From an optimization exercise on the open Yosys and OpenROAD flow, aimed at small area; shortcuts taken in it are not production practice. Only simulation tests tie the RTL to the original design; equivalence was not proved. The series may have gaps, and a smaller design here may also do less where the tests do not look. Power figures rest on the tool's default switching activity, not on a simulated workload.

--- flow/config.mk ---
export PLATFORM = sky130hd
export DESIGN_NAME = cpu_core
export DESIGN_NICKNAME = cpu_core
export VERILOG_FILES = /design/flow/design.v
export SDC_FILE = /design/flow/constraint.sdc
export NUM_CORES = 4
export LEC_CHECK = 0
export CAP_MARGIN = 20
export CORE_MARGIN = 2
export CORE_UTILIZATION = 40
export SLEW_MARGIN = 20
--- flow/constraint.sdc ---
create_clock -name core_clock -period 11.0 [get_ports {clk}]
set_input_delay 2.2000 -clock core_clock [delete_from_list [all_inputs] [get_ports {clk}]]
set_output_delay 2.2000 -clock core_clock [all_outputs]
set_load 0.01 [all_outputs]
--- flow/design.v ---
`timescale 1ns / 1ps
module MUX2x1(
    input [15:0] ch1,
    input [15:0] ch2,
    input sel,
    output reg [15:0] out
    );
	 always @(sel or ch1 or ch2) begin
		case(sel)
			1'b0 : out  = ch1;
			1'b1 : out  = ch2;
		endcase
	 end
endmodule
`timescale 1ns / 1ps
module MUX2x1_Br(
    input [5:0] ch1,
    input [5:0] ch2,
    input sel,
    output reg [5:0] out
    );
	 always @(sel or ch1 or ch2) begin
		case(sel)
			1'b0 : out  = ch1;
			1'b1 : out  = ch2;
		endcase
	 end
endmodule
`timescale 1ns / 1ps
module Program_Counter(
    input clk,
	 input rst,
	 input [5:0] target,
    output reg [5:0] pc_out
    );
	 always @(posedge clk or posedge rst)
		if(rst)begin
			pc_out <= 0;
		end
		else begin
			pc_out <= target;
	 end
endmodule
`timescale 1ns/1ps
module Register_File_main(
					input clk,
					input rst,
					input [3:0] read_add_1,
					input [3:0] read_add_2,
					input [3:0] wr_reg_add,
					input wr_en,
					input [15:0] wr_data,
					output [15:0] read_data_1,
					output [15:0] read_data_2
					);
					reg [15:0] reg_file [15:0];
					always @ (posedge clk or posedge rst) begin 
						if(rst) begin
							reg_file[0]  = 0;
							reg_file[1]  = 0;
							reg_file[2]  = 0;
							reg_file[3]  = 0;
							reg_file[4]  = 0;
							reg_file[5]  = 0;
							reg_file[6]  = 0;
							reg_file[7]  = 0;
							reg_file[8]  = 0;
							reg_file[9]  = 0;
							reg_file[10] = 0;
							reg_file[11] = 0;
							reg_file[12] = 0;
							reg_file[13] = 0;
							reg_file[14] = 0;
							reg_file[15] = 0;
						end
						else if (wr_en == 1) begin
							reg_file[wr_reg_add] = wr_data;
						end
					end
					assign read_data_1 = reg_file[read_add_1];
					assign read_data_2 = reg_file[read_add_2];
endmodule			
`timescale 1ns / 1ps
   module Control_Unit(
    input [3:0] opcode,
    output reg [2:0] alu_op,
    output reg reg_wr,
    output reg reg_dst,
    output reg alu_src,
    output reg jump,
	 output reg jeq,
	 output reg jr,
    output reg cmp,
	 output reg mov,
	 output reg li,
    output reg mem_rd,
    output reg mem_wr,
    output reg mem_to_reg
    );
	 always @(opcode)begin
		case(opcode)
			4'b0000 :	begin 
				alu_op		<= 3'b111;
				reg_wr 		<= 1'b0 ;	
				reg_dst 		<= 1'b0 ;	
				alu_src 		<= 1'b0 ;	
				jump	 		<= 1'b0 ;	
				jeq	 		<= 1'b0 ;
				jr		 		<= 1'b0 ;
				cmp	 		<= 1'b0 ;	
				mov 			<= 1'b0 ;
				li 			<= 1'b0 ;
				mem_rd 		<= 1'b0 ;	
				mem_wr 		<= 1'b0 ;	
				mem_to_reg 	<= 1'b0 ;	
				end
			4'b0001 :	begin	 
				alu_op		<= 3'b000;
				reg_wr 		<= 1'b1 ;	
				reg_dst 		<= 1'b0 ;	
				alu_src 		<= 1'b0 ;	
				jump	 		<= 1'b0 ;	
				jeq	 		<= 1'b0 ;
				jr		 		<= 1'b0 ;
				cmp	 		<= 1'b0 ;	
				mov 			<= 1'b0 ;
				li 			<= 1'b0 ;
				mem_rd 		<= 1'b0 ;	
				mem_wr 		<= 1'b0 ;	
				mem_to_reg 	<= 1'b0 ;	
				end
			4'b0010 :	begin	 
				alu_op		<= 3'b000;	
				reg_wr 		<= 1'b1 ;		
				reg_dst 		<= 1'b0 ;		
				alu_src 		<= 1'b1 ;		
				jump	 		<= 1'b0 ;		
				jeq	 		<= 1'b0 ;
				jr		 		<= 1'b0 ;
				cmp	 		<= 1'b0 ;	
				mov 			<= 1'b0 ;
				li 			<= 1'b0 ;
				mem_rd 		<= 1'b0 ;		
				mem_wr 		<= 1'b0 ;		
				mem_to_reg 	<= 1'b0 ;	
				end
			4'b0011 :	begin  
				alu_op		<= 3'b001;	
				reg_wr 		<= 1'b1 ;		
				reg_dst 		<= 1'b0 ;		
				alu_src 		<= 1'b0 ;		
				jump	 		<= 1'b0 ;		
				jeq	 		<= 1'b0 ;
				jr		 		<= 1'b0 ;
				cmp	 		<= 1'b0 ;	
				mov 			<= 1'b0 ;
				li 			<= 1'b0 ;
				mem_rd 		<= 1'b0 ;		
				mem_wr 		<= 1'b0 ;		
				mem_to_reg 	<= 1'b0 ;	
				end
			4'b0100 :   begin  
				alu_op		<= 3'b010;	
				reg_wr 		<= 1'b1 ;		
				reg_dst 		<= 1'b0 ;		
				alu_src 		<= 1'b0 ;		
				jump	 		<= 1'b0 ;		
				jeq	 		<= 1'b0 ;
				jr		 		<= 1'b0 ;
				cmp	 		<= 1'b0 ;	
				mov 			<= 1'b0 ;
				li 			<= 1'b0 ;				
				mem_rd 		<= 1'b0 ;		
				mem_wr 		<= 1'b0 ;		
				mem_to_reg 	<= 1'b0 ;	
				end
			4'b0101 :   begin  
				alu_op		<= 3'b011;
				reg_wr 		<= 1'b1 ;	
				reg_dst 		<= 1'b0 ;	
				alu_src 		<= 1'b0 ;	
				jump	 		<= 1'b0 ;	
				jeq	 		<= 1'b0 ;
				jr		 		<= 1'b0 ;
				cmp	 		<= 1'b0 ;	
				mov 			<= 1'b0 ;
				li 			<= 1'b0 ;
				mem_rd 		<= 1'b0 ;	
				mem_wr 		<= 1'b0 ;	
				mem_to_reg 	<= 1'b0 ;	
				end
			4'b0110 :	begin  
				alu_op		<= 3'b100;	
				reg_wr 		<= 1'b1 ;		
				reg_dst 		<= 1'b0 ;		
				alu_src 		<= 1'b0 ;		
				jump	 		<= 1'b0 ;		
				jeq	 		<= 1'b0 ;
				jr		 		<= 1'b0 ;
				cmp	 		<= 1'b0 ;	
				mov 			<= 1'b0 ;
				li 			<= 1'b0 ;				
				mem_rd 		<= 1'b0 ;		
				mem_wr 		<= 1'b0 ;		
				mem_to_reg 	<= 1'b0 ;		
				end
			4'b0111 :   begin  
				alu_op		<= 3'b111;
				reg_wr 		<= 1'b0 ;	
				reg_dst 		<= 1'b0 ;	
				alu_src 		<= 1'b0 ;	
				jump	 		<= 1'b0 ;	
				jeq	 		<= 1'b1 ;
				jr		 		<= 1'b0 ;
				cmp	 		<= 1'b0 ;	
				mov 			<= 1'b0 ;
				li 			<= 1'b0 ;
				mem_rd 		<= 1'b0 ;	
				mem_wr 		<= 1'b0 ;	
				mem_to_reg 	<= 1'b0 ;	
				end
			4'b1000 :   begin  
				alu_op		<= 3'b111;
				reg_wr 		<= 1'b1 ;	
				reg_dst 		<= 1'b0 ;	
				alu_src 		<= 1'b0 ;	
				jump	 		<= 1'b0 ;	
				jeq	 		<= 1'b0 ;
				jr		 		<= 1'b0 ;
				cmp	 		<= 1'b1 ;	
				mov 			<= 1'b0 ;
				li 			<= 1'b0 ;
				mem_rd 		<= 1'b0 ;	
				mem_wr 		<= 1'b0 ;	
				mem_to_reg 	<= 1'b0 ;	
				end
			4'b1001 :	begin  
				alu_op		<= 3'b111;
				reg_wr 		<= 1'b1 ;	
				reg_dst 		<= 1'b0 ;	
				alu_src 		<= 1'b0 ;	
				jump	 		<= 1'b0 ;	
				jeq	 		<= 1'b0 ;
				jr		 		<= 1'b0 ;
				cmp	 		<= 1'b0 ;	
				mov 			<= 1'b1 ;
				li 			<= 1'b0 ;
				mem_rd 		<= 1'b0 ;	
				mem_wr 		<= 1'b0 ;	
				mem_to_reg 	<= 1'b0 ;	
				end
			4'b1010 :   begin  
				alu_op		<= 3'b111;
				reg_wr 		<= 1'b0 ;	
				reg_dst 		<= 1'b0 ;	
				alu_src 		<= 1'b0 ;	
				jump	 		<= 1'b1 ;	
				jeq	 		<= 1'b0 ;	
				jr		 		<= 1'b0 ;
				cmp	 		<= 1'b0 ;
				mov 			<= 1'b0 ;
				li 			<= 1'b0 ;
				mem_rd 		<= 1'b0 ;	
				mem_wr 		<= 1'b0 ;	
				mem_to_reg 	<= 1'b0 ;	
				end
			4'b1011 :   begin  
				alu_op		<= 3'b111;
				reg_wr 		<= 1'b0 ;	
				reg_dst 		<= 1'b0 ;	
				alu_src 		<= 1'b0 ;	
				jump	 		<= 1'b0 ;	
				jeq	 		<= 1'b0 ;	
				jr		 		<= 1'b1 ;
				cmp	 		<= 1'b0 ;	
				mov 			<= 1'b0 ;
				li 			<= 1'b0 ;
				mem_rd 		<= 1'b0 ;	
				mem_wr 		<= 1'b0 ;	
				mem_to_reg 	<= 1'b0 ;	
				end
			4'b1100 :	begin  
				alu_op		<= 3'b000;
				reg_wr 		<= 1'b1 ;	
				reg_dst 		<= 1'b0 ;	
				alu_src 		<= 1'b1 ;	
				jump	 		<= 1'b0 ;	
				jeq	 		<= 1'b0 ;	
				jr		 		<= 1'b0 ;
				cmp	 		<= 1'b0 ;	
				mov 			<= 1'b0 ;
				li 			<= 1'b0 ;
				mem_rd 		<= 1'b1 ;	
				mem_wr 		<= 1'b0 ;	
				mem_to_reg 	<= 1'b1 ;	
				end
			4'b1101 :   begin  
				alu_op		<= 3'b000;
				reg_wr 		<= 1'b0 ;	
				reg_dst 		<= 1'b0 ;	
				alu_src 		<= 1'b1 ;	
				jump	 		<= 1'b0 ;	
				jeq	 		<= 1'b0 ;
				jr		 		<= 1'b0 ;
				cmp	 		<= 1'b0 ;	
				mov 			<= 1'b0 ;
				li 			<= 1'b0 ;
				mem_rd 		<= 1'b0 ;	
				mem_wr 		<= 1'b1 ;	
				mem_to_reg 	<= 1'b0 ;	
				end
			4'b1110 :   begin  
				alu_op		<= 3'b111;
				reg_wr 		<= 1'b1 ;	
				reg_dst 		<= 1'b0 ;	
				alu_src 		<= 1'b1 ;	
				jump	 		<= 1'b0 ;	
				jeq	 		<= 1'b0 ;
				jr		 		<= 1'b0 ;
				cmp	 		<= 1'b0 ;	
				mov 			<= 1'b0 ;
				li 			<= 1'b1 ;
				mem_rd 		<= 1'b0 ;	
				mem_wr 		<= 1'b0 ;	
				mem_to_reg 	<= 1'b0 ;	
				end
			4'b1111 :	begin  
				alu_op		<= 3'b111;
				reg_wr 		<= 1'b1 ;	
				reg_dst 		<= 1'b0 ;	
				alu_src 		<= 1'b0 ;	
				jump	 		<= 1'b0 ;	
				jeq	 		<= 1'b0 ;
				jr		 		<= 1'b0 ;
				cmp	 		<= 1'b0 ;	
				mov 			<= 1'b0 ;
				li 			<= 1'b0 ;
				mem_rd 		<= 1'b0 ;	
				mem_wr 		<= 1'b0 ;	
				mem_to_reg 	<= 1'b0 ;	
				end
			default :   begin 
				alu_op		<= 3'b111;	
				reg_wr 		<= 1'b0 ;	
				reg_dst 		<= 1'b0 ;	
				alu_src 		<= 1'b0 ;	
				jump	 		<= 1'b0 ;	
				jeq	 		<= 1'b0 ;
				jr		 		<= 1'b0 ;
				cmp	 		<= 1'b0 ;	
				mov 			<= 1'b0 ;
				li 			<= 1'b0 ;
				mem_rd 		<= 1'b0 ;	
				mem_wr 		<= 1'b0 ;	
				mem_to_reg 	<= 1'b0 ;	
				end        
		endcase
	 end
endmodule
`timescale 1ns / 1ps
module ALU_Main(
    input [15:0] d_in_1,
    input [15:0] d_in_2,
    input [2:0] alu_op,
    output reg z_flag,
    output reg [15:0] alu_out,
    output reg a_grt_b,
    output reg b_grt_a
    );
	 wire [15:0] d_out1;
	 wire [15:0] d_out2;
	 wire [15:0] d_out3; 
	 wire [15:0] d_out4; 
	 wire [15:0] d_out5; 
	 wire d_out6; 
	 wire d_out7; 
	 wire [15:0] d_out8; 
	 always @(d_in_1, d_in_2, alu_op,d_out1, d_out2, d_out3, d_out4, d_out5, d_out6, d_out7, d_out8) begin
			case(alu_op)
				3'b000 : begin 	alu_out[15:0] 	= d_out1	;  end
				3'b001 : begin 	alu_out 			= d_out2 ;	end
				3'b010 : begin 	alu_out[15:0] 	= d_out3 ;  end
				3'b011 : begin 	alu_out[15:0] 	= d_out4 ;  end
				3'b100 : begin 	alu_out[15:0] 	= d_out5 ;  end
				3'b101 : begin 	alu_out[0] 		= d_out6 ; alu_out[15:1]  = 0; end
				3'b110 : begin 	alu_out[0] 		= d_out7 ; alu_out[15:1]  = 0; end
				3'b111 : begin 	alu_out[15:0] 	= d_out8 ;  end
				default: begin 	alu_out[15:0] 	= 16'h0000;	end
			endcase 
		end
		assign d_out1 = d_in_1 + d_in_2;
		assign d_out2 = d_in_1 * d_in_2;
		assign d_out3 = d_in_1 & d_in_2;
		assign d_out4 = d_in_1 | d_in_2;
		assign d_out5 = d_in_1 / 2;
		assign d_out6 = d_in_1 > d_in_2;
		assign d_out7 = d_in_1 < d_in_2;
		assign d_out8 = d_in_1 - d_in_2;
		always @(d_out6 or d_out7) begin 
			if(d_out6 == 1)begin
				a_grt_b <= 1;
				b_grt_a <=0;
				z_flag <= 0;
			end
			else if(d_out7  == 1) begin
					a_grt_b <= 0;
					b_grt_a <=1;
					z_flag <= 0;
			end
			else begin
				a_grt_b <= 0;
				b_grt_a <=0;
				z_flag <= 1;
			end
		end
endmodule
`timescale 1ns / 1ps
module cpu_core(
    input clk,
    input rst,
	 output [5:0] pc_out,
	 input [15:0] instr_out,
	 input [15:0] mem_Data_in,
	 output mem_wr,
	 output mem_rd,
	 output [15:0] reg_Data_2,
	 output [5:0] data_mem_address
    );
	 wire [5:0] pc_target;
	 Program_Counter pc(clk,	rst,		pc_target,		pc_out);
	 wire  [5:0] pc_next;
	 assign pc_next = pc_out + 1;
	 wire [3:0] opcode,		reg_Rs,		reg_Rt,		reg_Rd;
	 wire [15:0] imm_offset;
	 wire [5:0] j_offset;
	 wire [3:0] jeq_offset;
	 wire [7:0] li_offset;
	 assign opcode 		=		instr_out	[15:12];
	 assign reg_Rd 		=		instr_out	[11:8];
	 assign reg_Rs 		=		instr_out	[7:4];
	 assign reg_Rt 		=		instr_out	[3:0];
	 assign imm_offset 	=		instr_out	[3:0]; 
	 assign li_offset		=		instr_out	[7:0];
	 assign j_offset 		=		instr_out	[5:0];
	 assign jeq_offset   = 		instr_out	[11:8];
	 reg [3:0] reg_Rd_mxd;
	 wire reg_dest;
	 wire [15:0] reg_write_Data, reg_Data_1, reg_Write_D, reg_Write_s1, reg_Write_s2;
	 always @(reg_dest or reg_Rd or reg_Rt) begin
		case(reg_dest)
			1'b0 : reg_Rd_mxd  = reg_Rd;
			1'b1 : reg_Rd_mxd  = reg_Rt;
		endcase
	 end
	 Register_File_main reg_file (clk,		rst,		reg_Rs,		reg_Rt,		reg_Rd_mxd,		reg_wr,		reg_Write_D,		reg_Data_1,		reg_Data_2);
	 wire [2:0] alu_op;
	 wire alu_src, op_jump, op_jeq, op_jr, op_cmp, op_mov, op_li, m2r;
	 Control_Unit cu(opcode,		alu_op,		reg_wr,		reg_dest,		alu_src,		op_jump,		op_jeq,		op_jr,	op_cmp,	op_mov,	op_li, 	mem_rd,		mem_wr,		m2r);
	 wire z_flag, agb, bga;
	 reg [15:0] imm_offset_se;
	 always @ (imm_offset) begin
		if(imm_offset[3] == 0) begin
			imm_offset_se <= {12'b000000000000,imm_offset};		 
			end
			else begin 
				imm_offset_se <= {12'b111111111111,imm_offset};	 
			end
	end
	 wire [15:0] alu_Out;
	 assign data_mem_address = alu_Out[5:0];
	 wire [15:0] alu_src_2;
	 MUX2x1 mxalusrc (reg_Data_2,	imm_offset_se,	alu_src,	alu_src_2);
	 ALU_Main alu ( reg_Data_1,	alu_src_2,		alu_op,	z_flag,	alu_Out,		agb,	bga);
	wire [5:0] jr_target, mxj_return;
	assign jr_target = reg_Data_1[5:0];  
	wire j_control;
	assign j_control = op_jump;
	wire [5:0] j_target;
	assign j_target = j_offset[5:0];
	wire jeq_ok;
	wire [5:0] mxjr_return;
	assign jeq_ok = op_jeq & z_flag;
	wire [5:0] jeq_target;
	assign jeq_target = {2'b00,jeq_offset};
	MUX2x1_Br mx_j_pc (pc_next, j_target, j_control, mxj_return);
	MUX2x1_Br mx_jr (mxj_return,	jr_target,	op_jr,	mxjr_return);
	MUX2x1_Br mx_jeq (mxjr_return,	jeq_target,	jeq_ok,	pc_target);
	MUX2x1 mxm2r (alu_Out,	mem_Data_in,	m2r,	reg_write_Data);
	reg [15:0] cmp_DS;
	always @(op_cmp or z_flag or agb or bga)begin
		if(z_flag)begin
			cmp_DS <= 16'hffff;
		end
		else if(agb)begin
			cmp_DS <= 16'h00ff;
		end
		else if(bga) begin
			cmp_DS <= 16'hff00;
		end
		else 
			cmp_DS <= 16'h0000;
	end
	MUX2x1 mxcmp (reg_write_Data,	cmp_DS,	op_cmp,	reg_Write_s1);
	reg  [15:0] li_offset_se;
	always @ (li_offset) begin
		if(li_offset[7] == 0) begin
			li_offset_se <= {4'b0000,li_offset};		 
			end
			else begin 
				li_offset_se <= {4'b1111,li_offset};	 
			end
	end
	MUX2x1 mxli (reg_Write_s1,	li_offset_se,	op_li,	reg_Write_s2);
	MUX2x1 mxmov (reg_Write_s2,	reg_Data_1,	op_mov,	reg_Write_D);
endmodule
--- flow/run.sh ---
#!/bin/bash
# synth_recipe.tcl (not shown) runs the flow's synth.tcl, then flattens the netlist and writes it again
# the make line also repeats each setting of config.mk as NAME=value (left out here)
make -C /OpenROAD-flow-scripts/flow DESIGN_CONFIG=/design/flow/config.mk WORK_HOME=/design/flow/orfs CLKGATE_MAP_FILE= SYNTH_SCRIPT=/design/flow/synth_recipe.tcl finish
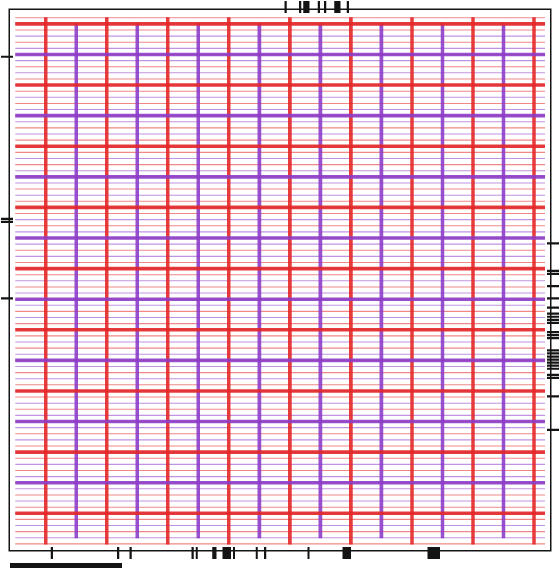
Run 1: floorplan with the power grid
Bar = 50 um. Pins as bars on the die edge.
colour	net
purple	VDD
red	VSS
signal pins	64
met1 rails	87

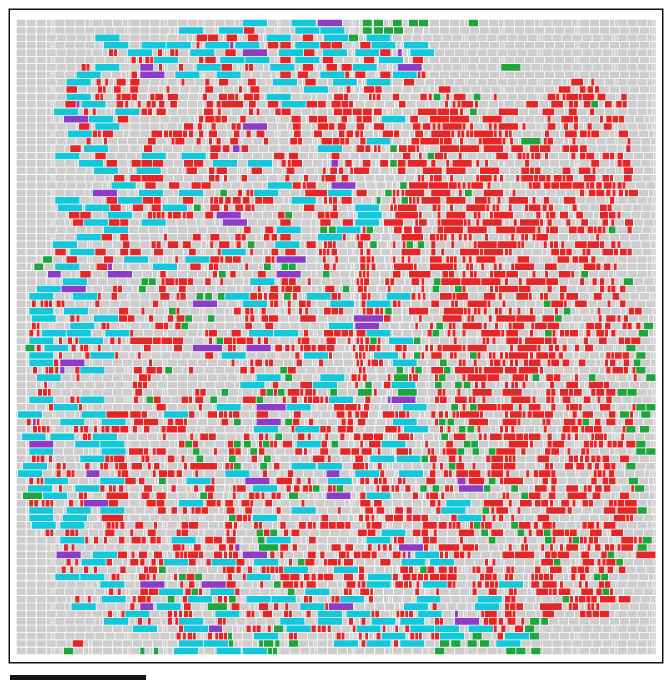
Run 1: placement by cell class
Bar = 50 um. Fill, decap, tap and diode cells in grey.
colour	class	cells
green	remaining buffers and delay cells	220
purple	clock drivers and dummy loads	54
red	remaining logic cells	2132
cyan	registers	262

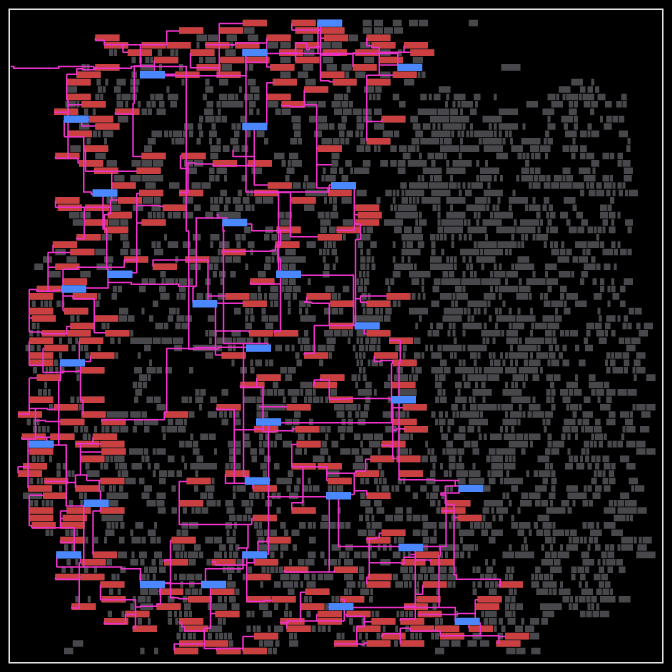
Run 1: routed clock nets over the placement
[red] flip-flops | count: 262
[blue] clock-net drivers | count: 30
[magenta] clock wires | length: 4070 um
routed clock nets	31

==> summary.txt, run 1 <==
- Status: timing/DRC/antenna clean
- Distinct cells, synth: 108
- FMAX: 0.0924 GHz
- Pre-antenna DRT Iters: 5
- Synth Area in Compound Gates: 22.0%
- Iteration-0 DRC Markers: 2368
- Antenna Nets Post-Route: 0
- Multi-input gate area: 14100 sq um
- Htree depth: 1
- Max-area cell class: multi-input combinational cells
- Most frequent cells in the layout: 301 x nand2_1, 262 x dfrtp_1, 242 x nor2_1
- Worst Setup Slack, final: 0.182 ns
- First-pass GRT wire length: 148000 um
- Final Hold Viols: 0
- Clock sinks: 262
- Post CTS Setup Buffer Count: 0
- Slew HR: 18.3%
- Avg Cell Area, Syn: 8.63 sq um
- Final #Nets: 2864
- Synth top area share: 29.4%
- Vias in the first global route: 21200
- Clock latency at the later pin of the worst-skew pair: 0.59 ns
- DIE AREA: 57600 sq um
- Comb pwr share: 61.6%
- Largest net degree at the start of global routing: 170
- GRT Util Overall: 35.2%
- WP data required: 8.80 ns
- Mux cell area share after synthesis: 8.83%
- FFs w/ async S/R, synth: 100%
- CTS Hold Bufs: 0
- Final Cycle Share: 98.3%
- IO Count: 64
- Non-clk bufs: 220
- Detailed placement HPWL: 75700 um
- Hold Worst Slack: 0.499 ns
- CLK BUF: 43
- Design area: 25200 sq um
- Sw frac: 47.1%
- CP endpoint kind: output port
- Worst-margin pin slew: 1.22 ns
## run 1: critical path: stages
cell and delay, ns:
buf_2 0.41, buf_12 0.30, nor3b_1 0.68, a32oi_1 0.20, o22ai_1 0.22, o32a_1 0.50, a21oi_4 0.20, inv_2 0.10
ha_1 0.28, fa_1 0.46, ha_1 0.29, ha_1 0.32, inv_1 0.07, fa_1 0.53, fa_1 0.43, o21ai_0 0.25
a221oi_1 0.07, o21ai_0 0.16, a21oi_1 0.11, nor2_1 0.20, clkdlybuf4s50_1 0.59
## run 1: power by group through the flow
stage	Sequential [mW]	Clock (mW)	Combinational (mW)
2_1_floorplan	1.67	0	3.30
3_3_place_gp	1.86	0	4.60
3_5_place_dp	1.87	0	4.67
4_1_cts	1.85	1.10	4.69
5_1_grt	1.92	1.13	5.25
6_report	1.88	1.08	4.75
## run 1: flip-flops by register name, summed over array words and instances, names as in the netlist
name,cells
pc.pc_out,6
reg_file.reg_file,256
## run 1: per-layer routing
layer / vias to the layer above / part of all wire [%] / track usage, %
li1: 9269 / - / -
met1: 10700 / 40 / 45.4
met2: 1257 / 44 / 55.4
met3: 327 / 8.9 / 6.14
met4: 0 / 6.8 / 20.8
met5: - / 0 / 0
Run 1, routing congestion map:
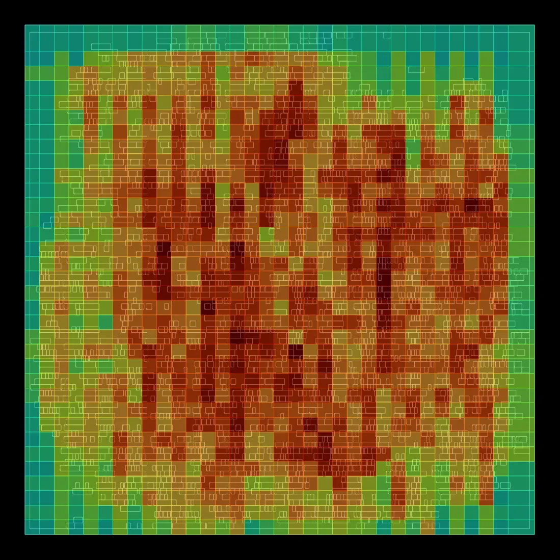

==> run 2: changes to the inputs <==
==> flow/design.v (replaced) <==
module cpu_core(
    input clk,
    input rst,
    output [5:0] pc_out,
    input [15:0] instr_out,
    input [15:0] mem_Data_in,
    output mem_wr,
    output mem_rd,
    output [15:0] reg_Data_2,
    output [5:0] data_mem_address
    );
    wire [3:0] op = instr_out[15:12];
    wire [3:0] rd = instr_out[11:8];
    wire [3:0] rs = instr_out[7:4];
    wire [3:0] rt = instr_out[3:0];
    reg [5:0] pc;
    assign pc_out = pc;
    reg [15:0] rf [0:15];
    reg [15:0] valid;
    reg [15:0] A, B;
    integer i;
    always @* begin
        A = 16'h0000;
        B = 16'h0000;
        for (i = 0; i < 16; i = i + 1) begin
            A = A | ({16{valid[i] & (rs == i)}} & rf[i]);
            B = B | ({16{valid[i] & (rt == i)}} & rf[i]);
        end
    end
    wire op_add  = (op == 4'h1);
    wire op_addi = (op == 4'h2);
    wire op_mul  = (op == 4'h3);
    wire op_and  = (op == 4'h4);
    wire op_or   = (op == 4'h5);
    wire op_div  = (op == 4'h6);
    wire op_jeq  = (op == 4'h7);
    wire op_cmp  = (op == 4'h8);
    wire op_mov  = (op == 4'h9);
    wire op_jmp  = (op == 4'hA);
    wire op_jr   = (op == 4'hB);
    wire op_lw   = (op == 4'hC);
    wire op_sw   = (op == 4'hD);
    wire op_li   = (op == 4'hE);
    wire op_sub  = (op == 4'hF);
    wire use_imm = op_addi | op_lw | op_sw;
    wire do_sub  = op_sub | op_cmp | op_jeq;
    wire reg_wr  = op_add | op_addi | op_mul | op_and | op_or | op_div |
                   op_cmp | op_mov | op_lw | op_li | op_sub;
    wire [15:0] Y0 = use_imm ? {12'h000, rt} : B;
    wire [15:0] Y  = Y0 ^ {16{do_sub}};
    wire [16:0] S  = {1'b0, A} + {1'b0, Y} + {16'h0000, do_sub};
    wire eq = (S[15:0] == 16'h0000);    
    wire ge = S[16];                     
    wire gt = ge & ~eq;
    wire [15:0] P = A * B;
    reg [15:0] wd;
    always @* begin
        case (op)
            4'h1, 4'h2, 4'hF: wd = S[15:0];
            4'h3: wd = P;
            4'h4: wd = A & B;
            4'h5: wd = A | B;
            4'h6: wd = {1'b0, A[15:1]};
            4'h8: wd = {{8{eq | ~gt}}, {8{eq | gt}}};
            4'h9: wd = A;
            4'hC: wd = mem_Data_in;
            4'hE: wd = {4'h0, {4{instr_out[7]}}, instr_out[7:0]};
            default: wd = 16'hxxxx;
        endcase
    end
    always @(posedge clk) begin
        for (i = 0; i < 16; i = i + 1)
            if (reg_wr && rd == i) rf[i] <= wd;
    end
    always @(posedge clk or posedge rst) begin
        if (rst) valid <= 16'h0000;
        else if (reg_wr) valid[rd] <= 1'b1;
    end
    wire [5:0] pc_inc = pc + 6'd1;
    wire [5:0] pc_nx = (op_jeq & eq) ? {2'b00, rd} :
                       op_jr         ? A[5:0] :
                       op_jmp        ? instr_out[5:0] :
                                       pc_inc;
    always @(posedge clk or posedge rst) begin
        if (rst) pc <= 6'd0;
        else     pc <= pc_nx;
    end
    assign mem_rd = op_lw;
    assign mem_wr = op_sw;
    assign data_mem_address = S[5:0];
    assign reg_Data_2 = B;
endmodule
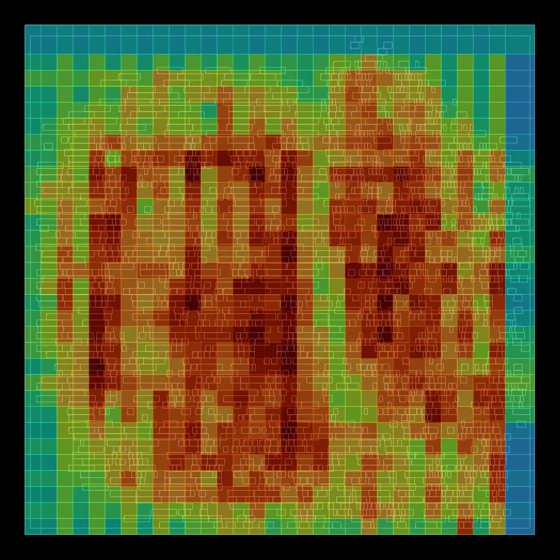
Run 2: routing congestion map
met2 Use GR: 50.1%
final core utilization: 48.5%
DR WL/cell: 31.6 um
grt met1 use: 43.4%

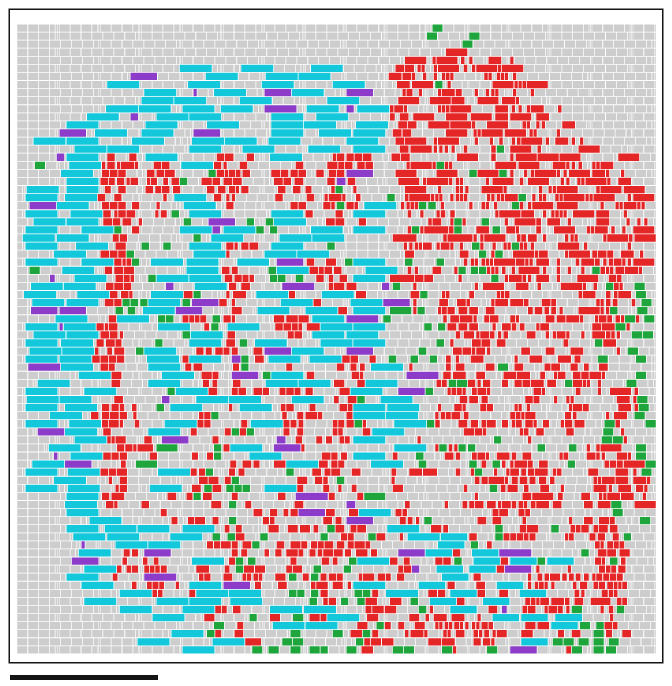
Run 2: placement by cell class
Bar = 50 um. Fill, decap, tap and diode cells in grey.
colour	class	cells
cyan	registers	278
purple	clock drivers and dummy loads	56
green	remaining buffers and delay cells	228
red	remaining logic cells	1405

==> summary.txt, run 2 <==
- Register area share after synthesis: 44.3% (was 29.4%)
- CTS Hold Bufs: 0 (unchanged)
- Comb pwr share: 41.1% (was 61.6%)
- # resized after CTS: 0 (unchanged)
- Distinct cells, synth: 80 (was 108)
- Highest routed metal layer: met4 (unchanged)
- Pre-antenna DRT Iters: 8 (was 5)
- I/O Buffers: 63 (unchanged)
- FMAX: 0.0960 GHz (was 0.0924 GHz)
- Critical Path Slowest Stage Cell: clkdlybuf4s50_1 (was nor3b_1)
- Worst EP arrival: 10.86 ns (was 8.62 ns)
- Largest delay share family, worst path: adder cells (unchanged)
- Gr ovfl total: 0 (unchanged)
- WP data required: 11.43 ns (was 8.80 ns)
- Post-synth EDFFs: 256 (was 0)
- CP Depth: 29 (was 21)
- Iteration-0 DRC Markers: 2728 (was 2368)
- Status: timing/DRC/antenna clean (unchanged)
- Avg Cell Area, Syn: 10.4 sq um (was 8.63 sq um)
- Slew HR: 35.3% (was 18.3%)
- Clock sinks: 278 (was 262)
- Routability congestion estimate from global placement: 1.05 (was 0.984)
- DP Worst Slack: 0.118 ns (was 0.227 ns)
- Top post-synthesis cells by area: edfxtp_1 41%, fa_1 8.7%, a22oi_1 5.8% (was dfrtp_1 29%, fa_1 7.4%, ha_1 5.7%)
- Metal3 WL: 9730 um (was 9020 um)
- Final #Nets: 2127 (was 2864)
- Hold Worst Slack: 0.628 ns (was 0.499 ns)
- First-pass GRT wire length: 115000 um (was 148000 um)
- Global Route met3 Usage: 9.04% (was 6.14%)
- FFs w/ async S/R, synth: 7.91% (was 100%)
- Worst Setup Slack, final: 0.579 ns (was 0.182 ns)
- Post CTS Setup Buffer Count: 0 (unchanged)
- Vias in the first global route: 16500 (was 21200)
- Worst-margin pin slew: 0.968 ns (was 1.22 ns)
- Final Hold Viols: 0 (unchanged)
- End of the worst hold path: valid[3] (was reg_file.reg_file[8][15])
- Largest net degree at the start of global routing: 30 (was 170)
- Most frequent cells in the layout: 256 x edfxtp_1, 167 x nand2_1, 161 x buf_4 (was 301 x nand2_1, 262 x dfrtp_1, 242 x nor2_1)
- IO Count: 64 (unchanged)
- Synth top area share: 41.3% (was 29.4%)
- Antenna Nets Post-Route: 0 (unchanged)
- CP bufs+invs: 7 (was 5)
- CTS buffer count: 30 (unchanged)
- Crit path top cell by count: fa_1
- Max FFs per register: 256 (unchanged)
- Busiest layer in global routing: met2 (unchanged)
- Sw frac: 37.5% (was 47.1%)
- Htree depth: 1 (unchanged)
- Detailed placement HPWL: 58400 um (was 75700 um)
- Clock latency at the later pin of the worst-skew pair: 0.61 ns (was 0.59 ns)
- WL met1: 31100 um (was 40800 um)
- CP endpoint kind: flop (was output port)
- Crit path largest cell delay: 0.88 ns (was 0.68 ns)
- Synth Area in Compound Gates: 16.5% (was 22.0%)
- Design area: 22100 sq um (was 25200 sq um)
- Met2 wire length: 34300 um (was 44900 um)
- CTS tree: yes (unchanged)
- GRT Util Overall: 33.5% (was 35.2%)
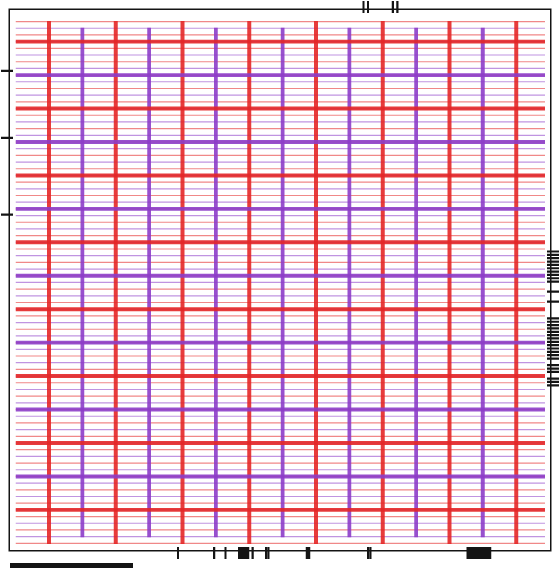
Run 2: floorplan with the power grid
Bar = 50 um. Pins as bars on the die edge.
colour	net
purple	VDD
red	VSS
rows	78
met5 straps	15
signal pins	64
met4 straps	15

[run 2: cell types whose count changed in the layout (fill, tap and decap cells not counted), sizes merged, moves of 101 or more]
| cell | before | now |
|---|---|---|
| nand2 | 302 | 167 |
| a22oi | 42 | 143 |
| o21ai | 227 | 51 |
| dfrtp | 262 | 22 |
| edfxtp | 0 | 256 |
| nor2 | 247 | 126 |
[run 2: metrics by stage]
step	std cells	power, mW
finish	2568	4.24
global route	2567	4.43
CTS	2567	4.22
floorplan	1781	2.37
global placement	2511	3.08
detailed placement	2511	3.10
[run 2: final cells by class]
| type | instances | area [sq um] | area share [%] |
|---|---|---|---|
| clock buffer | 32 | 758 | 3.42 |
| multi-input combinational | 1242 | 9510 | 42.9 |
| timing repair buffer | 228 | 1920 | 8.67 |
| sequential | 278 | 8240 | 37.2 |
| tap | 600 | 751 | 3.39 |
| clock inverter | 24 | 353 | 1.59 |
| inverter | 163 | 612 | 2.76 |
| antenna | 1 | 2.50 | 0.0113 |
[run 2: power groups by stage]
stage               clock network, mW  registers, mW  logic, mW
floorplan                           0           1.36       1.01
global placement                    0           1.39       1.69
detailed placement                  0           1.39       1.70
CTS                              1.13           1.37       1.71
global route                     1.17           1.38       1.88
finish                           1.12           1.38       1.74
Run 2, wiring by layer:
Only two layers are drawn.
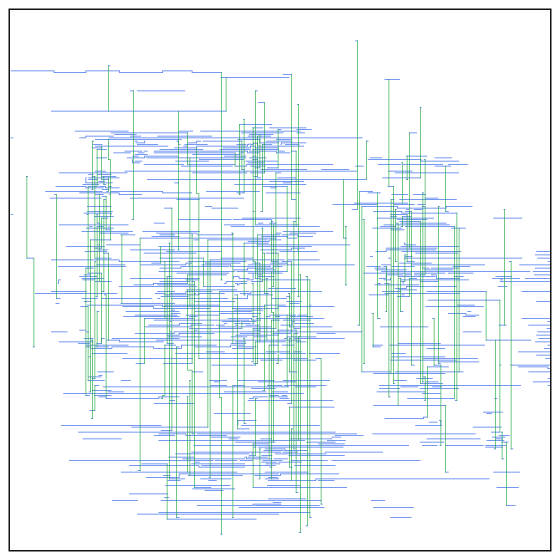

## Run 3: files that changed since run 2, shown whole
removed: flow/run.sh
==> flow/design.v <==
module fa1(input a, input b, input c, output s, output co);
    assign s = a ^ b ^ c;
    assign co = (a & b) | (a & c) | (b & c);
endmodule
module aoi222(input a1, input a2, input b1, input b2, input c1, input c2, output y);
    assign y = ~((a1 & a2) | (b1 & b2) | (c1 & c2));
endmodule
module aoi22(input a1, input a2, input b1, input b2, output y);
    assign y = ~((a1 & a2) | (b1 & b2));
endmodule
module nand2m(input a, input b, output y);
    assign y = ~(a & b);
endmodule
module nand3m(input a, input b, input c, output y);
    assign y = ~(a & b & c);
endmodule
module and3m(input a, input b, input c, output y);
    assign y = a & b & c;
endmodule
module nand4m(input a, input b, input c, input d, output y);
    assign y = ~(a & b & c & d);
endmodule
module a21o(input a1, input a2, input b1, output y);
    assign y = (a1 & a2) | b1;
endmodule
module rd16(input [15:0] s, input [15:0] d, output y);
    wire t0, t1, t2, t3, t4, t5, v;
    aoi222 g0 (.a1(s[0]),  .a2(d[0]),  .b1(s[1]),  .b2(d[1]),  .c1(s[2]),  .c2(d[2]),  .y(t0));
    aoi222 g1 (.a1(s[3]),  .a2(d[3]),  .b1(s[4]),  .b2(d[4]),  .c1(s[5]),  .c2(d[5]),  .y(t1));
    aoi222 g2 (.a1(s[6]),  .a2(d[6]),  .b1(s[7]),  .b2(d[7]),  .c1(s[8]),  .c2(d[8]),  .y(t2));
    aoi222 g3 (.a1(s[9]),  .a2(d[9]),  .b1(s[10]), .b2(d[10]), .c1(s[11]), .c2(d[11]), .y(t3));
    aoi222 g4 (.a1(s[12]), .a2(d[12]), .b1(s[13]), .b2(d[13]), .c1(s[14]), .c2(d[14]), .y(t4));
    nand2m g5 (.a(s[15]), .b(d[15]), .y(t5));
    and3m  g6 (.a(t0), .b(t1), .c(t2), .y(v));
    nand4m g7 (.a(v), .b(t3), .c(t4), .d(t5), .y(y));
endmodule
module mul16lo(input [15:0] a, input [15:0] b, output [15:0] p);
    wire pp1 = ~(a[0] & b[0]);
    wire pp2 = ~(a[0] & b[1]);
    wire pp3 = ~(a[0] & b[2]);
    wire pp4 = ~(a[0] & b[3]);
    wire pp5 = ~(a[0] & b[4]);
    wire pp6 = ~(a[0] & b[5]);
    wire pp7 = ~(a[0] & b[6]);
    wire pp8 = ~(a[0] & b[7]);
    wire pp9 = ~(a[0] & b[8]);
    wire pp10 = ~(a[0] & b[9]);
    wire pp11 = ~(a[0] & b[10]);
    wire pp12 = ~(a[0] & b[11]);
    wire pp13 = ~(a[0] & b[12]);
    wire pp14 = ~(a[0] & b[13]);
    wire pp15 = ~(a[0] & b[14]);
    wire pp16 = ~(a[0] & b[15]);
    wire pp17 = ~(a[1] & b[0]);
    wire pp18 = ~(a[1] & b[1]);
    wire pp19 = ~(a[1] & b[2]);
    wire pp20 = ~(a[1] & b[3]);
    wire pp21 = ~(a[1] & b[4]);
    wire pp22 = ~(a[1] & b[5]);
    wire pp23 = ~(a[1] & b[6]);
    wire pp24 = ~(a[1] & b[7]);
    wire pp25 = ~(a[1] & b[8]);
    wire pp26 = ~(a[1] & b[9]);
    wire pp27 = ~(a[1] & b[10]);
    wire pp28 = ~(a[1] & b[11]);
    wire pp29 = ~(a[1] & b[12]);
    wire pp30 = ~(a[1] & b[13]);
    wire pp31 = ~(a[1] & b[14]);
    wire pp32 = ~(a[2] & b[0]);
    wire pp33 = ~(a[2] & b[1]);
    wire pp34 = ~(a[2] & b[2]);
    wire pp35 = ~(a[2] & b[3]);
    wire pp36 = ~(a[2] & b[4]);
    wire pp37 = ~(a[2] & b[5]);
    wire pp38 = ~(a[2] & b[6]);
    wire pp39 = ~(a[2] & b[7]);
    wire pp40 = ~(a[2] & b[8]);
    wire pp41 = ~(a[2] & b[9]);
    wire pp42 = ~(a[2] & b[10]);
    wire pp43 = ~(a[2] & b[11]);
    wire pp44 = ~(a[2] & b[12]);
    wire pp45 = ~(a[2] & b[13]);
    wire pp46 = ~(a[3] & b[0]);
    wire pp47 = ~(a[3] & b[1]);
    wire pp48 = ~(a[3] & b[2]);
    wire pp49 = ~(a[3] & b[3]);
    wire pp50 = ~(a[3] & b[4]);
    wire pp51 = ~(a[3] & b[5]);
    wire pp52 = ~(a[3] & b[6]);
    wire pp53 = ~(a[3] & b[7]);
    wire pp54 = ~(a[3] & b[8]);
    wire pp55 = ~(a[3] & b[9]);
    wire pp56 = ~(a[3] & b[10]);
    wire pp57 = ~(a[3] & b[11]);
    wire pp58 = ~(a[3] & b[12]);
    wire pp59 = ~(a[4] & b[0]);
    wire pp60 = ~(a[4] & b[1]);
    wire pp61 = ~(a[4] & b[2]);
    wire pp62 = ~(a[4] & b[3]);
    wire pp63 = ~(a[4] & b[4]);
    wire pp64 = ~(a[4] & b[5]);
    wire pp65 = ~(a[4] & b[6]);
    wire pp66 = ~(a[4] & b[7]);
    wire pp67 = ~(a[4] & b[8]);
    wire pp68 = ~(a[4] & b[9]);
    wire pp69 = ~(a[4] & b[10]);
    wire pp70 = ~(a[4] & b[11]);
    wire pp71 = ~(a[5] & b[0]);
    wire pp72 = ~(a[5] & b[1]);
    wire pp73 = ~(a[5] & b[2]);
    wire pp74 = ~(a[5] & b[3]);
    wire pp75 = ~(a[5] & b[4]);
    wire pp76 = ~(a[5] & b[5]);
    wire pp77 = ~(a[5] & b[6]);
    wire pp78 = ~(a[5] & b[7]);
    wire pp79 = ~(a[5] & b[8]);
    wire pp80 = ~(a[5] & b[9]);
    wire pp81 = ~(a[5] & b[10]);
    wire pp82 = ~(a[6] & b[0]);
    wire pp83 = ~(a[6] & b[1]);
    wire pp84 = ~(a[6] & b[2]);
    wire pp85 = ~(a[6] & b[3]);
    wire pp86 = ~(a[6] & b[4]);
    wire pp87 = ~(a[6] & b[5]);
    wire pp88 = ~(a[6] & b[6]);
    wire pp89 = ~(a[6] & b[7]);
    wire pp90 = ~(a[6] & b[8]);
    wire pp91 = ~(a[6] & b[9]);
    wire pp92 = ~(a[7] & b[0]);
    wire pp93 = ~(a[7] & b[1]);
    wire pp94 = ~(a[7] & b[2]);
    wire pp95 = ~(a[7] & b[3]);
    wire pp96 = ~(a[7] & b[4]);
    wire pp97 = ~(a[7] & b[5]);
    wire pp98 = ~(a[7] & b[6]);
    wire pp99 = ~(a[7] & b[7]);
    wire pp100 = ~(a[7] & b[8]);
    wire pp101 = ~(a[8] & b[0]);
    wire pp102 = ~(a[8] & b[1]);
    wire pp103 = ~(a[8] & b[2]);
    wire pp104 = ~(a[8] & b[3]);
    wire pp105 = ~(a[8] & b[4]);
    wire pp106 = ~(a[8] & b[5]);
    wire pp107 = ~(a[8] & b[6]);
    wire pp108 = ~(a[8] & b[7]);
    wire pp109 = ~(a[9] & b[0]);
    wire pp110 = ~(a[9] & b[1]);
    wire pp111 = ~(a[9] & b[2]);
    wire pp112 = ~(a[9] & b[3]);
    wire pp113 = ~(a[9] & b[4]);
    wire pp114 = ~(a[9] & b[5]);
    wire pp115 = ~(a[9] & b[6]);
    wire pp116 = ~(a[10] & b[0]);
    wire pp117 = ~(a[10] & b[1]);
    wire pp118 = ~(a[10] & b[2]);
    wire pp119 = ~(a[10] & b[3]);
    wire pp120 = ~(a[10] & b[4]);
    wire pp121 = ~(a[10] & b[5]);
    wire pp122 = ~(a[11] & b[0]);
    wire pp123 = ~(a[11] & b[1]);
    wire pp124 = ~(a[11] & b[2]);
    wire pp125 = ~(a[11] & b[3]);
    wire pp126 = ~(a[11] & b[4]);
    wire pp127 = ~(a[12] & b[0]);
    wire pp128 = ~(a[12] & b[1]);
    wire pp129 = ~(a[12] & b[2]);
    wire pp130 = ~(a[12] & b[3]);
    wire pp131 = ~(a[13] & b[0]);
    wire pp132 = ~(a[13] & b[1]);
    wire pp133 = ~(a[13] & b[2]);
    wire pp134 = ~(a[14] & b[0]);
    wire pp135 = ~(a[14] & b[1]);
    wire pp136 = ~(a[15] & b[0]);
    wire hs137 = ~(pp106 ^ pp113);
    wire hc138 = pp106 | pp113;
    wire s139, c140;
    fa1 us139 (.a(pp107), .b(pp114), .c(pp120), .s(s139), .co(c140));
    wire hs141 = ~(pp125 ^ pp129);
    wire hc142 = pp125 | pp129;
    wire hs143 = ~(pp10 ^ pp102);
    wire hc144 = pp10 | pp102;
    wire s145, c146;
    fa1 us145 (.a(pp103), .b(pp11), .c(pp110), .s(s145), .co(c146));
    wire hs147 = ~(pp116 ^ pp26);
    wire hc148 = pp116 | pp26;
    wire s149, c150;
    fa1 us149 (.a(pp104), .b(pp111), .c(pp117), .s(s149), .co(c150));
    wire s151, c152;
    fa1 us151 (.a(pp12), .b(pp122), .c(pp27), .s(s151), .co(c152));
    wire hs153 = ~(pp41 ^ pp54);
    wire hc154 = pp41 | pp54;
    wire s155, c156;
    fa1 us155 (.a(pp105), .b(pp112), .c(pp118), .s(s155), .co(c156));
    wire s157, c158;
    fa1 us157 (.a(pp123), .b(pp127), .c(pp13), .s(s157), .co(c158));
    wire s159, c160;
    fa1 us159 (.a(pp28), .b(pp42), .c(pp55), .s(s159), .co(c160));
    wire hs161 = ~(pp67 ^ pp78);
    wire hc162 = pp67 | pp78;
    wire s163, c164;
    fa1 us163 (.a(pp119), .b(pp124), .c(pp128), .s(s163), .co(c164));
    wire s165, c166;
    fa1 us165 (.a(pp131), .b(pp14), .c(pp29), .s(s165), .co(c166));
    wire s167, c168;
    fa1 us167 (.a(pp43), .b(pp56), .c(pp68), .s(s167), .co(c168));
    wire s169, c170;
    fa1 us169 (.a(pp79), .b(pp89), .c(pp98), .s(s169), .co(c170));
    wire s171, c172;
    fa1 us171 (.a(pp132), .b(pp134), .c(pp15), .s(s171), .co(c172));
    wire s173, c174;
    fa1 us173 (.a(pp30), .b(pp44), .c(pp57), .s(s173), .co(c174));
    wire s175, c176;
    fa1 us175 (.a(pp69), .b(pp80), .c(pp90), .s(s175), .co(c176));
    wire s177, c178;
    fa1 us177 (.a(pp99), .b(hs141), .c(hc138), .s(s177), .co(c178));
    wire hs179 = ~(pp22 ^ pp36);
    wire hc180 = pp22 | pp36;
    wire s181, c182;
    fa1 us181 (.a(pp23), .b(pp37), .c(pp50), .s(s181), .co(c182));
    wire hs183 = ~(pp62 ^ pp73);
    wire hc184 = pp62 | pp73;
    wire s185, c186;
    fa1 us185 (.a(pp101), .b(pp24), .c(pp38), .s(s185), .co(c186));
    wire s187, c188;
    fa1 us187 (.a(pp51), .b(pp63), .c(pp74), .s(s187), .co(c188));
    wire hs189 = ~(pp84 ^ pp9);
    wire hc190 = pp84 | pp9;
    wire s191, c192;
    fa1 us191 (.a(pp109), .b(pp25), .c(pp39), .s(s191), .co(c192));
    wire s193, c194;
    fa1 us193 (.a(pp52), .b(pp64), .c(pp75), .s(s193), .co(c194));
    wire s195, c196;
    fa1 us195 (.a(pp85), .b(pp94), .c(hs143), .s(s195), .co(c196));
    wire s197, c198;
    fa1 us197 (.a(pp40), .b(pp53), .c(pp65), .s(s197), .co(c198));
    wire s199, c200;
    fa1 us199 (.a(pp76), .b(pp86), .c(pp95), .s(s199), .co(c200));
    wire s201, c202;
    fa1 us201 (.a(hs147), .b(hc144), .c(s145), .s(s201), .co(c202));
    wire s203, c204;
    fa1 us203 (.a(pp66), .b(pp77), .c(pp87), .s(s203), .co(c204));
    wire s205, c206;
    fa1 us205 (.a(pp96), .b(hs153), .c(hc148), .s(s205), .co(c206));
    wire s207, c208;
    fa1 us207 (.a(c146), .b(s149), .c(s151), .s(s207), .co(c208));
    wire s209, c210;
    fa1 us209 (.a(pp88), .b(pp97), .c(hs161), .s(s209), .co(c210));
    wire s211, c212;
    fa1 us211 (.a(hc154), .b(c150), .c(c152), .s(s211), .co(c212));
    wire s213, c214;
    fa1 us213 (.a(s155), .b(s157), .c(s159), .s(s213), .co(c214));
    wire s215, c216;
    fa1 us215 (.a(hs137), .b(hc162), .c(c156), .s(s215), .co(c216));
    wire s217, c218;
    fa1 us217 (.a(c158), .b(c160), .c(s163), .s(s217), .co(c218));
    wire s219, c220;
    fa1 us219 (.a(s165), .b(s167), .c(s169), .s(s219), .co(c220));
    wire s221, c222;
    fa1 us221 (.a(c164), .b(c166), .c(c168), .s(s221), .co(c222));
    wire s223, c224;
    fa1 us223 (.a(c170), .b(s139), .c(s171), .s(s223), .co(c224));
    wire s225, c226;
    fa1 us225 (.a(s173), .b(s175), .c(s177), .s(s225), .co(c226));
    wire hs227 = ~(pp20 ^ pp34);
    wire hc228 = pp20 | pp34;
    wire s229, c230;
    fa1 us229 (.a(pp21), .b(pp35), .c(pp48), .s(s229), .co(c230));
    wire hs231 = ~(pp6 ^ pp60);
    wire hc232 = pp6 | pp60;
    wire s233, c234;
    fa1 us233 (.a(pp49), .b(pp61), .c(pp7), .s(s233), .co(c234));
    wire s235, c236;
    fa1 us235 (.a(pp72), .b(pp82), .c(hs179), .s(s235), .co(c236));
    wire s237, c238;
    fa1 us237 (.a(pp8), .b(pp83), .c(pp92), .s(s237), .co(c238));
    wire s239, c240;
    fa1 us239 (.a(hs183), .b(hc180), .c(s181), .s(s239), .co(c240));
    wire s241, c242;
    fa1 us241 (.a(pp93), .b(hs189), .c(hc184), .s(s241), .co(c242));
    wire s243, c244;
    fa1 us243 (.a(c182), .b(s185), .c(s187), .s(s243), .co(c244));
    wire s245, c246;
    fa1 us245 (.a(hc190), .b(c186), .c(c188), .s(s245), .co(c246));
    wire s247, c248;
    fa1 us247 (.a(s191), .b(s193), .c(s195), .s(s247), .co(c248));
    wire s249, c250;
    fa1 us249 (.a(c192), .b(c194), .c(s197), .s(s249), .co(c250));
    wire s251, c252;
    fa1 us251 (.a(s199), .b(c196), .c(s201), .s(s251), .co(c252));
    wire s253, c254;
    fa1 us253 (.a(c198), .b(c200), .c(s203), .s(s253), .co(c254));
    wire s255, c256;
    fa1 us255 (.a(s205), .b(c202), .c(s207), .s(s255), .co(c256));
    wire s257, c258;
    fa1 us257 (.a(c204), .b(c206), .c(s209), .s(s257), .co(c258));
    wire s259, c260;
    fa1 us259 (.a(s211), .b(c208), .c(s213), .s(s259), .co(c260));
    wire s261, c262;
    fa1 us261 (.a(c210), .b(c212), .c(s215), .s(s261), .co(c262));
    wire s263, c264;
    fa1 us263 (.a(c214), .b(s217), .c(s219), .s(s263), .co(c264));
    wire s265, c266;
    fa1 us265 (.a(c216), .b(s221), .c(c218), .s(s265), .co(c266));
    wire s267, c268;
    fa1 us267 (.a(c220), .b(s223), .c(s225), .s(s267), .co(c268));
    wire hs269 = ~(pp19 ^ pp33);
    wire hc270 = pp19 | pp33;
    wire s271, c272;
    fa1 us271 (.a(pp47), .b(pp5), .c(pp59), .s(s271), .co(c272));
    wire s273, c274;
    fa1 us273 (.a(pp71), .b(hs231), .c(hc228), .s(s273), .co(c274));
    wire s275, c276;
    fa1 us275 (.a(hc232), .b(c230), .c(s233), .s(s275), .co(c276));
    wire s277, c278;
    fa1 us277 (.a(c234), .b(s237), .c(c236), .s(s277), .co(c278));
    wire s279, c280;
    fa1 us279 (.a(c238), .b(s241), .c(c240), .s(s279), .co(c280));
    wire s281, c282;
    fa1 us281 (.a(c242), .b(s245), .c(c244), .s(s281), .co(c282));
    wire s283, c284;
    fa1 us283 (.a(c246), .b(s249), .c(c248), .s(s283), .co(c284));
    wire s285, c286;
    fa1 us285 (.a(c250), .b(s253), .c(c252), .s(s285), .co(c286));
    wire s287, c288;
    fa1 us287 (.a(c254), .b(s257), .c(c256), .s(s287), .co(c288));
    wire s289, c290;
    fa1 us289 (.a(c258), .b(c260), .c(s261), .s(s289), .co(c290));
    wire s291, c292;
    fa1 us291 (.a(c262), .b(c264), .c(s265), .s(s291), .co(c292));
    wire hs293 = ~(pp18 ^ pp3);
    wire hc294 = pp18 | pp3;
    wire s295, c296;
    fa1 us295 (.a(pp4), .b(pp46), .c(hs269), .s(s295), .co(c296));
    wire s297, c298;
    fa1 us297 (.a(hs227), .b(hc270), .c(s271), .s(s297), .co(c298));
    wire s299, c300;
    fa1 us299 (.a(c272), .b(s229), .c(s273), .s(s299), .co(c300));
    wire s301, c302;
    fa1 us301 (.a(c274), .b(s235), .c(s275), .s(s301), .co(c302));
    wire s303, c304;
    fa1 us303 (.a(c276), .b(s239), .c(s277), .s(s303), .co(c304));
    wire s305, c306;
    fa1 us305 (.a(s243), .b(c278), .c(s279), .s(s305), .co(c306));
    wire s307, c308;
    fa1 us307 (.a(s247), .b(c280), .c(s281), .s(s307), .co(c308));
    wire s309, c310;
    fa1 us309 (.a(c282), .b(s251), .c(s283), .s(s309), .co(c310));
    wire s311, c312;
    fa1 us311 (.a(s255), .b(c284), .c(s285), .s(s311), .co(c312));
    wire s313, c314;
    fa1 us313 (.a(s259), .b(c286), .c(s287), .s(s313), .co(c314));
    wire s315, c316;
    fa1 us315 (.a(s263), .b(c288), .c(s289), .s(s315), .co(c316));
    wire s317, c318;
    fa1 us317 (.a(s267), .b(c290), .c(s291), .s(s317), .co(c318));
    wire p319 = ~pp1;
    wire g320 = ~(pp17 | pp2);
    wire p321 = pp17 ^ pp2;
    wire g322 = ~(pp32 | hs293);
    wire p323 = pp32 ^ hs293;
    wire g324 = ~(hc294 | s295);
    wire p325 = hc294 ^ s295;
    wire g326 = ~(c296 | s297);
    wire p327 = c296 ^ s297;
    wire g328 = ~(c298 | s299);
    wire p329 = c298 ^ s299;
    wire g330 = ~(c300 | s301);
    wire p331 = c300 ^ s301;
    wire g332 = ~(c302 | s303);
    wire p333 = c302 ^ s303;
    wire g334 = ~(c304 | s305);
    wire p335 = c304 ^ s305;
    wire g336 = ~(c306 | s307);
    wire p337 = c306 ^ s307;
    wire g338 = ~(c308 | s309);
    wire p339 = c308 ^ s309;
    wire g340 = ~(c310 | s311);
    wire p341 = c310 ^ s311;
    wire g342 = ~(c312 | s313);
    wire p343 = c312 ^ s313;
    wire g344 = ~(c314 | s315);
    wire p345 = c314 ^ s315;
    wire g346 = ~(c316 | s317);
    wire p347 = c316 ^ s317;
    wire G348 = g320 | (p321 & 1'b0);
    wire P349 = p321 & p319;
    wire G350 = g324 | (p325 & g322);
    wire P351 = p325 & p323;
    wire G352 = g328 | (p329 & g326);
    wire P353 = p329 & p327;
    wire G354 = g332 | (p333 & g330);
    wire P355 = p333 & p331;
    wire G356 = g336 | (p337 & g334);
    wire P357 = p337 & p335;
    wire G358 = g340 | (p341 & g338);
    wire P359 = p341 & p339;
    wire G360 = g344 | (p345 & g342);
    wire P361 = p345 & p343;
    wire G362 = g322 | (p323 & G348);
    wire P363 = p323 & P349;
    wire G364 = G350 | (P351 & G348);
    wire P365 = P351 & P349;
    wire G366 = g330 | (p331 & G352);
    wire P367 = p331 & P353;
    wire G368 = G354 | (P355 & G352);
    wire P369 = P355 & P353;
    wire G370 = g338 | (p339 & G356);
    wire P371 = p339 & P357;
    wire G372 = G358 | (P359 & G356);
    wire P373 = P359 & P357;
    wire G374 = g346 | (p347 & G360);
    wire P375 = p347 & P361;
    wire G376 = g326 | (p327 & G364);
    wire P377 = p327 & P365;
    wire G378 = G352 | (P353 & G364);
    wire P379 = P353 & P365;
    wire G380 = G366 | (P367 & G364);
    wire P381 = P367 & P365;
    wire G382 = G368 | (P369 & G364);
    wire P383 = P369 & P365;
    wire G384 = g342 | (p343 & G372);
    wire P385 = p343 & P373;
    wire G386 = G360 | (P361 & G372);
    wire P387 = P361 & P373;
    wire G388 = G374 | (P375 & G372);
    wire P389 = P375 & P373;
    wire G390 = g334 | (p335 & G382);
    wire P391 = p335 & P383;
    wire G392 = G356 | (P357 & G382);
    wire P393 = P357 & P383;
    wire G394 = G370 | (P371 & G382);
    wire P395 = P371 & P383;
    wire G396 = G372 | (P373 & G382);
    wire P397 = P373 & P383;
    wire G398 = G384 | (P385 & G382);
    wire P399 = P385 & P383;
    wire G400 = G386 | (P387 & G382);
    wire P401 = P387 & P383;
    wire G402 = G388 | (P389 & G382);
    wire P403 = P389 & P383;
    wire sum404 = p321 ^ 1'b0;
    wire sum405 = p323 ^ G348;
    wire sum406 = p325 ^ G362;
    wire sum407 = p327 ^ G364;
    wire sum408 = p329 ^ G376;
    wire sum409 = p331 ^ G378;
    wire sum410 = p333 ^ G380;
    wire sum411 = p335 ^ G382;
    wire sum412 = p337 ^ G390;
    wire sum413 = p339 ^ G392;
    wire sum414 = p341 ^ G394;
    wire sum415 = p343 ^ G396;
    wire sum416 = p345 ^ G398;
    wire sum417 = p347 ^ G400;
    wire x418 = pp100 ^ pp108;
    wire x419 = pp115 ^ pp121;
    wire x420 = pp126 ^ pp130;
    wire x421 = pp133 ^ pp135;
    wire x422 = pp136 ^ pp16;
    wire x423 = pp31 ^ pp45;
    wire x424 = pp58 ^ pp70;
    wire x425 = pp81 ^ pp91;
    wire x426 = x418 ^ x419;
    wire x427 = x420 ^ x421;
    wire x428 = x422 ^ x423;
    wire x429 = x424 ^ x425;
    wire x430 = hc142 ^ c140;
    wire x431 = c172 ^ c174;
    wire x432 = c176 ^ x426;
    wire x433 = x427 ^ x428;
    wire x434 = x429 ^ x430;
    wire x435 = x431 ^ c178;
    wire x436 = x432 ^ x433;
    wire x437 = c222 ^ x434;
    wire x438 = c224 ^ x435;
    wire x439 = x436 ^ x437;
    wire x440 = x438 ^ c226;
    wire x441 = c266 ^ x439;
    wire x442 = x440 ^ x441;
    wire x443 = c268 ^ c292;
    wire x444 = x442 ^ x443;
    wire x445 = x444 ^ c318;
    wire x446 = x445 ^ G402;
    assign p = {~x446, sum417, sum416, sum415, sum414, sum413, sum412, sum411, sum410, sum409, sum408, sum407, sum406, sum405, sum404, p319};
endmodule
module cpu_core(
    input clk,
    input rst,
    output [5:0] pc_out,
    input [15:0] instr_out,
    input [15:0] mem_Data_in,
    output mem_wr,
    output mem_rd,
    output [15:0] reg_Data_2,
    output [5:0] data_mem_address
    );
    wire [3:0] op = instr_out[15:12];
    wire [3:0] rd = instr_out[11:8];
    wire [3:0] rs = instr_out[7:4];
    wire [3:0] rt = instr_out[3:0];
    genvar g, k;
    wire op_add  = (op == 4'h1);
    wire op_addi = (op == 4'h2);
    wire op_mul  = (op == 4'h3);
    wire op_and  = (op == 4'h4);
    wire op_or   = (op == 4'h5);
    wire op_div  = (op == 4'h6);
    wire op_jeq  = (op == 4'h7);
    wire op_cmp  = (op == 4'h8);
    wire op_mov  = (op == 4'h9);
    wire op_jmp  = (op == 4'hA);
    wire op_jr   = (op == 4'hB);
    wire op_lw   = (op == 4'hC);
    wire op_sw   = (op == 4'hD);
    wire op_li   = (op == 4'hE);
    wire op_sub  = (op == 4'hF);
    wire use_imm = op_addi | op_lw | op_sw;
    wire do_sub  = op_sub | op_cmp | op_jeq;
    wire reg_wr  = op_add | op_addi | op_mul | op_and | op_or | op_div |
                   op_cmp | op_mov | op_lw | op_li | op_sub;
    reg [15:0] rf [0:15];
    reg [15:0] valid;
    wire [15:0] sa, sb, we;
    generate for (g = 0; g < 16; g = g + 1) begin : dec
        assign sa[g] = valid[g] & (rs == g);
        assign sb[g] = valid[g] & (rt == g);
        assign we[g] = reg_wr & (rd == g);
    end endgenerate
    wire [15:0] A, B;
    generate for (k = 0; k < 16; k = k + 1) begin : rp
        wire [15:0] col;
        for (g = 0; g < 16; g = g + 1) begin : c
            assign col[g] = rf[g][k];
        end
        rd16 ra (.s(sa), .d(col), .y(A[k]));
        rd16 rb (.s(sb), .d(col), .y(B[k]));
    end endgenerate
    wire [15:0] Y;
    assign Y[3:0]  = use_imm ? rt : (B[3:0] ^ {4{do_sub}});
    assign Y[15:4] = use_imm ? 12'h000 : (B[15:4] ^ {12{do_sub}});
    wire [16:0] C;
    wire [15:0] S;
    wire [16:8] C0, C1;
    wire [15:8] S0, S1;
    assign C[0] = do_sub;
    assign C0[8] = 1'b0;
    assign C1[8] = 1'b1;
    generate for (g = 0; g < 8; g = g + 1) begin : addl
        fa1 u (.a(A[g]), .b(Y[g]), .c(C[g]), .s(S[g]), .co(C[g+1]));
    end endgenerate
    generate for (g = 8; g < 16; g = g + 1) begin : addh
        fa1 u0 (.a(A[g]), .b(Y[g]), .c(C0[g]), .s(S0[g]), .co(C0[g+1]));
        fa1 u1 (.a(A[g]), .b(Y[g]), .c(C1[g]), .s(S1[g]), .co(C1[g+1]));
    end endgenerate
    assign S[15:8] = C[8] ? S1 : S0;
    assign C[16]   = C[8] ? C1[16] : C0[16];
    wire eq = (A == B);      
    wire ge = C[16];         
    wire [15:0] P;
    mul16lo mu (.a(A), .b(B), .p(P));
    wire c_s   = op_add | op_addi | op_sub;
    wire c_and = op_and;
    wire c_x   = op_or | op_mov;       
    wire [15:0] K;                     
    assign K[7:0]   = ({8{op_li}} & instr_out[7:0]) | {8{op_cmp & ge}};
    assign K[11:8]  = {4{(op_li & instr_out[7]) | (op_cmp & (eq | ~ge))}};
    assign K[15:12] = {4{op_cmp & (eq | ~ge)}};
    wire [15:0] nK = ~K;
    wire [15:0] wd;
    generate for (k = 0; k < 16; k = k + 1) begin : wb
        wire t, u, v, w;
        a21o   ga (.a1(B[k]), .a2(c_and), .b1(c_x), .y(t));
        aoi222 gb (.a1(c_s), .a2(S[k]), .b1(op_mul), .b2(P[k]), .c1(op_lw), .c2(mem_Data_in[k]), .y(u));
        if (k < 15) begin : h
            aoi222 gc (.a1(op_div), .a2(A[k+1]), .b1(A[k]), .b2(t), .c1(op_or), .c2(B[k]), .y(v));
        end else begin : l
            aoi22  gc (.a1(A[k]), .a2(t), .b1(op_or), .b2(B[k]), .y(v));
        end
        nand3m gd (.a(u), .b(v), .c(nK[k]), .y(wd[k]));
    end endgenerate
    integer i;
    always @(posedge clk) begin
        for (i = 0; i < 16; i = i + 1)
            if (we[i]) rf[i] <= wd;
    end
    always @(posedge clk or posedge rst) begin
        if (rst) valid <= 16'h0000;
        else     valid <= valid | we;
    end
    reg [5:0] pc;
    assign pc_out = pc;
    wire [5:0] pc_inc = pc + 6'd1;
    wire s_jeq = op_jeq & eq;
    wire s_inc = ~(s_jeq | op_jr | op_jmp);
    wire [5:0] pc_nx = ({6{s_jeq}} & {2'b00, rd}) | ({6{op_jr}} & A[5:0]) |
                       ({6{op_jmp}} & instr_out[5:0]) | ({6{s_inc}} & pc_inc);
    always @(posedge clk or posedge rst) begin
        if (rst) pc <= 6'd0;
        else     pc <= pc_nx;
    end
    assign mem_rd = op_lw;
    assign mem_wr = op_sw;
    assign data_mem_address = S[5:0];
    assign reg_Data_2 = B;
endmodule
==> flow/flow/run.sh <==
#!/bin/bash
set -euo pipefail
export BUFFER_PORTS_ARGS="-buffer_cell sky130_fd_sc_hd__buf_1"
export RECOVER_POWER=100
bash standard.sh > standard_flow.log 2>&1
==> flow/standard.sh <==
#!/bin/bash
# synth_recipe.tcl (not shown) runs the flow's synth.tcl, then flattens the netlist and writes it again
# the make line also repeats each setting of config.mk as NAME=value (left out here)
make -C /OpenROAD-flow-scripts/flow DESIGN_CONFIG=/design/flow/config.mk WORK_HOME=/design/flow/orfs CLKGATE_MAP_FILE= SYNTH_SCRIPT=/design/flow/synth_recipe.tcl "${@:-finish}"
==> flow/config.mk <==
export PLATFORM = sky130hd
export DESIGN_NAME = cpu_core
export DESIGN_NICKNAME = cpu_core
export VERILOG_FILES = /design/flow/design.v
export SDC_FILE = /design/flow/constraint.sdc
export NUM_CORES = 4
export LEC_CHECK = 0
export CAP_MARGIN = 20
export CORE_MARGIN = 2
export CORE_UTILIZATION = 50
export CTS_CLUSTER_DIAMETER = 80
export CTS_CLUSTER_SIZE = 30
export GPL_TIMING_DRIVEN = 0
export SLEW_MARGIN = 20
export SYNTH_HIERARCHICAL = 1
export SYNTH_MINIMUM_KEEP_SIZE = 0
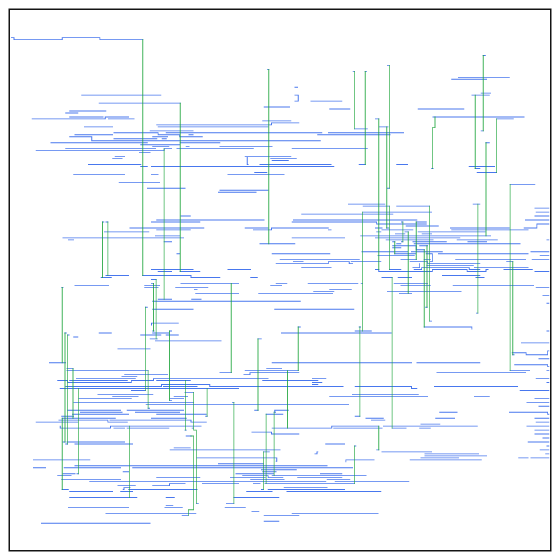
Run 3: wiring by layer
Only two layers are drawn.
colour	layer	wire length
blue	M3	5340 um
green	M4	1600 um

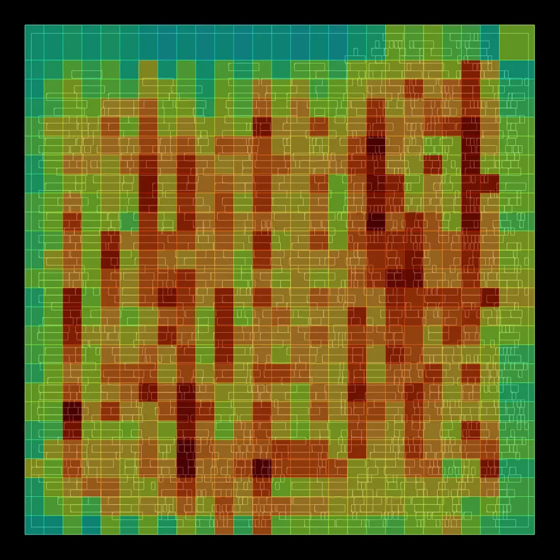
Run 3: routing congestion map
Global Route met3 Usage: 4.11%
met2 Use GR: 50.6%

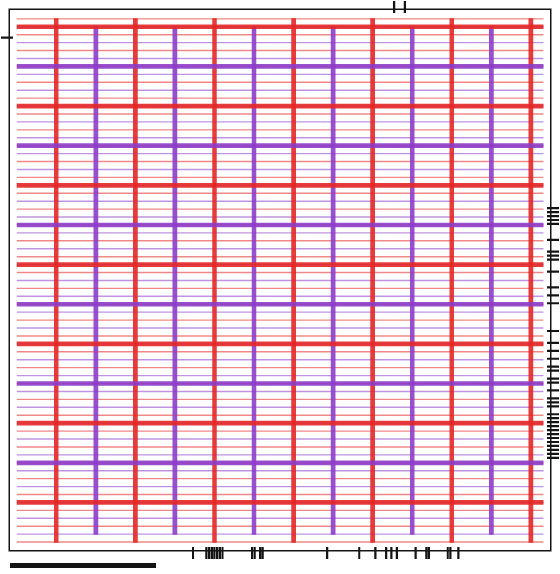
Run 3: floorplan with the power grid
Bar = 50 um. Pins as bars on the die edge.
colour	net
purple	VDD
red	VSS
met1 rails	67
met4 straps	13
met5 straps	13
rows	66

==> summary.txt, run 3 <==
- CP Depth: 21 (was 29)
- WP data required: 11.00 ns (was 11.43 ns)
- Worst Setup Slack, final: 0.261 ns (was 0.579 ns)
- Avg Cell Area, Syn: 13.0 sq um (was 10.4 sq um)
- Detailed placement HPWL: 35600 um (was 58400 um)
- Critical path cell sequence: clkbuf_1 > nor2_1 > and3_1 > a222oi_1 > and3_1 > nand4_1 > xnor2_1 > o21ai_1 > fa_1 > fa_1 > fa_1 > fa_1 > fa_1 > fa_1 > fa_1 > fa_1 > clkbuf_1 > mux2i_1 > o21bai_1 > a21boi_0 > nand3_1
- FFs w/ async S/R, synth: 7.91% (unchanged)
- Top power group: combinational logic (unchanged)
- Gr ovfl total: 0 (unchanged)
- Reg area: 8240 sq um (unchanged)
- Placed insts: 1787 (was 2511)
- Synth top area share: 46.8% (was 41.3%)
- Most frequent cells in the layout: 256 x edfxtp_1, 191 x a222oi_1, 150 x nand2_1 (was 256 x edfxtp_1, 167 x nand2_1, 161 x buf_4)
- FMAX: 0.0931 GHz (was 0.0960 GHz)
- P_seq: 1.32 mW (was 1.38 mW)
- Largest delay share family, worst path: adder cells (unchanged)
- Clock latency at the later pin of the worst-skew pair: 0.50 ns (was 0.61 ns)
- Fail Reasons: capacitance limit, slew limit
- Clock network power: 603 uW (was 1.12 mW)
- Critical Path Slowest Stage Cell: nand3_1 (was clkdlybuf4s50_1)
- Post CTS Setup Buffer Count: 0 (unchanged)
- Routability congestion estimate from global placement: 0.872 (was 1.05)
- Crit path top cell by count: fa_1 (unchanged)
- Comb pwr share: 43.1% (was 41.1%)
- CTS Hold Bufs: 0 (unchanged)
- Status: finished with violations (was timing/DRC/antenna clean)
- Iteration-0 DRC Markers: 2486 (was 2728)
- Max-cap violations: 2 (was 0)
- Antenna Nets Post-Route: 0 (unchanged)
- CP bufs+invs: 2 (was 7)
- Top post-synthesis cells by area: edfxtp_1 47%, fa_1 13%, a222oi_1 12% (was edfxtp_1 41%, fa_1 8.7%, a22oi_1 5.8%)
- Max FFs per register: 256 (unchanged)
- Fin cells: 1809 (was 2568)
- Distinct cells, synth: 50 (was 80)
- DIE AREA: 34300 sq um (was 48200 sq um)
- Pins Over Slew Limit: 34 (was 0)
- Htree depth: 1 (unchanged)
- Sw frac: 36.3% (was 37.5%)
- Register area share after synthesis: 50.1% (was 44.3%)
- Design area: 17800 sq um (was 22100 sq um)
- Final Hold Viols: 0 (unchanged)
- DR WL/cell: 28.6 um (was 31.6 um)
- Final Cycle Share: 97.6% (was 94.7%)
- GRT Util Overall: 30.1% (was 33.5%)
[run 3: changes by cell type after synthesis, moves of 32 or more]
cell and change:
a21oi_1 -32, clkbuf_1 -65, a222oi_1 +175, ha_1 -41, nand3_1 -47, a22oi_1 -143, o21ai_0 -44, inv_1 -104
nor2_1 -87
[run 3: layout make-up]
type / count / share of cell area, %
flip-flops and latches: 278 / 46.4
multi-input cells: 882 / 43.4
well taps: 442 / 3.11
clock buffers: 16 / 2.13
repair buffers: 84 / 1.86
plain buffers: 49 / 1.66
inverters: 52 / 1.10
clock inverters: 5 / 0.359
diodes: 1 / 0.0141
[run 3: cells by family after synthesis]
logic type	after synthesis	share of synthesized area, %
other cells	2	0.0457
flops	278	50.1
simple gates	390	12.0
buf+inv	101	2.98
xor+xnor	76	4.05
fa+ha+maj	133	14.9
compound gates	266	14.8
mux	15	0.975
[run 3: per-layer routing]
| layer | vias up | share of wire (%) | GRT usage, % |
|---|---|---|---|
| li1 | 5248 | - | - |
| met1 | 6301 | 38 | 40.1 |
| met2 | 746 | 48 | 50.6 |
| met3 | 123 | 10 | 4.11 |
| met4 | 0 | 3.1 | 11.0 |
| met5 | - | 0 | 0 |
Run 3, routed clock nets over the placement:
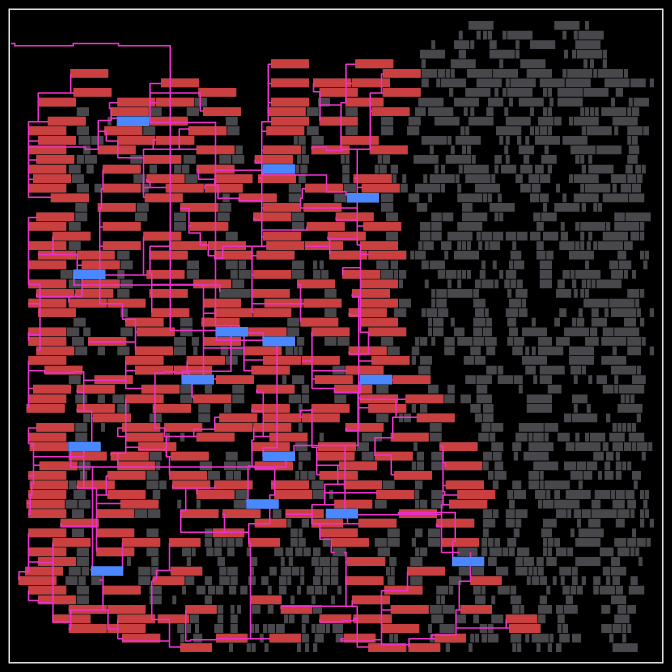

==> run 4: changes to the inputs <==
==> flow/run.sh (new file) <==
#!/bin/bash
# synth_recipe.tcl (not shown) runs the flow's synth.tcl, then flattens the netlist and writes it again
# the make line also repeats each setting of config.mk as NAME=value (left out here)
make -C /OpenROAD-flow-scripts/flow DESIGN_CONFIG=/design/flow/config.mk WORK_HOME=/design/flow/orfs CLKGATE_MAP_FILE= SYNTH_SCRIPT=/design/flow/synth_recipe.tcl finish
removed: flow/flow/run.sh
removed: flow/standard.sh
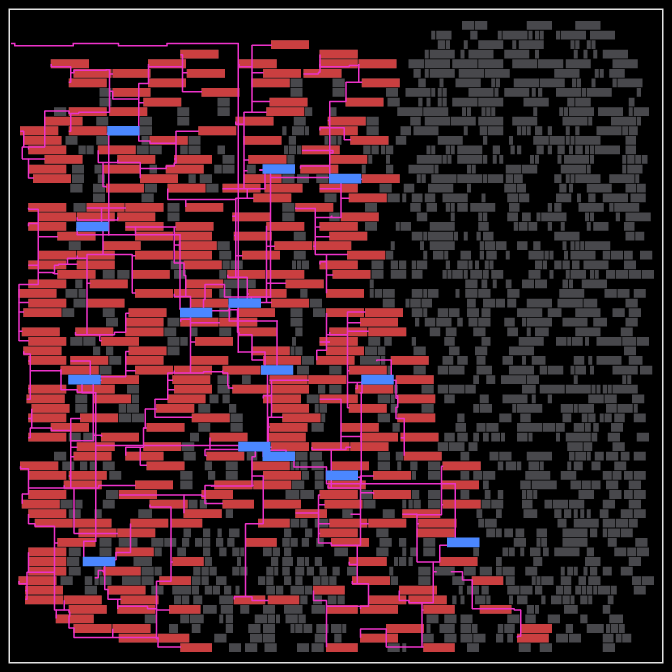
Run 4: routed clock nets over the placement
[blue] clock-net drivers | count: 14
[red] flip-flops | count: 278
[magenta] clock wires | length: 2720 um
routed clock nets	15

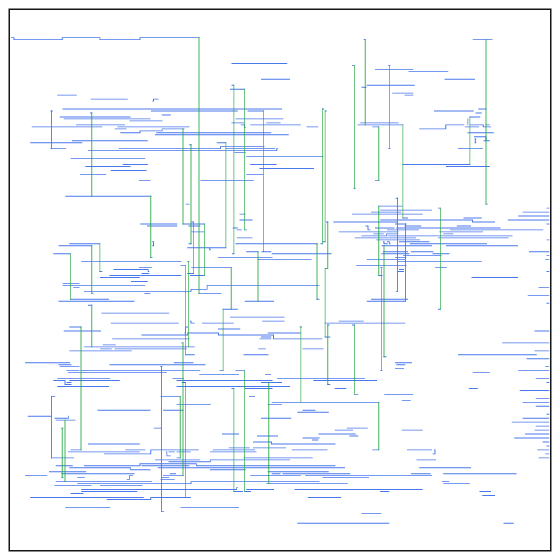
Run 4: wiring by layer
Only two layers are drawn.
colour	layer	wire length
green	M4	1630 um
blue	M3	4640 um

==> summary.txt, run 4 <==
- Final core utilization: 56.8% (was 54.7%)
- Inverters excl. clock: 52 (unchanged)
- Pre-antenna DRT Iters: 11 (was 9)
- Reg area: 8240 sq um (unchanged)
- Final #Nets: 1534 (was 1528)
- Multi-input gate share of total cell area: 42.4% (was 43.4%)
- Comb. pwr: 1.51 mW (was 1.46 mW)
- Routability congestion estimate from global placement: 0.867 (was 0.872)
- CP endpoint kind: output port (was flop)
- Total power: 3.42 mW (was 3.38 mW)
- DR WL/cell: 28.4 um (was 28.6 um)
- Antenna Nets Post-Route: 0 (unchanged)
- Iteration-0 DRC Markers: 2176 (was 2486)
- Detailed placement HPWL: 35900 um (was 35600 um)
- Avg Cell Area, Syn: 13.0 sq um (unchanged)
- DIE AREA: 34300 sq um (unchanged)
- Placed insts: 1786 (was 1787)
- Fin cells: 1815 (was 1809)
- Worst-margin pin slew: 1.11 ns (was 2.10 ns)
- Comb pwr share: 44.2% (was 43.1%)
- CTS Hold Bufs: 0 (unchanged)
- Layout buffering overhead excluding clock cells: 6.46% (was 3.52%)
- Post-synth EDFFs: 256 (unchanged)
- WP data required: 8.80 ns (was 11.00 ns)
- Clock sinks: 278 (unchanged)
- Sw frac: 35.4% (was 36.3%)
- Most frequent cells in the layout: 256 x edfxtp_1, 191 x a222oi_1, 150 x nand2_1 (unchanged)
- Gr ovfl total: 0 (unchanged)
- # diodes: 0 (was 1)
- Worst EP arrival: 8.50 ns (was 10.74 ns)
- DP Worst Slack: -0.348 ns (was -0.0398 ns)
- Max FFs per register: 256 (unchanged)
- Simple-gate portion of the synthesized area: 12.0% (unchanged)
- Post-synthesis adder-cell area fraction: 14.9% (unchanged)
- CTS tree: yes (unchanged)
- Comb_multi_in: 882 (unchanged)
- Max-area cell class: sequential cells (unchanged)
- Status: timing/DRC/antenna clean (was finished with violations)
- FMAX: 0.0935 GHz (was 0.0931 GHz)
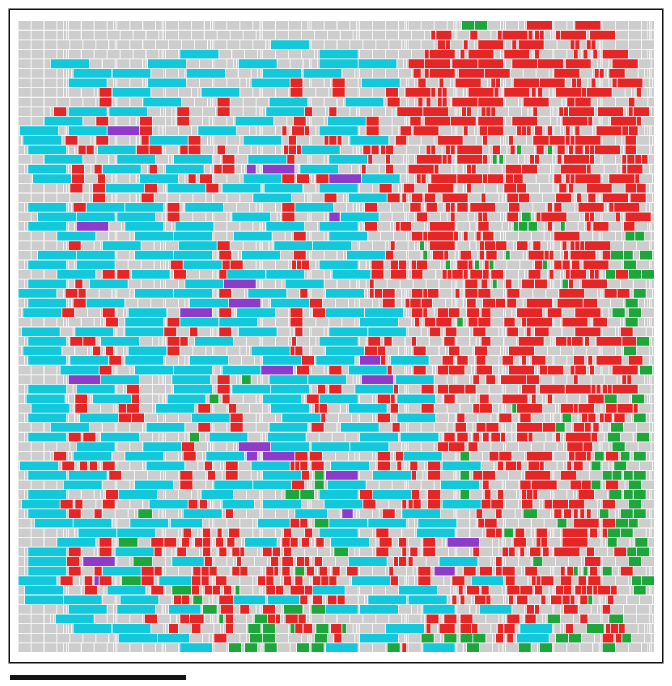
Run 4: placement by cell class
Bar = 50 um. Fill, decap, tap and diode cells in grey.
colour	class	cells
green	remaining buffers and delay cells	139
purple	clock drivers and dummy loads	22
red	remaining logic cells	934
cyan	registers	278

run 4: cell count changes in the layout (fill, tap and decap cells not counted), sizes merged:
cell	previous run	this run
clkinv	1	5
clkdlybuf4s50	0	63
diode	1	0
inv	56	53
buf	81	54
clkbuf	68	37
clkinvlp	0	1
run 4: repair_timing:
item	in CTS	in global routing
resized for setup	0	4
buffers inserted	0	7
setup endpoints to repair	0	65
run 4: per-layer routing:
layer / wire, um / global-route usage (%) / part of all wire, % / vias up
li1: - / - / - / 5264
met1: 20400 / 40.5 / 40 / 6291
met2: 24800 / 51.0 / 48 / 727
met3: 4640 / 3.48 / 9.0 / 115
met4: 1630 / 11.0 / 3.2 / 0
met5: 0 / 0 / 0 / -
run 4: worst max-delay path: stages:
cell and delay (ns):
clkdlybuf4s50_1 0.52, clkbuf_1 0.48, nor2_1 0.13, and3_1 0.57, a222oi_1 0.45, and3_1 0.34
nand4_1 0.73, fa_1 0.72, fa_1 0.40, fa_1 0.39, fa_1 0.40, fa_1 0.53
buf_4 0.11, clkdlybuf4s50_1 0.52
Run 4, routing congestion map:
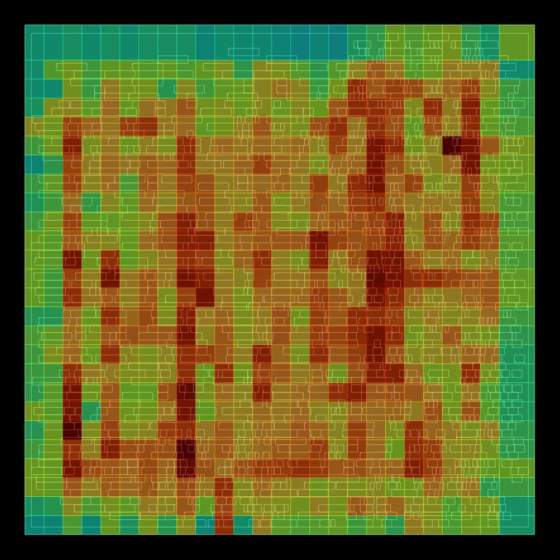

==> run 5: changes to the inputs <==
--- a/flow/design.v
+++ b/flow/design.v
@@ -213,5 +213,5 @@
     fa1 us175 (.a(pp69), .b(pp80), .c(pp90), .s(s175), .co(c176));
     wire s177, c178;
-    fa1 us177 (.a(pp99), .b(hs141), .c(hc138), .s(s177), .co(c178));
+    fa1 us177 (.a(pp99), .b(hc138), .c(hs141), .s(s177), .co(c178));
     wire hs179 = ~(pp22 ^ pp36);
     wire hc180 = pp22 | pp36;
@@ -237,19 +237,19 @@
     fa1 us199 (.a(pp76), .b(pp86), .c(pp95), .s(s199), .co(c200));
     wire s201, c202;
-    fa1 us201 (.a(hs147), .b(hc144), .c(s145), .s(s201), .co(c202));
+    fa1 us201 (.a(hc144), .b(hs147), .c(s145), .s(s201), .co(c202));
     wire s203, c204;
     fa1 us203 (.a(pp66), .b(pp77), .c(pp87), .s(s203), .co(c204));
     wire s205, c206;
-    fa1 us205 (.a(pp96), .b(hs153), .c(hc148), .s(s205), .co(c206));
+    fa1 us205 (.a(pp96), .b(hc148), .c(hs153), .s(s205), .co(c206));
     wire s207, c208;
     fa1 us207 (.a(c146), .b(s149), .c(s151), .s(s207), .co(c208));
     wire s209, c210;
-    fa1 us209 (.a(pp88), .b(pp97), .c(hs161), .s(s209), .co(c210));
+    fa1 us209 (.a(pp88), .b(pp97), .c(hc154), .s(s209), .co(c210));
     wire s211, c212;
-    fa1 us211 (.a(hc154), .b(c150), .c(c152), .s(s211), .co(c212));
+    fa1 us211 (.a(hs161), .b(c150), .c(c152), .s(s211), .co(c212));
     wire s213, c214;
     fa1 us213 (.a(s155), .b(s157), .c(s159), .s(s213), .co(c214));
     wire s215, c216;
-    fa1 us215 (.a(hs137), .b(hc162), .c(c156), .s(s215), .co(c216));
+    fa1 us215 (.a(hc162), .b(hs137), .c(c156), .s(s215), .co(c216));
     wire s217, c218;
     fa1 us217 (.a(c158), .b(c160), .c(s163), .s(s217), .co(c218));
@@ -275,7 +275,7 @@
     fa1 us237 (.a(pp8), .b(pp83), .c(pp92), .s(s237), .co(c238));
     wire s239, c240;
-    fa1 us239 (.a(hs183), .b(hc180), .c(s181), .s(s239), .co(c240));
+    fa1 us239 (.a(hc180), .b(hs183), .c(s181), .s(s239), .co(c240));
     wire s241, c242;
-    fa1 us241 (.a(pp93), .b(hs189), .c(hc184), .s(s241), .co(c242));
+    fa1 us241 (.a(pp93), .b(hc184), .c(hs189), .s(s241), .co(c242));
     wire s243, c244;
     fa1 us243 (.a(c182), .b(s185), .c(s187), .s(s243), .co(c244));
@@ -309,5 +309,5 @@
     fa1 us271 (.a(pp47), .b(pp5), .c(pp59), .s(s271), .co(c272));
     wire s273, c274;
-    fa1 us273 (.a(pp71), .b(hs231), .c(hc228), .s(s273), .co(c274));
+    fa1 us273 (.a(pp71), .b(hc228), .c(hs231), .s(s273), .co(c274));
     wire s275, c276;
     fa1 us275 (.a(hc232), .b(c230), .c(s233), .s(s275), .co(c276));
@@ -333,5 +333,5 @@
     fa1 us295 (.a(pp4), .b(pp46), .c(hs269), .s(s295), .co(c296));
     wire s297, c298;
-    fa1 us297 (.a(hs227), .b(hc270), .c(s271), .s(s297), .co(c298));
+    fa1 us297 (.a(hc270), .b(hs227), .c(s271), .s(s297), .co(c298));
     wire s299, c300;
     fa1 us299 (.a(c272), .b(s229), .c(s273), .s(s299), .co(c300));
@@ -354,133 +354,82 @@
     wire s317, c318;
     fa1 us317 (.a(s267), .b(c290), .c(s291), .s(s317), .co(c318));
-    wire p319 = ~pp1;
-    wire g320 = ~(pp17 | pp2);
-    wire p321 = pp17 ^ pp2;
-    wire g322 = ~(pp32 | hs293);
-    wire p323 = pp32 ^ hs293;
-    wire g324 = ~(hc294 | s295);
-    wire p325 = hc294 ^ s295;
-    wire g326 = ~(c296 | s297);
-    wire p327 = c296 ^ s297;
-    wire g328 = ~(c298 | s299);
-    wire p329 = c298 ^ s299;
-    wire g330 = ~(c300 | s301);
-    wire p331 = c300 ^ s301;
-    wire g332 = ~(c302 | s303);
-    wire p333 = c302 ^ s303;
-    wire g334 = ~(c304 | s305);
-    wire p335 = c304 ^ s305;
-    wire g336 = ~(c306 | s307);
-    wire p337 = c306 ^ s307;
-    wire g338 = ~(c308 | s309);
-    wire p339 = c308 ^ s309;
-    wire g340 = ~(c310 | s311);
-    wire p341 = c310 ^ s311;
-    wire g342 = ~(c312 | s313);
-    wire p343 = c312 ^ s313;
-    wire g344 = ~(c314 | s315);
-    wire p345 = c314 ^ s315;
-    wire g346 = ~(c316 | s317);
-    wire p347 = c316 ^ s317;
-    wire G348 = g320 | (p321 & 1'b0);
-    wire P349 = p321 & p319;
-    wire G350 = g324 | (p325 & g322);
-    wire P351 = p325 & p323;
-    wire G352 = g328 | (p329 & g326);
-    wire P353 = p329 & p327;
-    wire G354 = g332 | (p333 & g330);
-    wire P355 = p333 & p331;
-    wire G356 = g336 | (p337 & g334);
-    wire P357 = p337 & p335;
-    wire G358 = g340 | (p341 & g338);
-    wire P359 = p341 & p339;
-    wire G360 = g344 | (p345 & g342);
-    wire P361 = p345 & p343;
-    wire G362 = g322 | (p323 & G348);
-    wire P363 = p323 & P349;
-    wire G364 = G350 | (P351 & G348);
-    wire P365 = P351 & P349;
-    wire G366 = g330 | (p331 & G352);
-    wire P367 = p331 & P353;
-    wire G368 = G354 | (P355 & G352);
-    wire P369 = P355 & P353;
-    wire G370 = g338 | (p339 & G356);
-    wire P371 = p339 & P357;
-    wire G372 = G358 | (P359 & G356);
-    wire P373 = P359 & P357;
-    wire G374 = g346 | (p347 & G360);
-    wire P375 = p347 & P361;
-    wire G376 = g326 | (p327 & G364);
-    wire P377 = p327 & P365;
-    wire G378 = G352 | (P353 & G364);
-    wire P379 = P353 & P365;
-    wire G380 = G366 | (P367 & G364);
-    wire P381 = P367 & P365;
-    wire G382 = G368 | (P369 & G364);
-    wire P383 = P369 & P365;
-    wire G384 = g342 | (p343 & G372);
-    wire P385 = p343 & P373;
-    wire G386 = G360 | (P361 & G372);
-    wire P387 = P361 & P373;
-    wire G388 = G374 | (P375 & G372);
-    wire P389 = P375 & P373;
-    wire G390 = g334 | (p335 & G382);
-    wire P391 = p335 & P383;
-    wire G392 = G356 | (P357 & G382);
-    wire P393 = P357 & P383;
-    wire G394 = G370 | (P371 & G382);
-    wire P395 = P371 & P383;
-    wire G396 = G372 | (P373 & G382);
-    wire P397 = P373 & P383;
-    wire G398 = G384 | (P385 & G382);
-    wire P399 = P385 & P383;
-    wire G400 = G386 | (P387 & G382);
-    wire P401 = P387 & P383;
-    wire G402 = G388 | (P389 & G382);
-    wire P403 = P389 & P383;
-    wire sum404 = p321 ^ 1'b0;
-    wire sum405 = p323 ^ G348;
-    wire sum406 = p325 ^ G362;
-    wire sum407 = p327 ^ G364;
-    wire sum408 = p329 ^ G376;
-    wire sum409 = p331 ^ G378;
-    wire sum410 = p333 ^ G380;
-    wire sum411 = p335 ^ G382;
-    wire sum412 = p337 ^ G390;
-    wire sum413 = p339 ^ G392;
-    wire sum414 = p341 ^ G394;
-    wire sum415 = p343 ^ G396;
-    wire sum416 = p345 ^ G398;
-    wire sum417 = p347 ^ G400;
-    wire x418 = pp100 ^ pp108;
-    wire x419 = pp115 ^ pp121;
-    wire x420 = pp126 ^ pp130;
-    wire x421 = pp133 ^ pp135;
-    wire x422 = pp136 ^ pp16;
-    wire x423 = pp31 ^ pp45;
-    wire x424 = pp58 ^ pp70;
-    wire x425 = pp81 ^ pp91;
-    wire x426 = x418 ^ x419;
-    wire x427 = x420 ^ x421;
-    wire x428 = x422 ^ x423;
-    wire x429 = x424 ^ x425;
-    wire x430 = hc142 ^ c140;
-    wire x431 = c172 ^ c174;
-    wire x432 = c176 ^ x426;
-    wire x433 = x427 ^ x428;
-    wire x434 = x429 ^ x430;
-    wire x435 = x431 ^ c178;
-    wire x436 = x432 ^ x433;
-    wire x437 = c222 ^ x434;
-    wire x438 = c224 ^ x435;
-    wire x439 = x436 ^ x437;
-    wire x440 = x438 ^ c226;
-    wire x441 = c266 ^ x439;
-    wire x442 = x440 ^ x441;
-    wire x443 = c268 ^ c292;
-    wire x444 = x442 ^ x443;
-    wire x445 = x444 ^ c318;
-    wire x446 = x445 ^ G402;
-    assign p = {~x446, sum417, sum416, sum415, sum414, sum413, sum412, sum411, sum410, sum409, sum408, sum407, sum406, sum405, sum404, p319};
+    wire hs319 = ~(pp17 ^ pp2);
+    wire hc320 = pp17 | pp2;
+    wire s321, c322;
+    fa1 us321 (.a(pp32), .b(hs293), .c(hc320), .s(s321), .co(c322));
+    wire s323, c324;
+    fa1 us323 (.a(hc294), .b(s295), .c(c322), .s(s323), .co(c324));
+    wire s325, c326;
+    fa1 us325 (.a(c296), .b(s297), .c(c324), .s(s325), .co(c326));
+    wire s327, c328;
+    fa1 us327 (.a(c298), .b(s299), .c(c326), .s(s327), .co(c328));
+    wire s329, c330;
+    fa1 us329 (.a(c300), .b(s301), .c(c328), .s(s329), .co(c330));
+    wire s331, c332;
+    fa1 us331 (.a(c302), .b(s303), .c(c330), .s(s331), .co(c332));
+    wire s333, c334;
+    fa1 us333 (.a(c304), .b(s305), .c(c332), .s(s333), .co(c334));
+    wire hs335 = ~(c306 ^ s307);
+    wire hc336 = c306 | s307;
+    wire s337, c338;
+    fa1 us337 (.a(c308), .b(s309), .c(hc336), .s(s337), .co(c338));
+    wire s339, c340;
+    fa1 us339 (.a(c310), .b(s311), .c(c338), .s(s339), .co(c340));
+    wire hs341 = c306 ^ s307;
+    wire hc342 = c306 & s307;
+    wire s343, c344;
+    fa1 us343 (.a(c308), .b(s309), .c(hc342), .s(s343), .co(c344));
+    wire s345, c346;
+    fa1 us345 (.a(c310), .b(s311), .c(c344), .s(s345), .co(c346));
+    wire ms347 = c334 ? hs335 : hs341;
+    wire ms348 = c334 ? s337 : s343;
+    wire ms349 = c334 ? s339 : s345;
+    wire mc350 = c334 ? c340 : c346;
+    wire hs351 = ~(c312 ^ s313);
+    wire hc352 = c312 | s313;
+    wire s353, c354;
+    fa1 us353 (.a(c314), .b(s315), .c(hc352), .s(s353), .co(c354));
+    wire s355, c356;
+    fa1 us355 (.a(c316), .b(s317), .c(c354), .s(s355), .co(c356));
+    wire hs357 = c312 ^ s313;
+    wire hc358 = c312 & s313;
+    wire s359, c360;
+    fa1 us359 (.a(c314), .b(s315), .c(hc358), .s(s359), .co(c360));
+    wire s361, c362;
+    fa1 us361 (.a(c316), .b(s317), .c(c360), .s(s361), .co(c362));
+    wire ms363 = mc350 ? hs351 : hs357;
+    wire ms364 = mc350 ? s353 : s359;
+    wire ms365 = mc350 ? s355 : s361;
+    wire mc366 = mc350 ? c356 : c362;
+    wire x367 = pp100 ^ pp108;
+    wire x368 = pp115 ^ pp121;
+    wire x369 = pp126 ^ pp130;
+    wire x370 = pp133 ^ pp135;
+    wire x371 = pp136 ^ pp16;
+    wire x372 = pp31 ^ pp45;
+    wire x373 = pp58 ^ pp70;
+    wire x374 = pp81 ^ pp91;
+    wire x375 = hc142 ^ x367;
+    wire x376 = x368 ^ x369;
+    wire x377 = x370 ^ x371;
+    wire x378 = x372 ^ x373;
+    wire x379 = x374 ^ c140;
+    wire x380 = c172 ^ c174;
+    wire x381 = c176 ^ x375;
+    wire x382 = x376 ^ x377;
+    wire x383 = x378 ^ c178;
+    wire x384 = x379 ^ x380;
+    wire x385 = x381 ^ x382;
+    wire x386 = c222 ^ x383;
+    wire x387 = x384 ^ c224;
+    wire x388 = x385 ^ x386;
+    wire x389 = c226 ^ x387;
+    wire x390 = c266 ^ x388;
+    wire x391 = x389 ^ x390;
+    wire x392 = c268 ^ c292;
+    wire x393 = x391 ^ x392;
+    wire x394 = x393 ^ c318;
+    wire x395 = x394 ^ mc366;
+    assign p = {x395, ~ms365, ~ms364, ~ms363, ~ms349, ~ms348, ~ms347, ~s333, ~s331, ~s329, ~s327, ~s325, ~s323, ~s321, ~hs319, ~pp1};
 endmodule
 module cpu_core(
@@ -555,5 +504,5 @@
     assign S[15:8] = C[8] ? S1 : S0;
     assign C[16]   = C[8] ? C1[16] : C0[16];
-    wire eq = (A == B);      
+    wire eq = ~|S;           
     wire ge = C[16];         
     wire [15:0] P;
==> flow/flow/run.sh (new file) <==
#!/bin/bash
set -euo pipefail
export BUFFER_PORTS_ARGS="-buffer_cell sky130_fd_sc_hd__buf_1"
export RECOVER_POWER=100
export POST_GLOBAL_ROUTE_TCL="$PWD/flow/post_grt.tcl"
bash standard.sh > standard_flow.log 2>&1
==> flow/flow/post_grt.tcl (new file) <==
# Runs at the end of global routing, after power recovery: repair the slew and
# capacitance limits again, then setup and hold, and write the route guides anew.
global_route -start_incremental
repair_design_helper
detailed_placement
global_route -end_incremental
estimate_parasitics -global_routing
global_route -start_incremental
repair_timing_helper
detailed_placement
global_route -end_incremental
estimate_parasitics -global_routing
report_check_types -max_slew -max_capacitance
report_worst_slack
write_guides $::env(RESULTS_DIR)/route.guide
==> flow/standard.sh (new file) <==
#!/bin/bash
# synth_recipe.tcl (not shown) runs the flow's synth.tcl, then flattens the netlist and writes it again
# the make line also repeats each setting of config.mk as NAME=value (left out here)
make -C /OpenROAD-flow-scripts/flow DESIGN_CONFIG=/design/flow/config.mk WORK_HOME=/design/flow/orfs CLKGATE_MAP_FILE= SYNTH_SCRIPT=/design/flow/synth_recipe.tcl "${@:-finish}"
removed: flow/run.sh
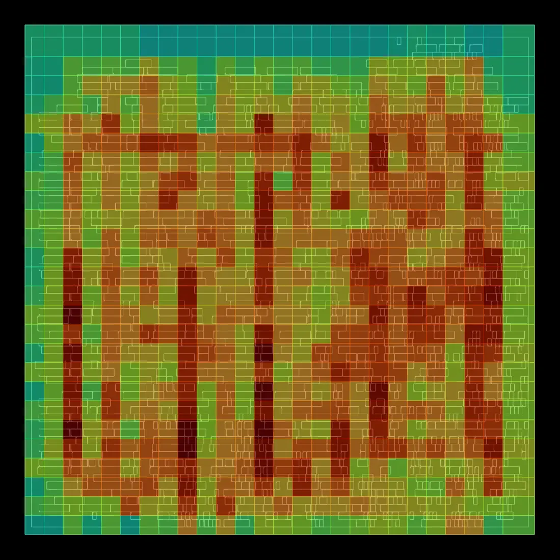
Run 5: routing congestion map
DR WL/cell: 30.4 um
final core utilization: 55.2%

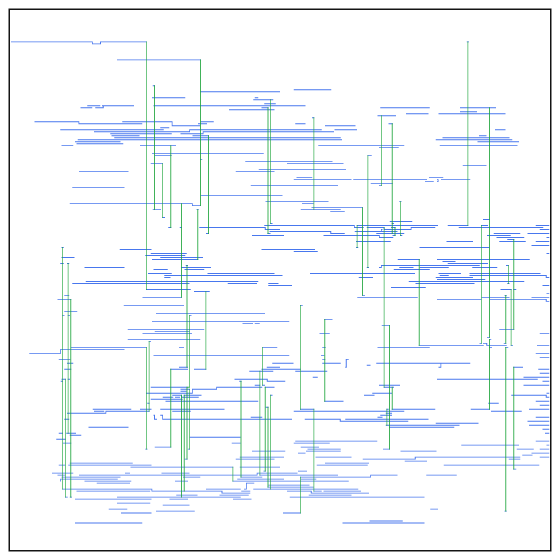
Run 5: wiring by layer
Only two layers are drawn.
colour	layer	wire length
blue	M3	4860 um
green	M4	1890 um

==> summary.txt, run 5 <==
- Status: timing/DRC/antenna clean (unchanged)
- Reg area: 8240 sq um (unchanged)
- Max-cap violations: 0 (unchanged)
- Detailed placement HPWL: 35800 um (was 35900 um)
- Seq area share: 47.1% (was 44.7%)
- Max FFs per register: 256 (unchanged)
- Non-clk bufs: 118 (was 139)
- Sw frac: 36.8% (was 35.4%)
- # diodes: 0 (unchanged)
- Largest net degree at the start of global routing: 32 (was 31)
- Distinct cells, synth: 56 (was 50)
- Post CTS Setup Buffer Count: 0 (unchanged)
- Grt met1 use: 39.2% (was 40.5%)
- IO Count: 64 (unchanged)
- Max-area cell class: sequential cells (unchanged)
- Busiest layer in global routing: met2 (unchanged)
- End of the worst hold path: valid[0] (was valid[14])
- Comb_multi_in: 850 (was 882)
- CP bufs+invs: 5 (was 4)
- Synth top area share: 47.5% (was 46.8%)
- Crit path top cell by count: fa_1 (unchanged)
- FFs w/ async S/R, synth: 7.91% (unchanged)
- Clock-cell share: 2.55% (was 2.42%)
- Inverters excl. clock: 41 (was 52)
- Avg Cell Area, Syn: 13.4 sq um (was 13.0 sq um)
- Top power group: combinational logic (unchanged)
- GRT Util Overall: 30.7% (was 30.2%)
- Most frequent cells in the layout: 256 x edfxtp_1, 191 x a222oi_1, 147 x nand2_1 (was 256 x edfxtp_1, 191 x a222oi_1, 150 x nand2_1)
- Routability congestion estimate from global placement: 0.922 (was 0.867)
- Multi-input gate area: 7650 sq um (was 7810 sq um)
- Vias in the first global route: 12300 (was 12500)
- First-pass GRT wire length: 75900 um (was 76200 um)
- CP endpoint kind: flop (was output port)
- Design area: 17500 sq um (was 18400 sq um)
- Post-synth EDFFs: 256 (unchanged)
- Antenna Nets Post-Route: 0 (unchanged)
- Worst EP arrival: 10.88 ns (was 8.50 ns)
- Crit path largest cell delay: 0.63 ns (was 0.73 ns)
- CP Depth: 25 (was 14)
- Layout buffering overhead excluding clock cells: 2.94% (was 6.46%)
- Clock latency at the later pin of the worst-skew pair: 0.51 ns (was 0.50 ns)
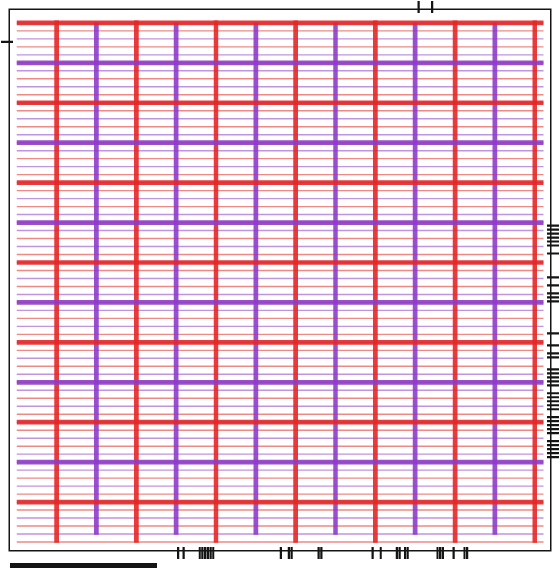
Run 5: floorplan with the power grid
Bar = 50 um. Pins as bars on the die edge.
colour	net
red	VSS
purple	VDD
met4 straps	13
met5 straps	13
met1 rails	66
rows	65
signal pins	64

## run 5: cell count changes in the layout (fill, tap and decap cells not counted), sizes merged, moves of 4 or more
| cell | delta |
|---|---|
| buf | +22 |
| xnor2 | -12 |
| inv | -9 |
| or2 | -4 |
| fa | +12 |
| clkbuf | +22 |
| nor2 | +6 |
| xor2 | -16 |
| clkdlybuf4s50 | -63 |
| a21o | -5 |
| mux2i | +6 |
| ha | -9 |
| a221o | -4 |
## run 5: worst register-to-register path, delay by kind of cell, from the launching register on
| kind | cells | cell delay (ns) |
|---|---|---|
| fa+ha+maj | 8 | 3.23 |
| simple gates | 5 | 1.87 |
| buf+inv | 4 | 0.88 |
| compound gates | 2 | 0.81 |
| mux | 2 | 0.70 |
| xor+xnor | 2 | 0.54 |
| flops | 1 | 0.41 |
## run 5: per-stage QoR
step | cells | TNS (ns)
2_1_floorplan | 1208 | 0
3_3_place_gp | 1673 | -9.17
3_5_place_dp | 1689 | -13.78
4_1_cts | 1711 | 0
6_report | 1711 | 0
Run 5, the routed nets:
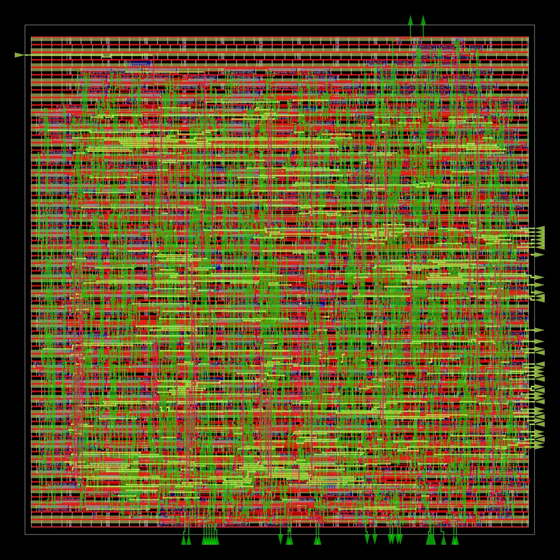

==> run 6: changes to the inputs <==
==> flow/flow/run.sh (replaced) <==
#!/bin/bash
set -euo pipefail
export BUFFER_PORTS_ARGS="-buffer_cell sky130_fd_sc_hd__buf_1"
export RECOVER_POWER=100
export REMOVE_ABC_BUFFERS=1
export POST_GLOBAL_ROUTE_TCL="$PWD/flow/post_grt.tcl"
bash standard.sh > standard_flow.log 2>&1
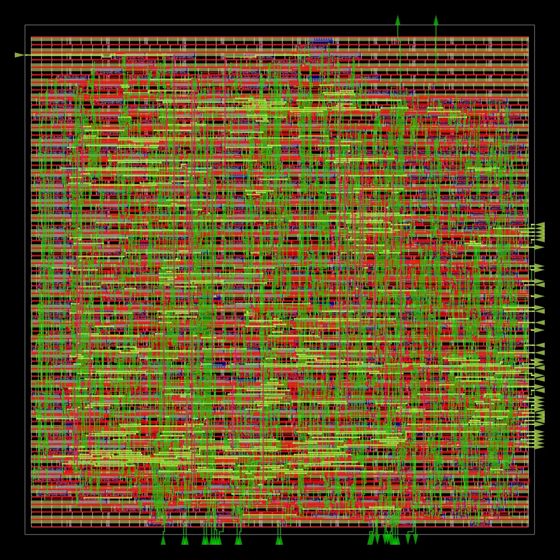
Run 6: the routed nets
GRT Util Overall: 29.7%
DR WL/cell: 29.7 um

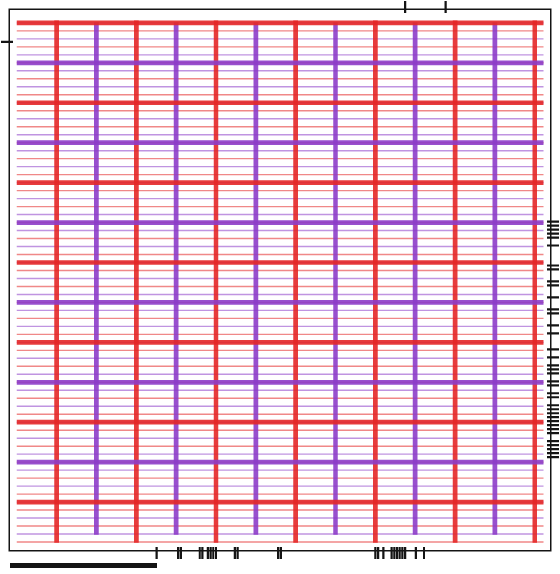
Run 6: floorplan with the power grid
Bar = 50 um. Pins as bars on the die edge.
colour	net
red	VSS
purple	VDD
signal pins	64
met5 straps	13
rows	65
met4 straps	13

==> summary.txt, run 6 <==
- Placed insts: 1656 (was 1689)
- Sw frac: 36.4% (was 36.8%)
- Pre-antenna DRT Iters: 11 (was 9)
- Setup TNS: 0 ns (unchanged)
- First-pass GRT wire length: 74900 um (was 75900 um)
- Comb_multi_in: 850 (unchanged)
- Final Cycle Share: 97.9% (was 97.7%)
- DIE AREA: 33800 sq um (unchanged)
- Total number of tap cells: 402 (unchanged)
- Number of sequential cells: 278 (unchanged)
- # resized after CTS: 0 (was 7)
- Htree depth: 1 (unchanged)
- CP endpoint kind: flop (unchanged)
- Clock sinks: 278 (unchanged)
- IO Count: 64 (unchanged)
- Clock latency at the later pin of the worst-skew pair: 0.52 ns (was 0.51 ns)
- Status: timing/DRC/antenna clean (unchanged)
- Worst Setup Slack, final: 0.231 ns (was 0.256 ns)
- Avg Cell Area, Syn: 13.4 sq um (unchanged)
- Synth top area share: 47.5% (unchanged)
- FMAX: 0.0929 GHz (was 0.0931 GHz)
- Clock-cell share: 2.54% (was 2.55%)
- Iteration-0 DRC Markers: 1891 (was 2085)
- Top post-synthesis cells by area: edfxtp_1 47%, fa_1 14%, a222oi_1 12% (unchanged)
- Critical Path Slowest Stage Cell: and3_1 (was clkbuf_1)
- Final core utilization: 55.1% (was 55.2%)
- Comb pwr share: 41.0% (was 42.4%)
- DP Worst Slack: -0.262 ns (was -0.653 ns)
- WP data required: 11.07 ns (was 11.14 ns)
- Inverters excl. clock: 41 (unchanged)
- Routability congestion estimate from global placement: 0.863 (was 0.922)
- Clock network power: 613 uW (was 601 uW)
- FFs w/ async S/R, synth: 7.91% (unchanged)
- Max-cap violations: 0 (unchanged)
- CTS buffer count: 14 (unchanged)
- Grt met1 use: 40.7% (was 39.2%)
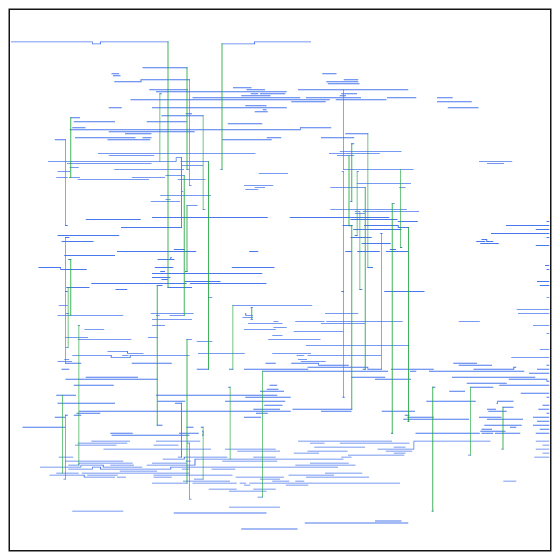
Run 6: wiring by layer
Only two layers are drawn.
colour	layer	wire length
blue	M3	4410 um
green	M4	1550 um

run 6: changes by cell type in the layout (fill, tap and decap cells not counted), sizes merged:
| cell | delta |
|---|---|
| clkbuf | -28 |
run 6: cells by family (layout without fill, tap and decap cells):
group | after synthesis | count (layout) | synth area share (%)
AND/OR/NAND/NOR | 388 | 388 | 12.0
flip-flops | 278 | 278 | 50.9
AO/OA/AOI/OAI | 253 | 253 | 14.5
adder cells (fa/ha/maj) | 136 | 136 | 15.9
buffers and inverters | 80 | 153 | 2.25
XOR/XNOR | 50 | 50 | 2.93
multiplexers | 21 | 21 | 1.44
other | 2 | 2 | 0.0464
run 6: per-module statistics from Yosys, one instance, submodules excluded, excerpt:
module    area (sq um)  flops+latches
aoi222            10.0              0
fa1               20.0              0
a21o              7.51              0
mul16lo           1410              0
cpu_core          9780            278
nand4m            6.26              0
and3m             6.26              0
nand3m            5.00              0
nand2m            3.75              0
aoi22             12.5              0
run 6: how the worst max path moves through the flow:
stage,cells after the start,endpoint
after global placement,22,rf[1][9]
after CTS,23,rf[10][10]
after detailed placement,23,rf[4][10]
after floorplan,21,rf[0][10]
final,21,rf[2][15]
Run 6, routed clock nets over the placement:
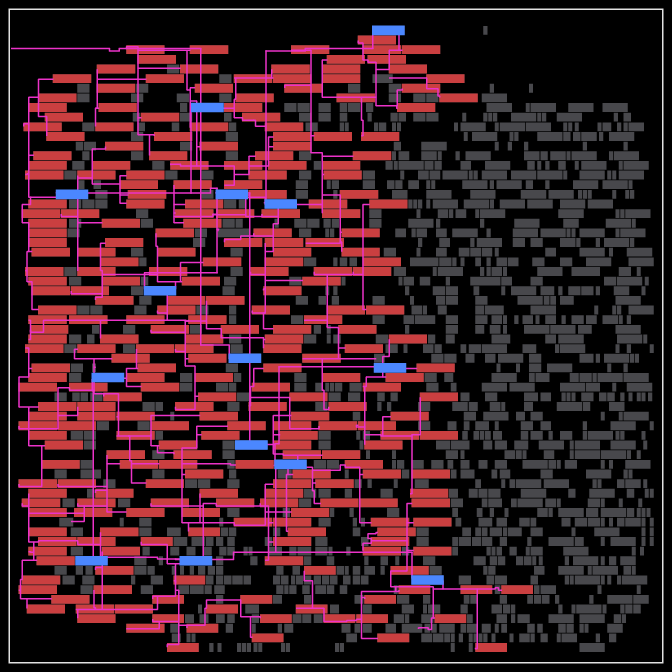

==> run 7: changes to the inputs <==
--- a/flow/config.mk
+++ b/flow/config.mk
@@ -12,4 +12,5 @@
 export CTS_CLUSTER_SIZE = 30
 export GPL_TIMING_DRIVEN = 0
+export PLACE_DENSITY = 0.8
 export SLEW_MARGIN = 20
 export SYNTH_HIERARCHICAL = 1
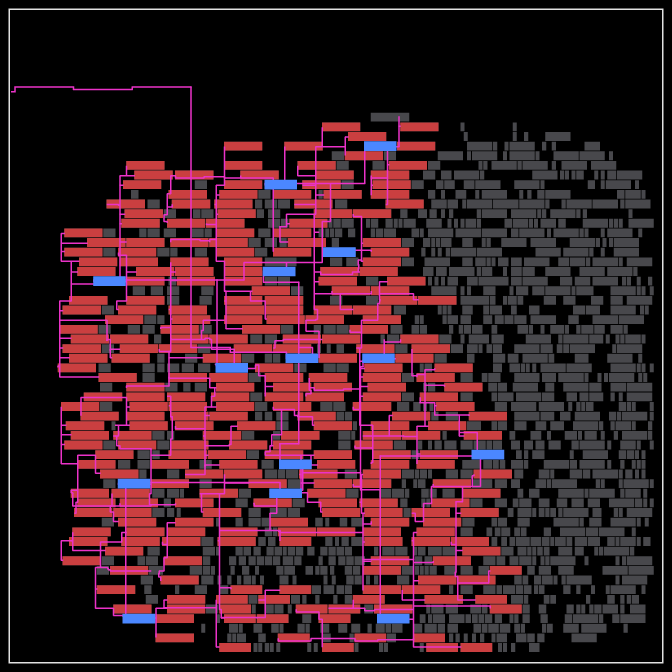
Run 7: routed clock nets over the placement
[red] flip-flops | count: 278
[magenta] clock wires | length: 2630 um
[blue] clock-net drivers | count: 14
routed clock nets	15

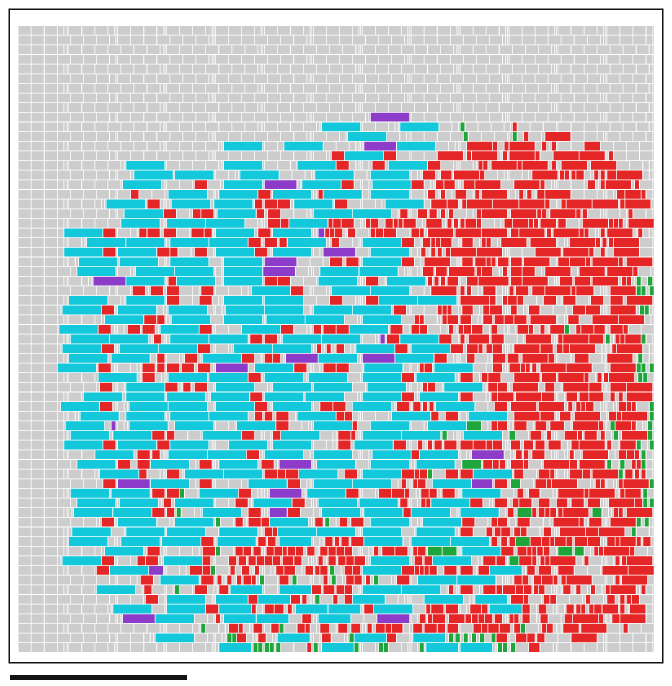
Run 7: placement by cell class
Bar = 50 um. Fill, decap, tap and diode cells in grey.
colour	class	cells
purple	clock drivers and dummy loads	22
red	remaining logic cells	891
green	remaining buffers and delay cells	91
cyan	registers	278

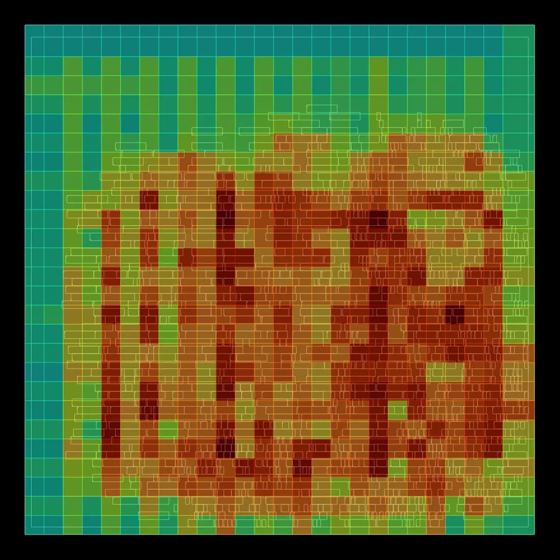
Run 7: routing congestion map
final core utilization: 54.7%
GRT Util Overall: 28.4%
DR WL/cell: 28.6 um
Global Route met3 Usage: 6.02%

==> summary.txt, run 7 <==
- Detailed placement HPWL: 33000 um (was 34200 um)
- Total power: 3.26 mW (was 3.28 mW)
- CP endpoint kind: flop (unchanged)
- Register area share after synthesis: 50.9% (unchanged)
- CTS buffer count: 14 (unchanged)
- FFs w/ async S/R, synth: 7.91% (unchanged)
- Synth top area share: 47.5% (unchanged)
- Antenna Nets Post-Route: 0 (unchanged)
- DIE AREA: 33800 sq um (unchanged)
- Comb pwr share: 41.0% (about the same)
- Slew HR: 21.3% (was 25.2%)
- Status: timing/DRC/antenna clean (unchanged)
- Final Cycle Share: 97.5% (was 97.9%)
- I/O Buffers: 63 (unchanged)
- Reg area: 8240 sq um (unchanged)
- Htree depth: 1 (unchanged)
- Routability congestion estimate from global placement: 0.885 (was 0.863)
- Synth Area in Compound Gates: 14.5% (unchanged)
- Top post-synthesis cells by area: edfxtp_1 47%, fa_1 14%, a222oi_1 12% (unchanged)
- FMAX: 0.0932 GHz (was 0.0929 GHz)
- Fin cells: 1684 (was 1683)
- Largest net degree at the start of global routing: 32 (unchanged)
- Placed insts: 1661 (was 1656)
- Met2 Use GR: 45.3% (was 49.8%)
- DP Worst Slack: 0.0694 ns (was -0.262 ns)
- Clock network power: 603 uW (was 613 uW)
- Post-synthesis adder-cell area fraction: 15.9% (unchanged)
- CTS Hold Bufs: 0 (unchanged)
- Avg Cell Area, Syn: 13.4 sq um (unchanged)
- Met2 wire length: 22500 um (was 24000 um)
- Metal3 WL: 6820 um (was 4410 um)
- Distinct cells, synth: 56 (unchanged)
- Largest family of logic cells by synthesized area: adder cells (unchanged)
- Worst Setup EP: rf[7][15] (was rf[2][15])
- Vias in the first global route: 12600 (was 12100)
- Top power group: combinational logic (unchanged)
- Mux cell area share after synthesis: 1.44% (unchanged)
- Simple-gate portion of the synthesized area: 12.0% (unchanged)
- # resized after CTS: 0 (unchanged)
- # diodes: 0 (unchanged)
- Busiest layer in global routing: met2 (unchanged)
- First-pass GRT wire length: 72600 um (was 74900 um)
- Multi-input gate area: 7580 sq um (was 7670 sq um)
- Max FFs per register: 256 (unchanged)
- Design area: 17400 sq um (was 17500 sq um)
- Post CTS Setup Buffer Count: 0 (unchanged)
- Sw frac: 36.1% (was 36.4%)
- Setup TNS: 0 ns (unchanged)
- Worst EP arrival: 10.76 ns (was 10.84 ns)
- IO Count: 64 (unchanged)
- Clock sinks: 278 (unchanged)
- Xor and xnor area share after synthesis: 2.93% (unchanged)
- Grt met1 use: 36.7% (was 40.7%)
- Worst-margin pin slew: 1.18 ns (was 1.12 ns)
- WP data required: 11.04 ns (was 11.07 ns)
- Post-synth EDFFs: 256 (unchanged)
- Gr ovfl total: 0 (unchanged)
- Pins Over Slew Limit: 0 (unchanged)
-- run 7: cell count changes in the layout (fill, tap and decap cells not counted), sizes merged --
cell / delta
inv: -1
buf: -6
clkbuf: +8
-- run 7: layout make-up --
cell class                      count  share of cell area [%]
Clock buffer                       18                    2.29
Inverter                           41                   0.887
Sequential cell                   278                    47.5
Multi-Input combinational cell    850                    43.7
Tap cell                          402                    2.90
Clock inverter                      4                   0.361
Timing Repair Buffer               91                    2.39
-- run 7: worst max-delay path: stages --
cell      delay (ns)
clkbuf_1        0.46
nor2b_1         0.12
and3_1          0.52
a222oi_1        0.44
and3_1          0.31
nand4_1         0.63
clkbuf_2        0.44
and2_0          0.20
ha_1            0.28
inv_1           0.05
fa_1            0.42
fa_1            0.40
fa_1            0.42
fa_1            0.41
fa_1            0.42
fa_1            0.40
fa_1            0.53
mux2i_2         0.41
mux2i_1         0.26
xnor2_1         0.16
xor3_1          0.40
a222oi_1        0.28
nand3_1         0.57

==> gallery <==
The routed nets.
image #1
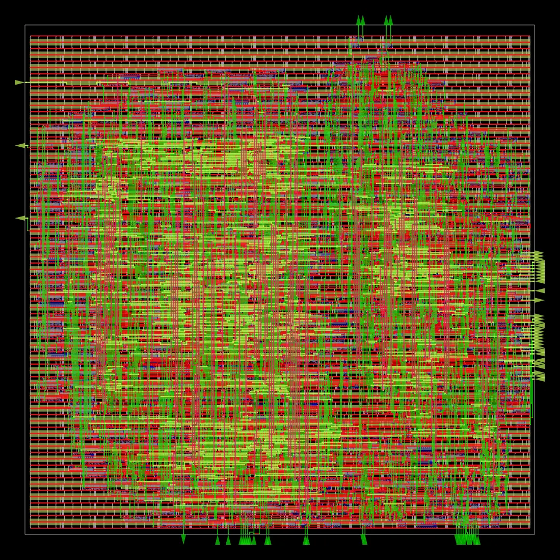
image #2
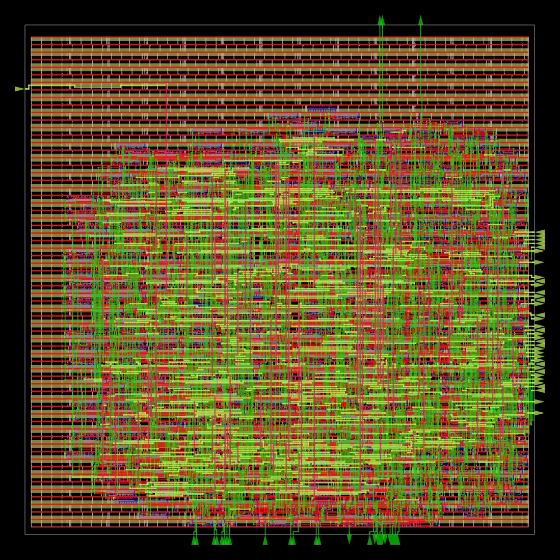
image #3
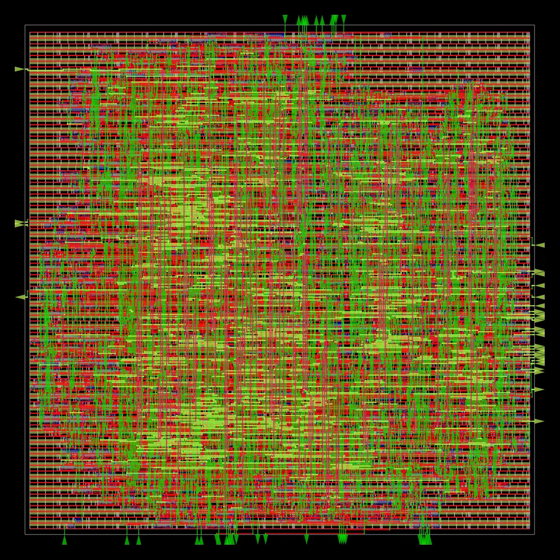
image #4
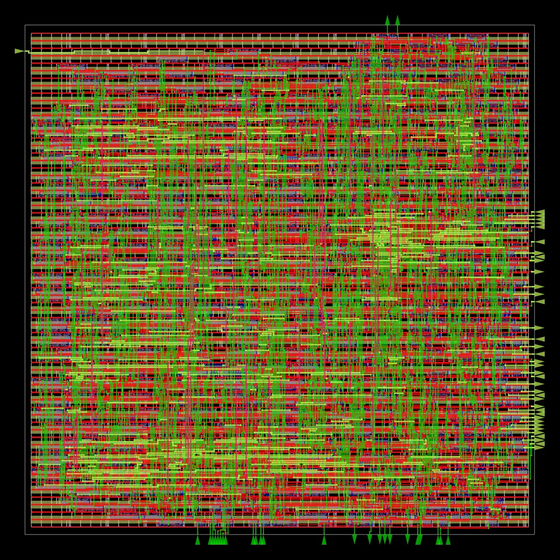
Image #2 is run 7.
Image #4 is run 4.
Image #1 is run 2.
Image #3 is run 1.


## Gallery

Placement by cell class.
Bar = 50 um. Fill, decap, tap and diode cells in grey.
(a)
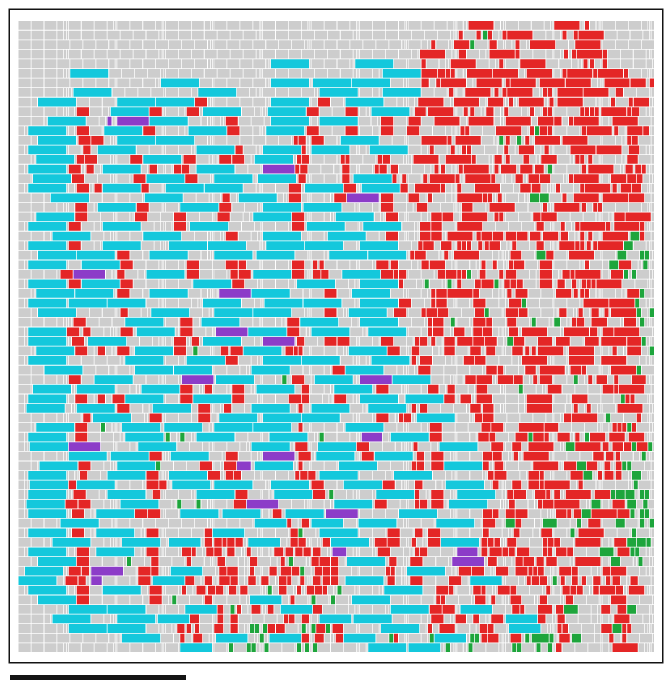
(b)
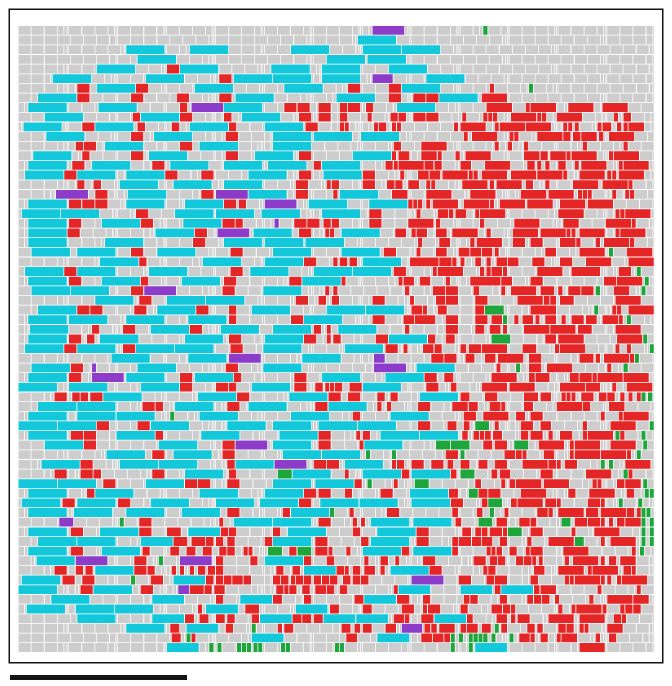
- run 6 = (b)
- run 3 = (a)

Key to (b):
colour	class	cells
purple	clock drivers and dummy loads	22
green	remaining buffers and delay cells	90
cyan	registers	278
red	remaining logic cells	891

## what the ideal ports hide
The flow's constraints put no driver on any port. The routed layouts listed below were extracted and timed again, unchanged, in two steps. Step 1 assumes that a clkbuf_16 drives the clock port and a buf_2 every other input. Step 2 times the ports against the registers' clock, not the clock port: input delays grow and output delays shrink by t, the midpoint of the rising clock arrivals with the driver on. Slacks: no drivers / after step 1 / after step 2; pairs: no drivers / after step 1.
run	t (ns)	setup WS [ns]	hold WS [ns]	worst setup path at the end
run 1	0.639	0.182 / 0.161 / 0.098	0.499 / 0.499 / 0.499	input to register
run 2	0.641	0.579 / 0.599 / -0.043	0.628 / 0.628 / 0.628	input to register
run 3	0.546	0.261 / 0.289 / -0.257	0.494 / 0.494 / 0.494	input to register
run 4	0.538	0.302 / 0.275 / -0.117	0.500 / 0.500 / 0.500	input to register
run 5	0.540	0.256 / 0.275 / -0.265	0.507 / 0.507 / 0.507	input to register
run 6	0.549	0.231 / 0.256 / -0.293	0.500 / 0.500 / 0.500	input to register
run 7	0.534	0.274 / 0.293 / -0.241	0.514 / 0.514 / 0.514	input to register
The setup slack of run 2, which loses most, moves by +0.020 ns with the drivers and by -0.622 ns with both steps.
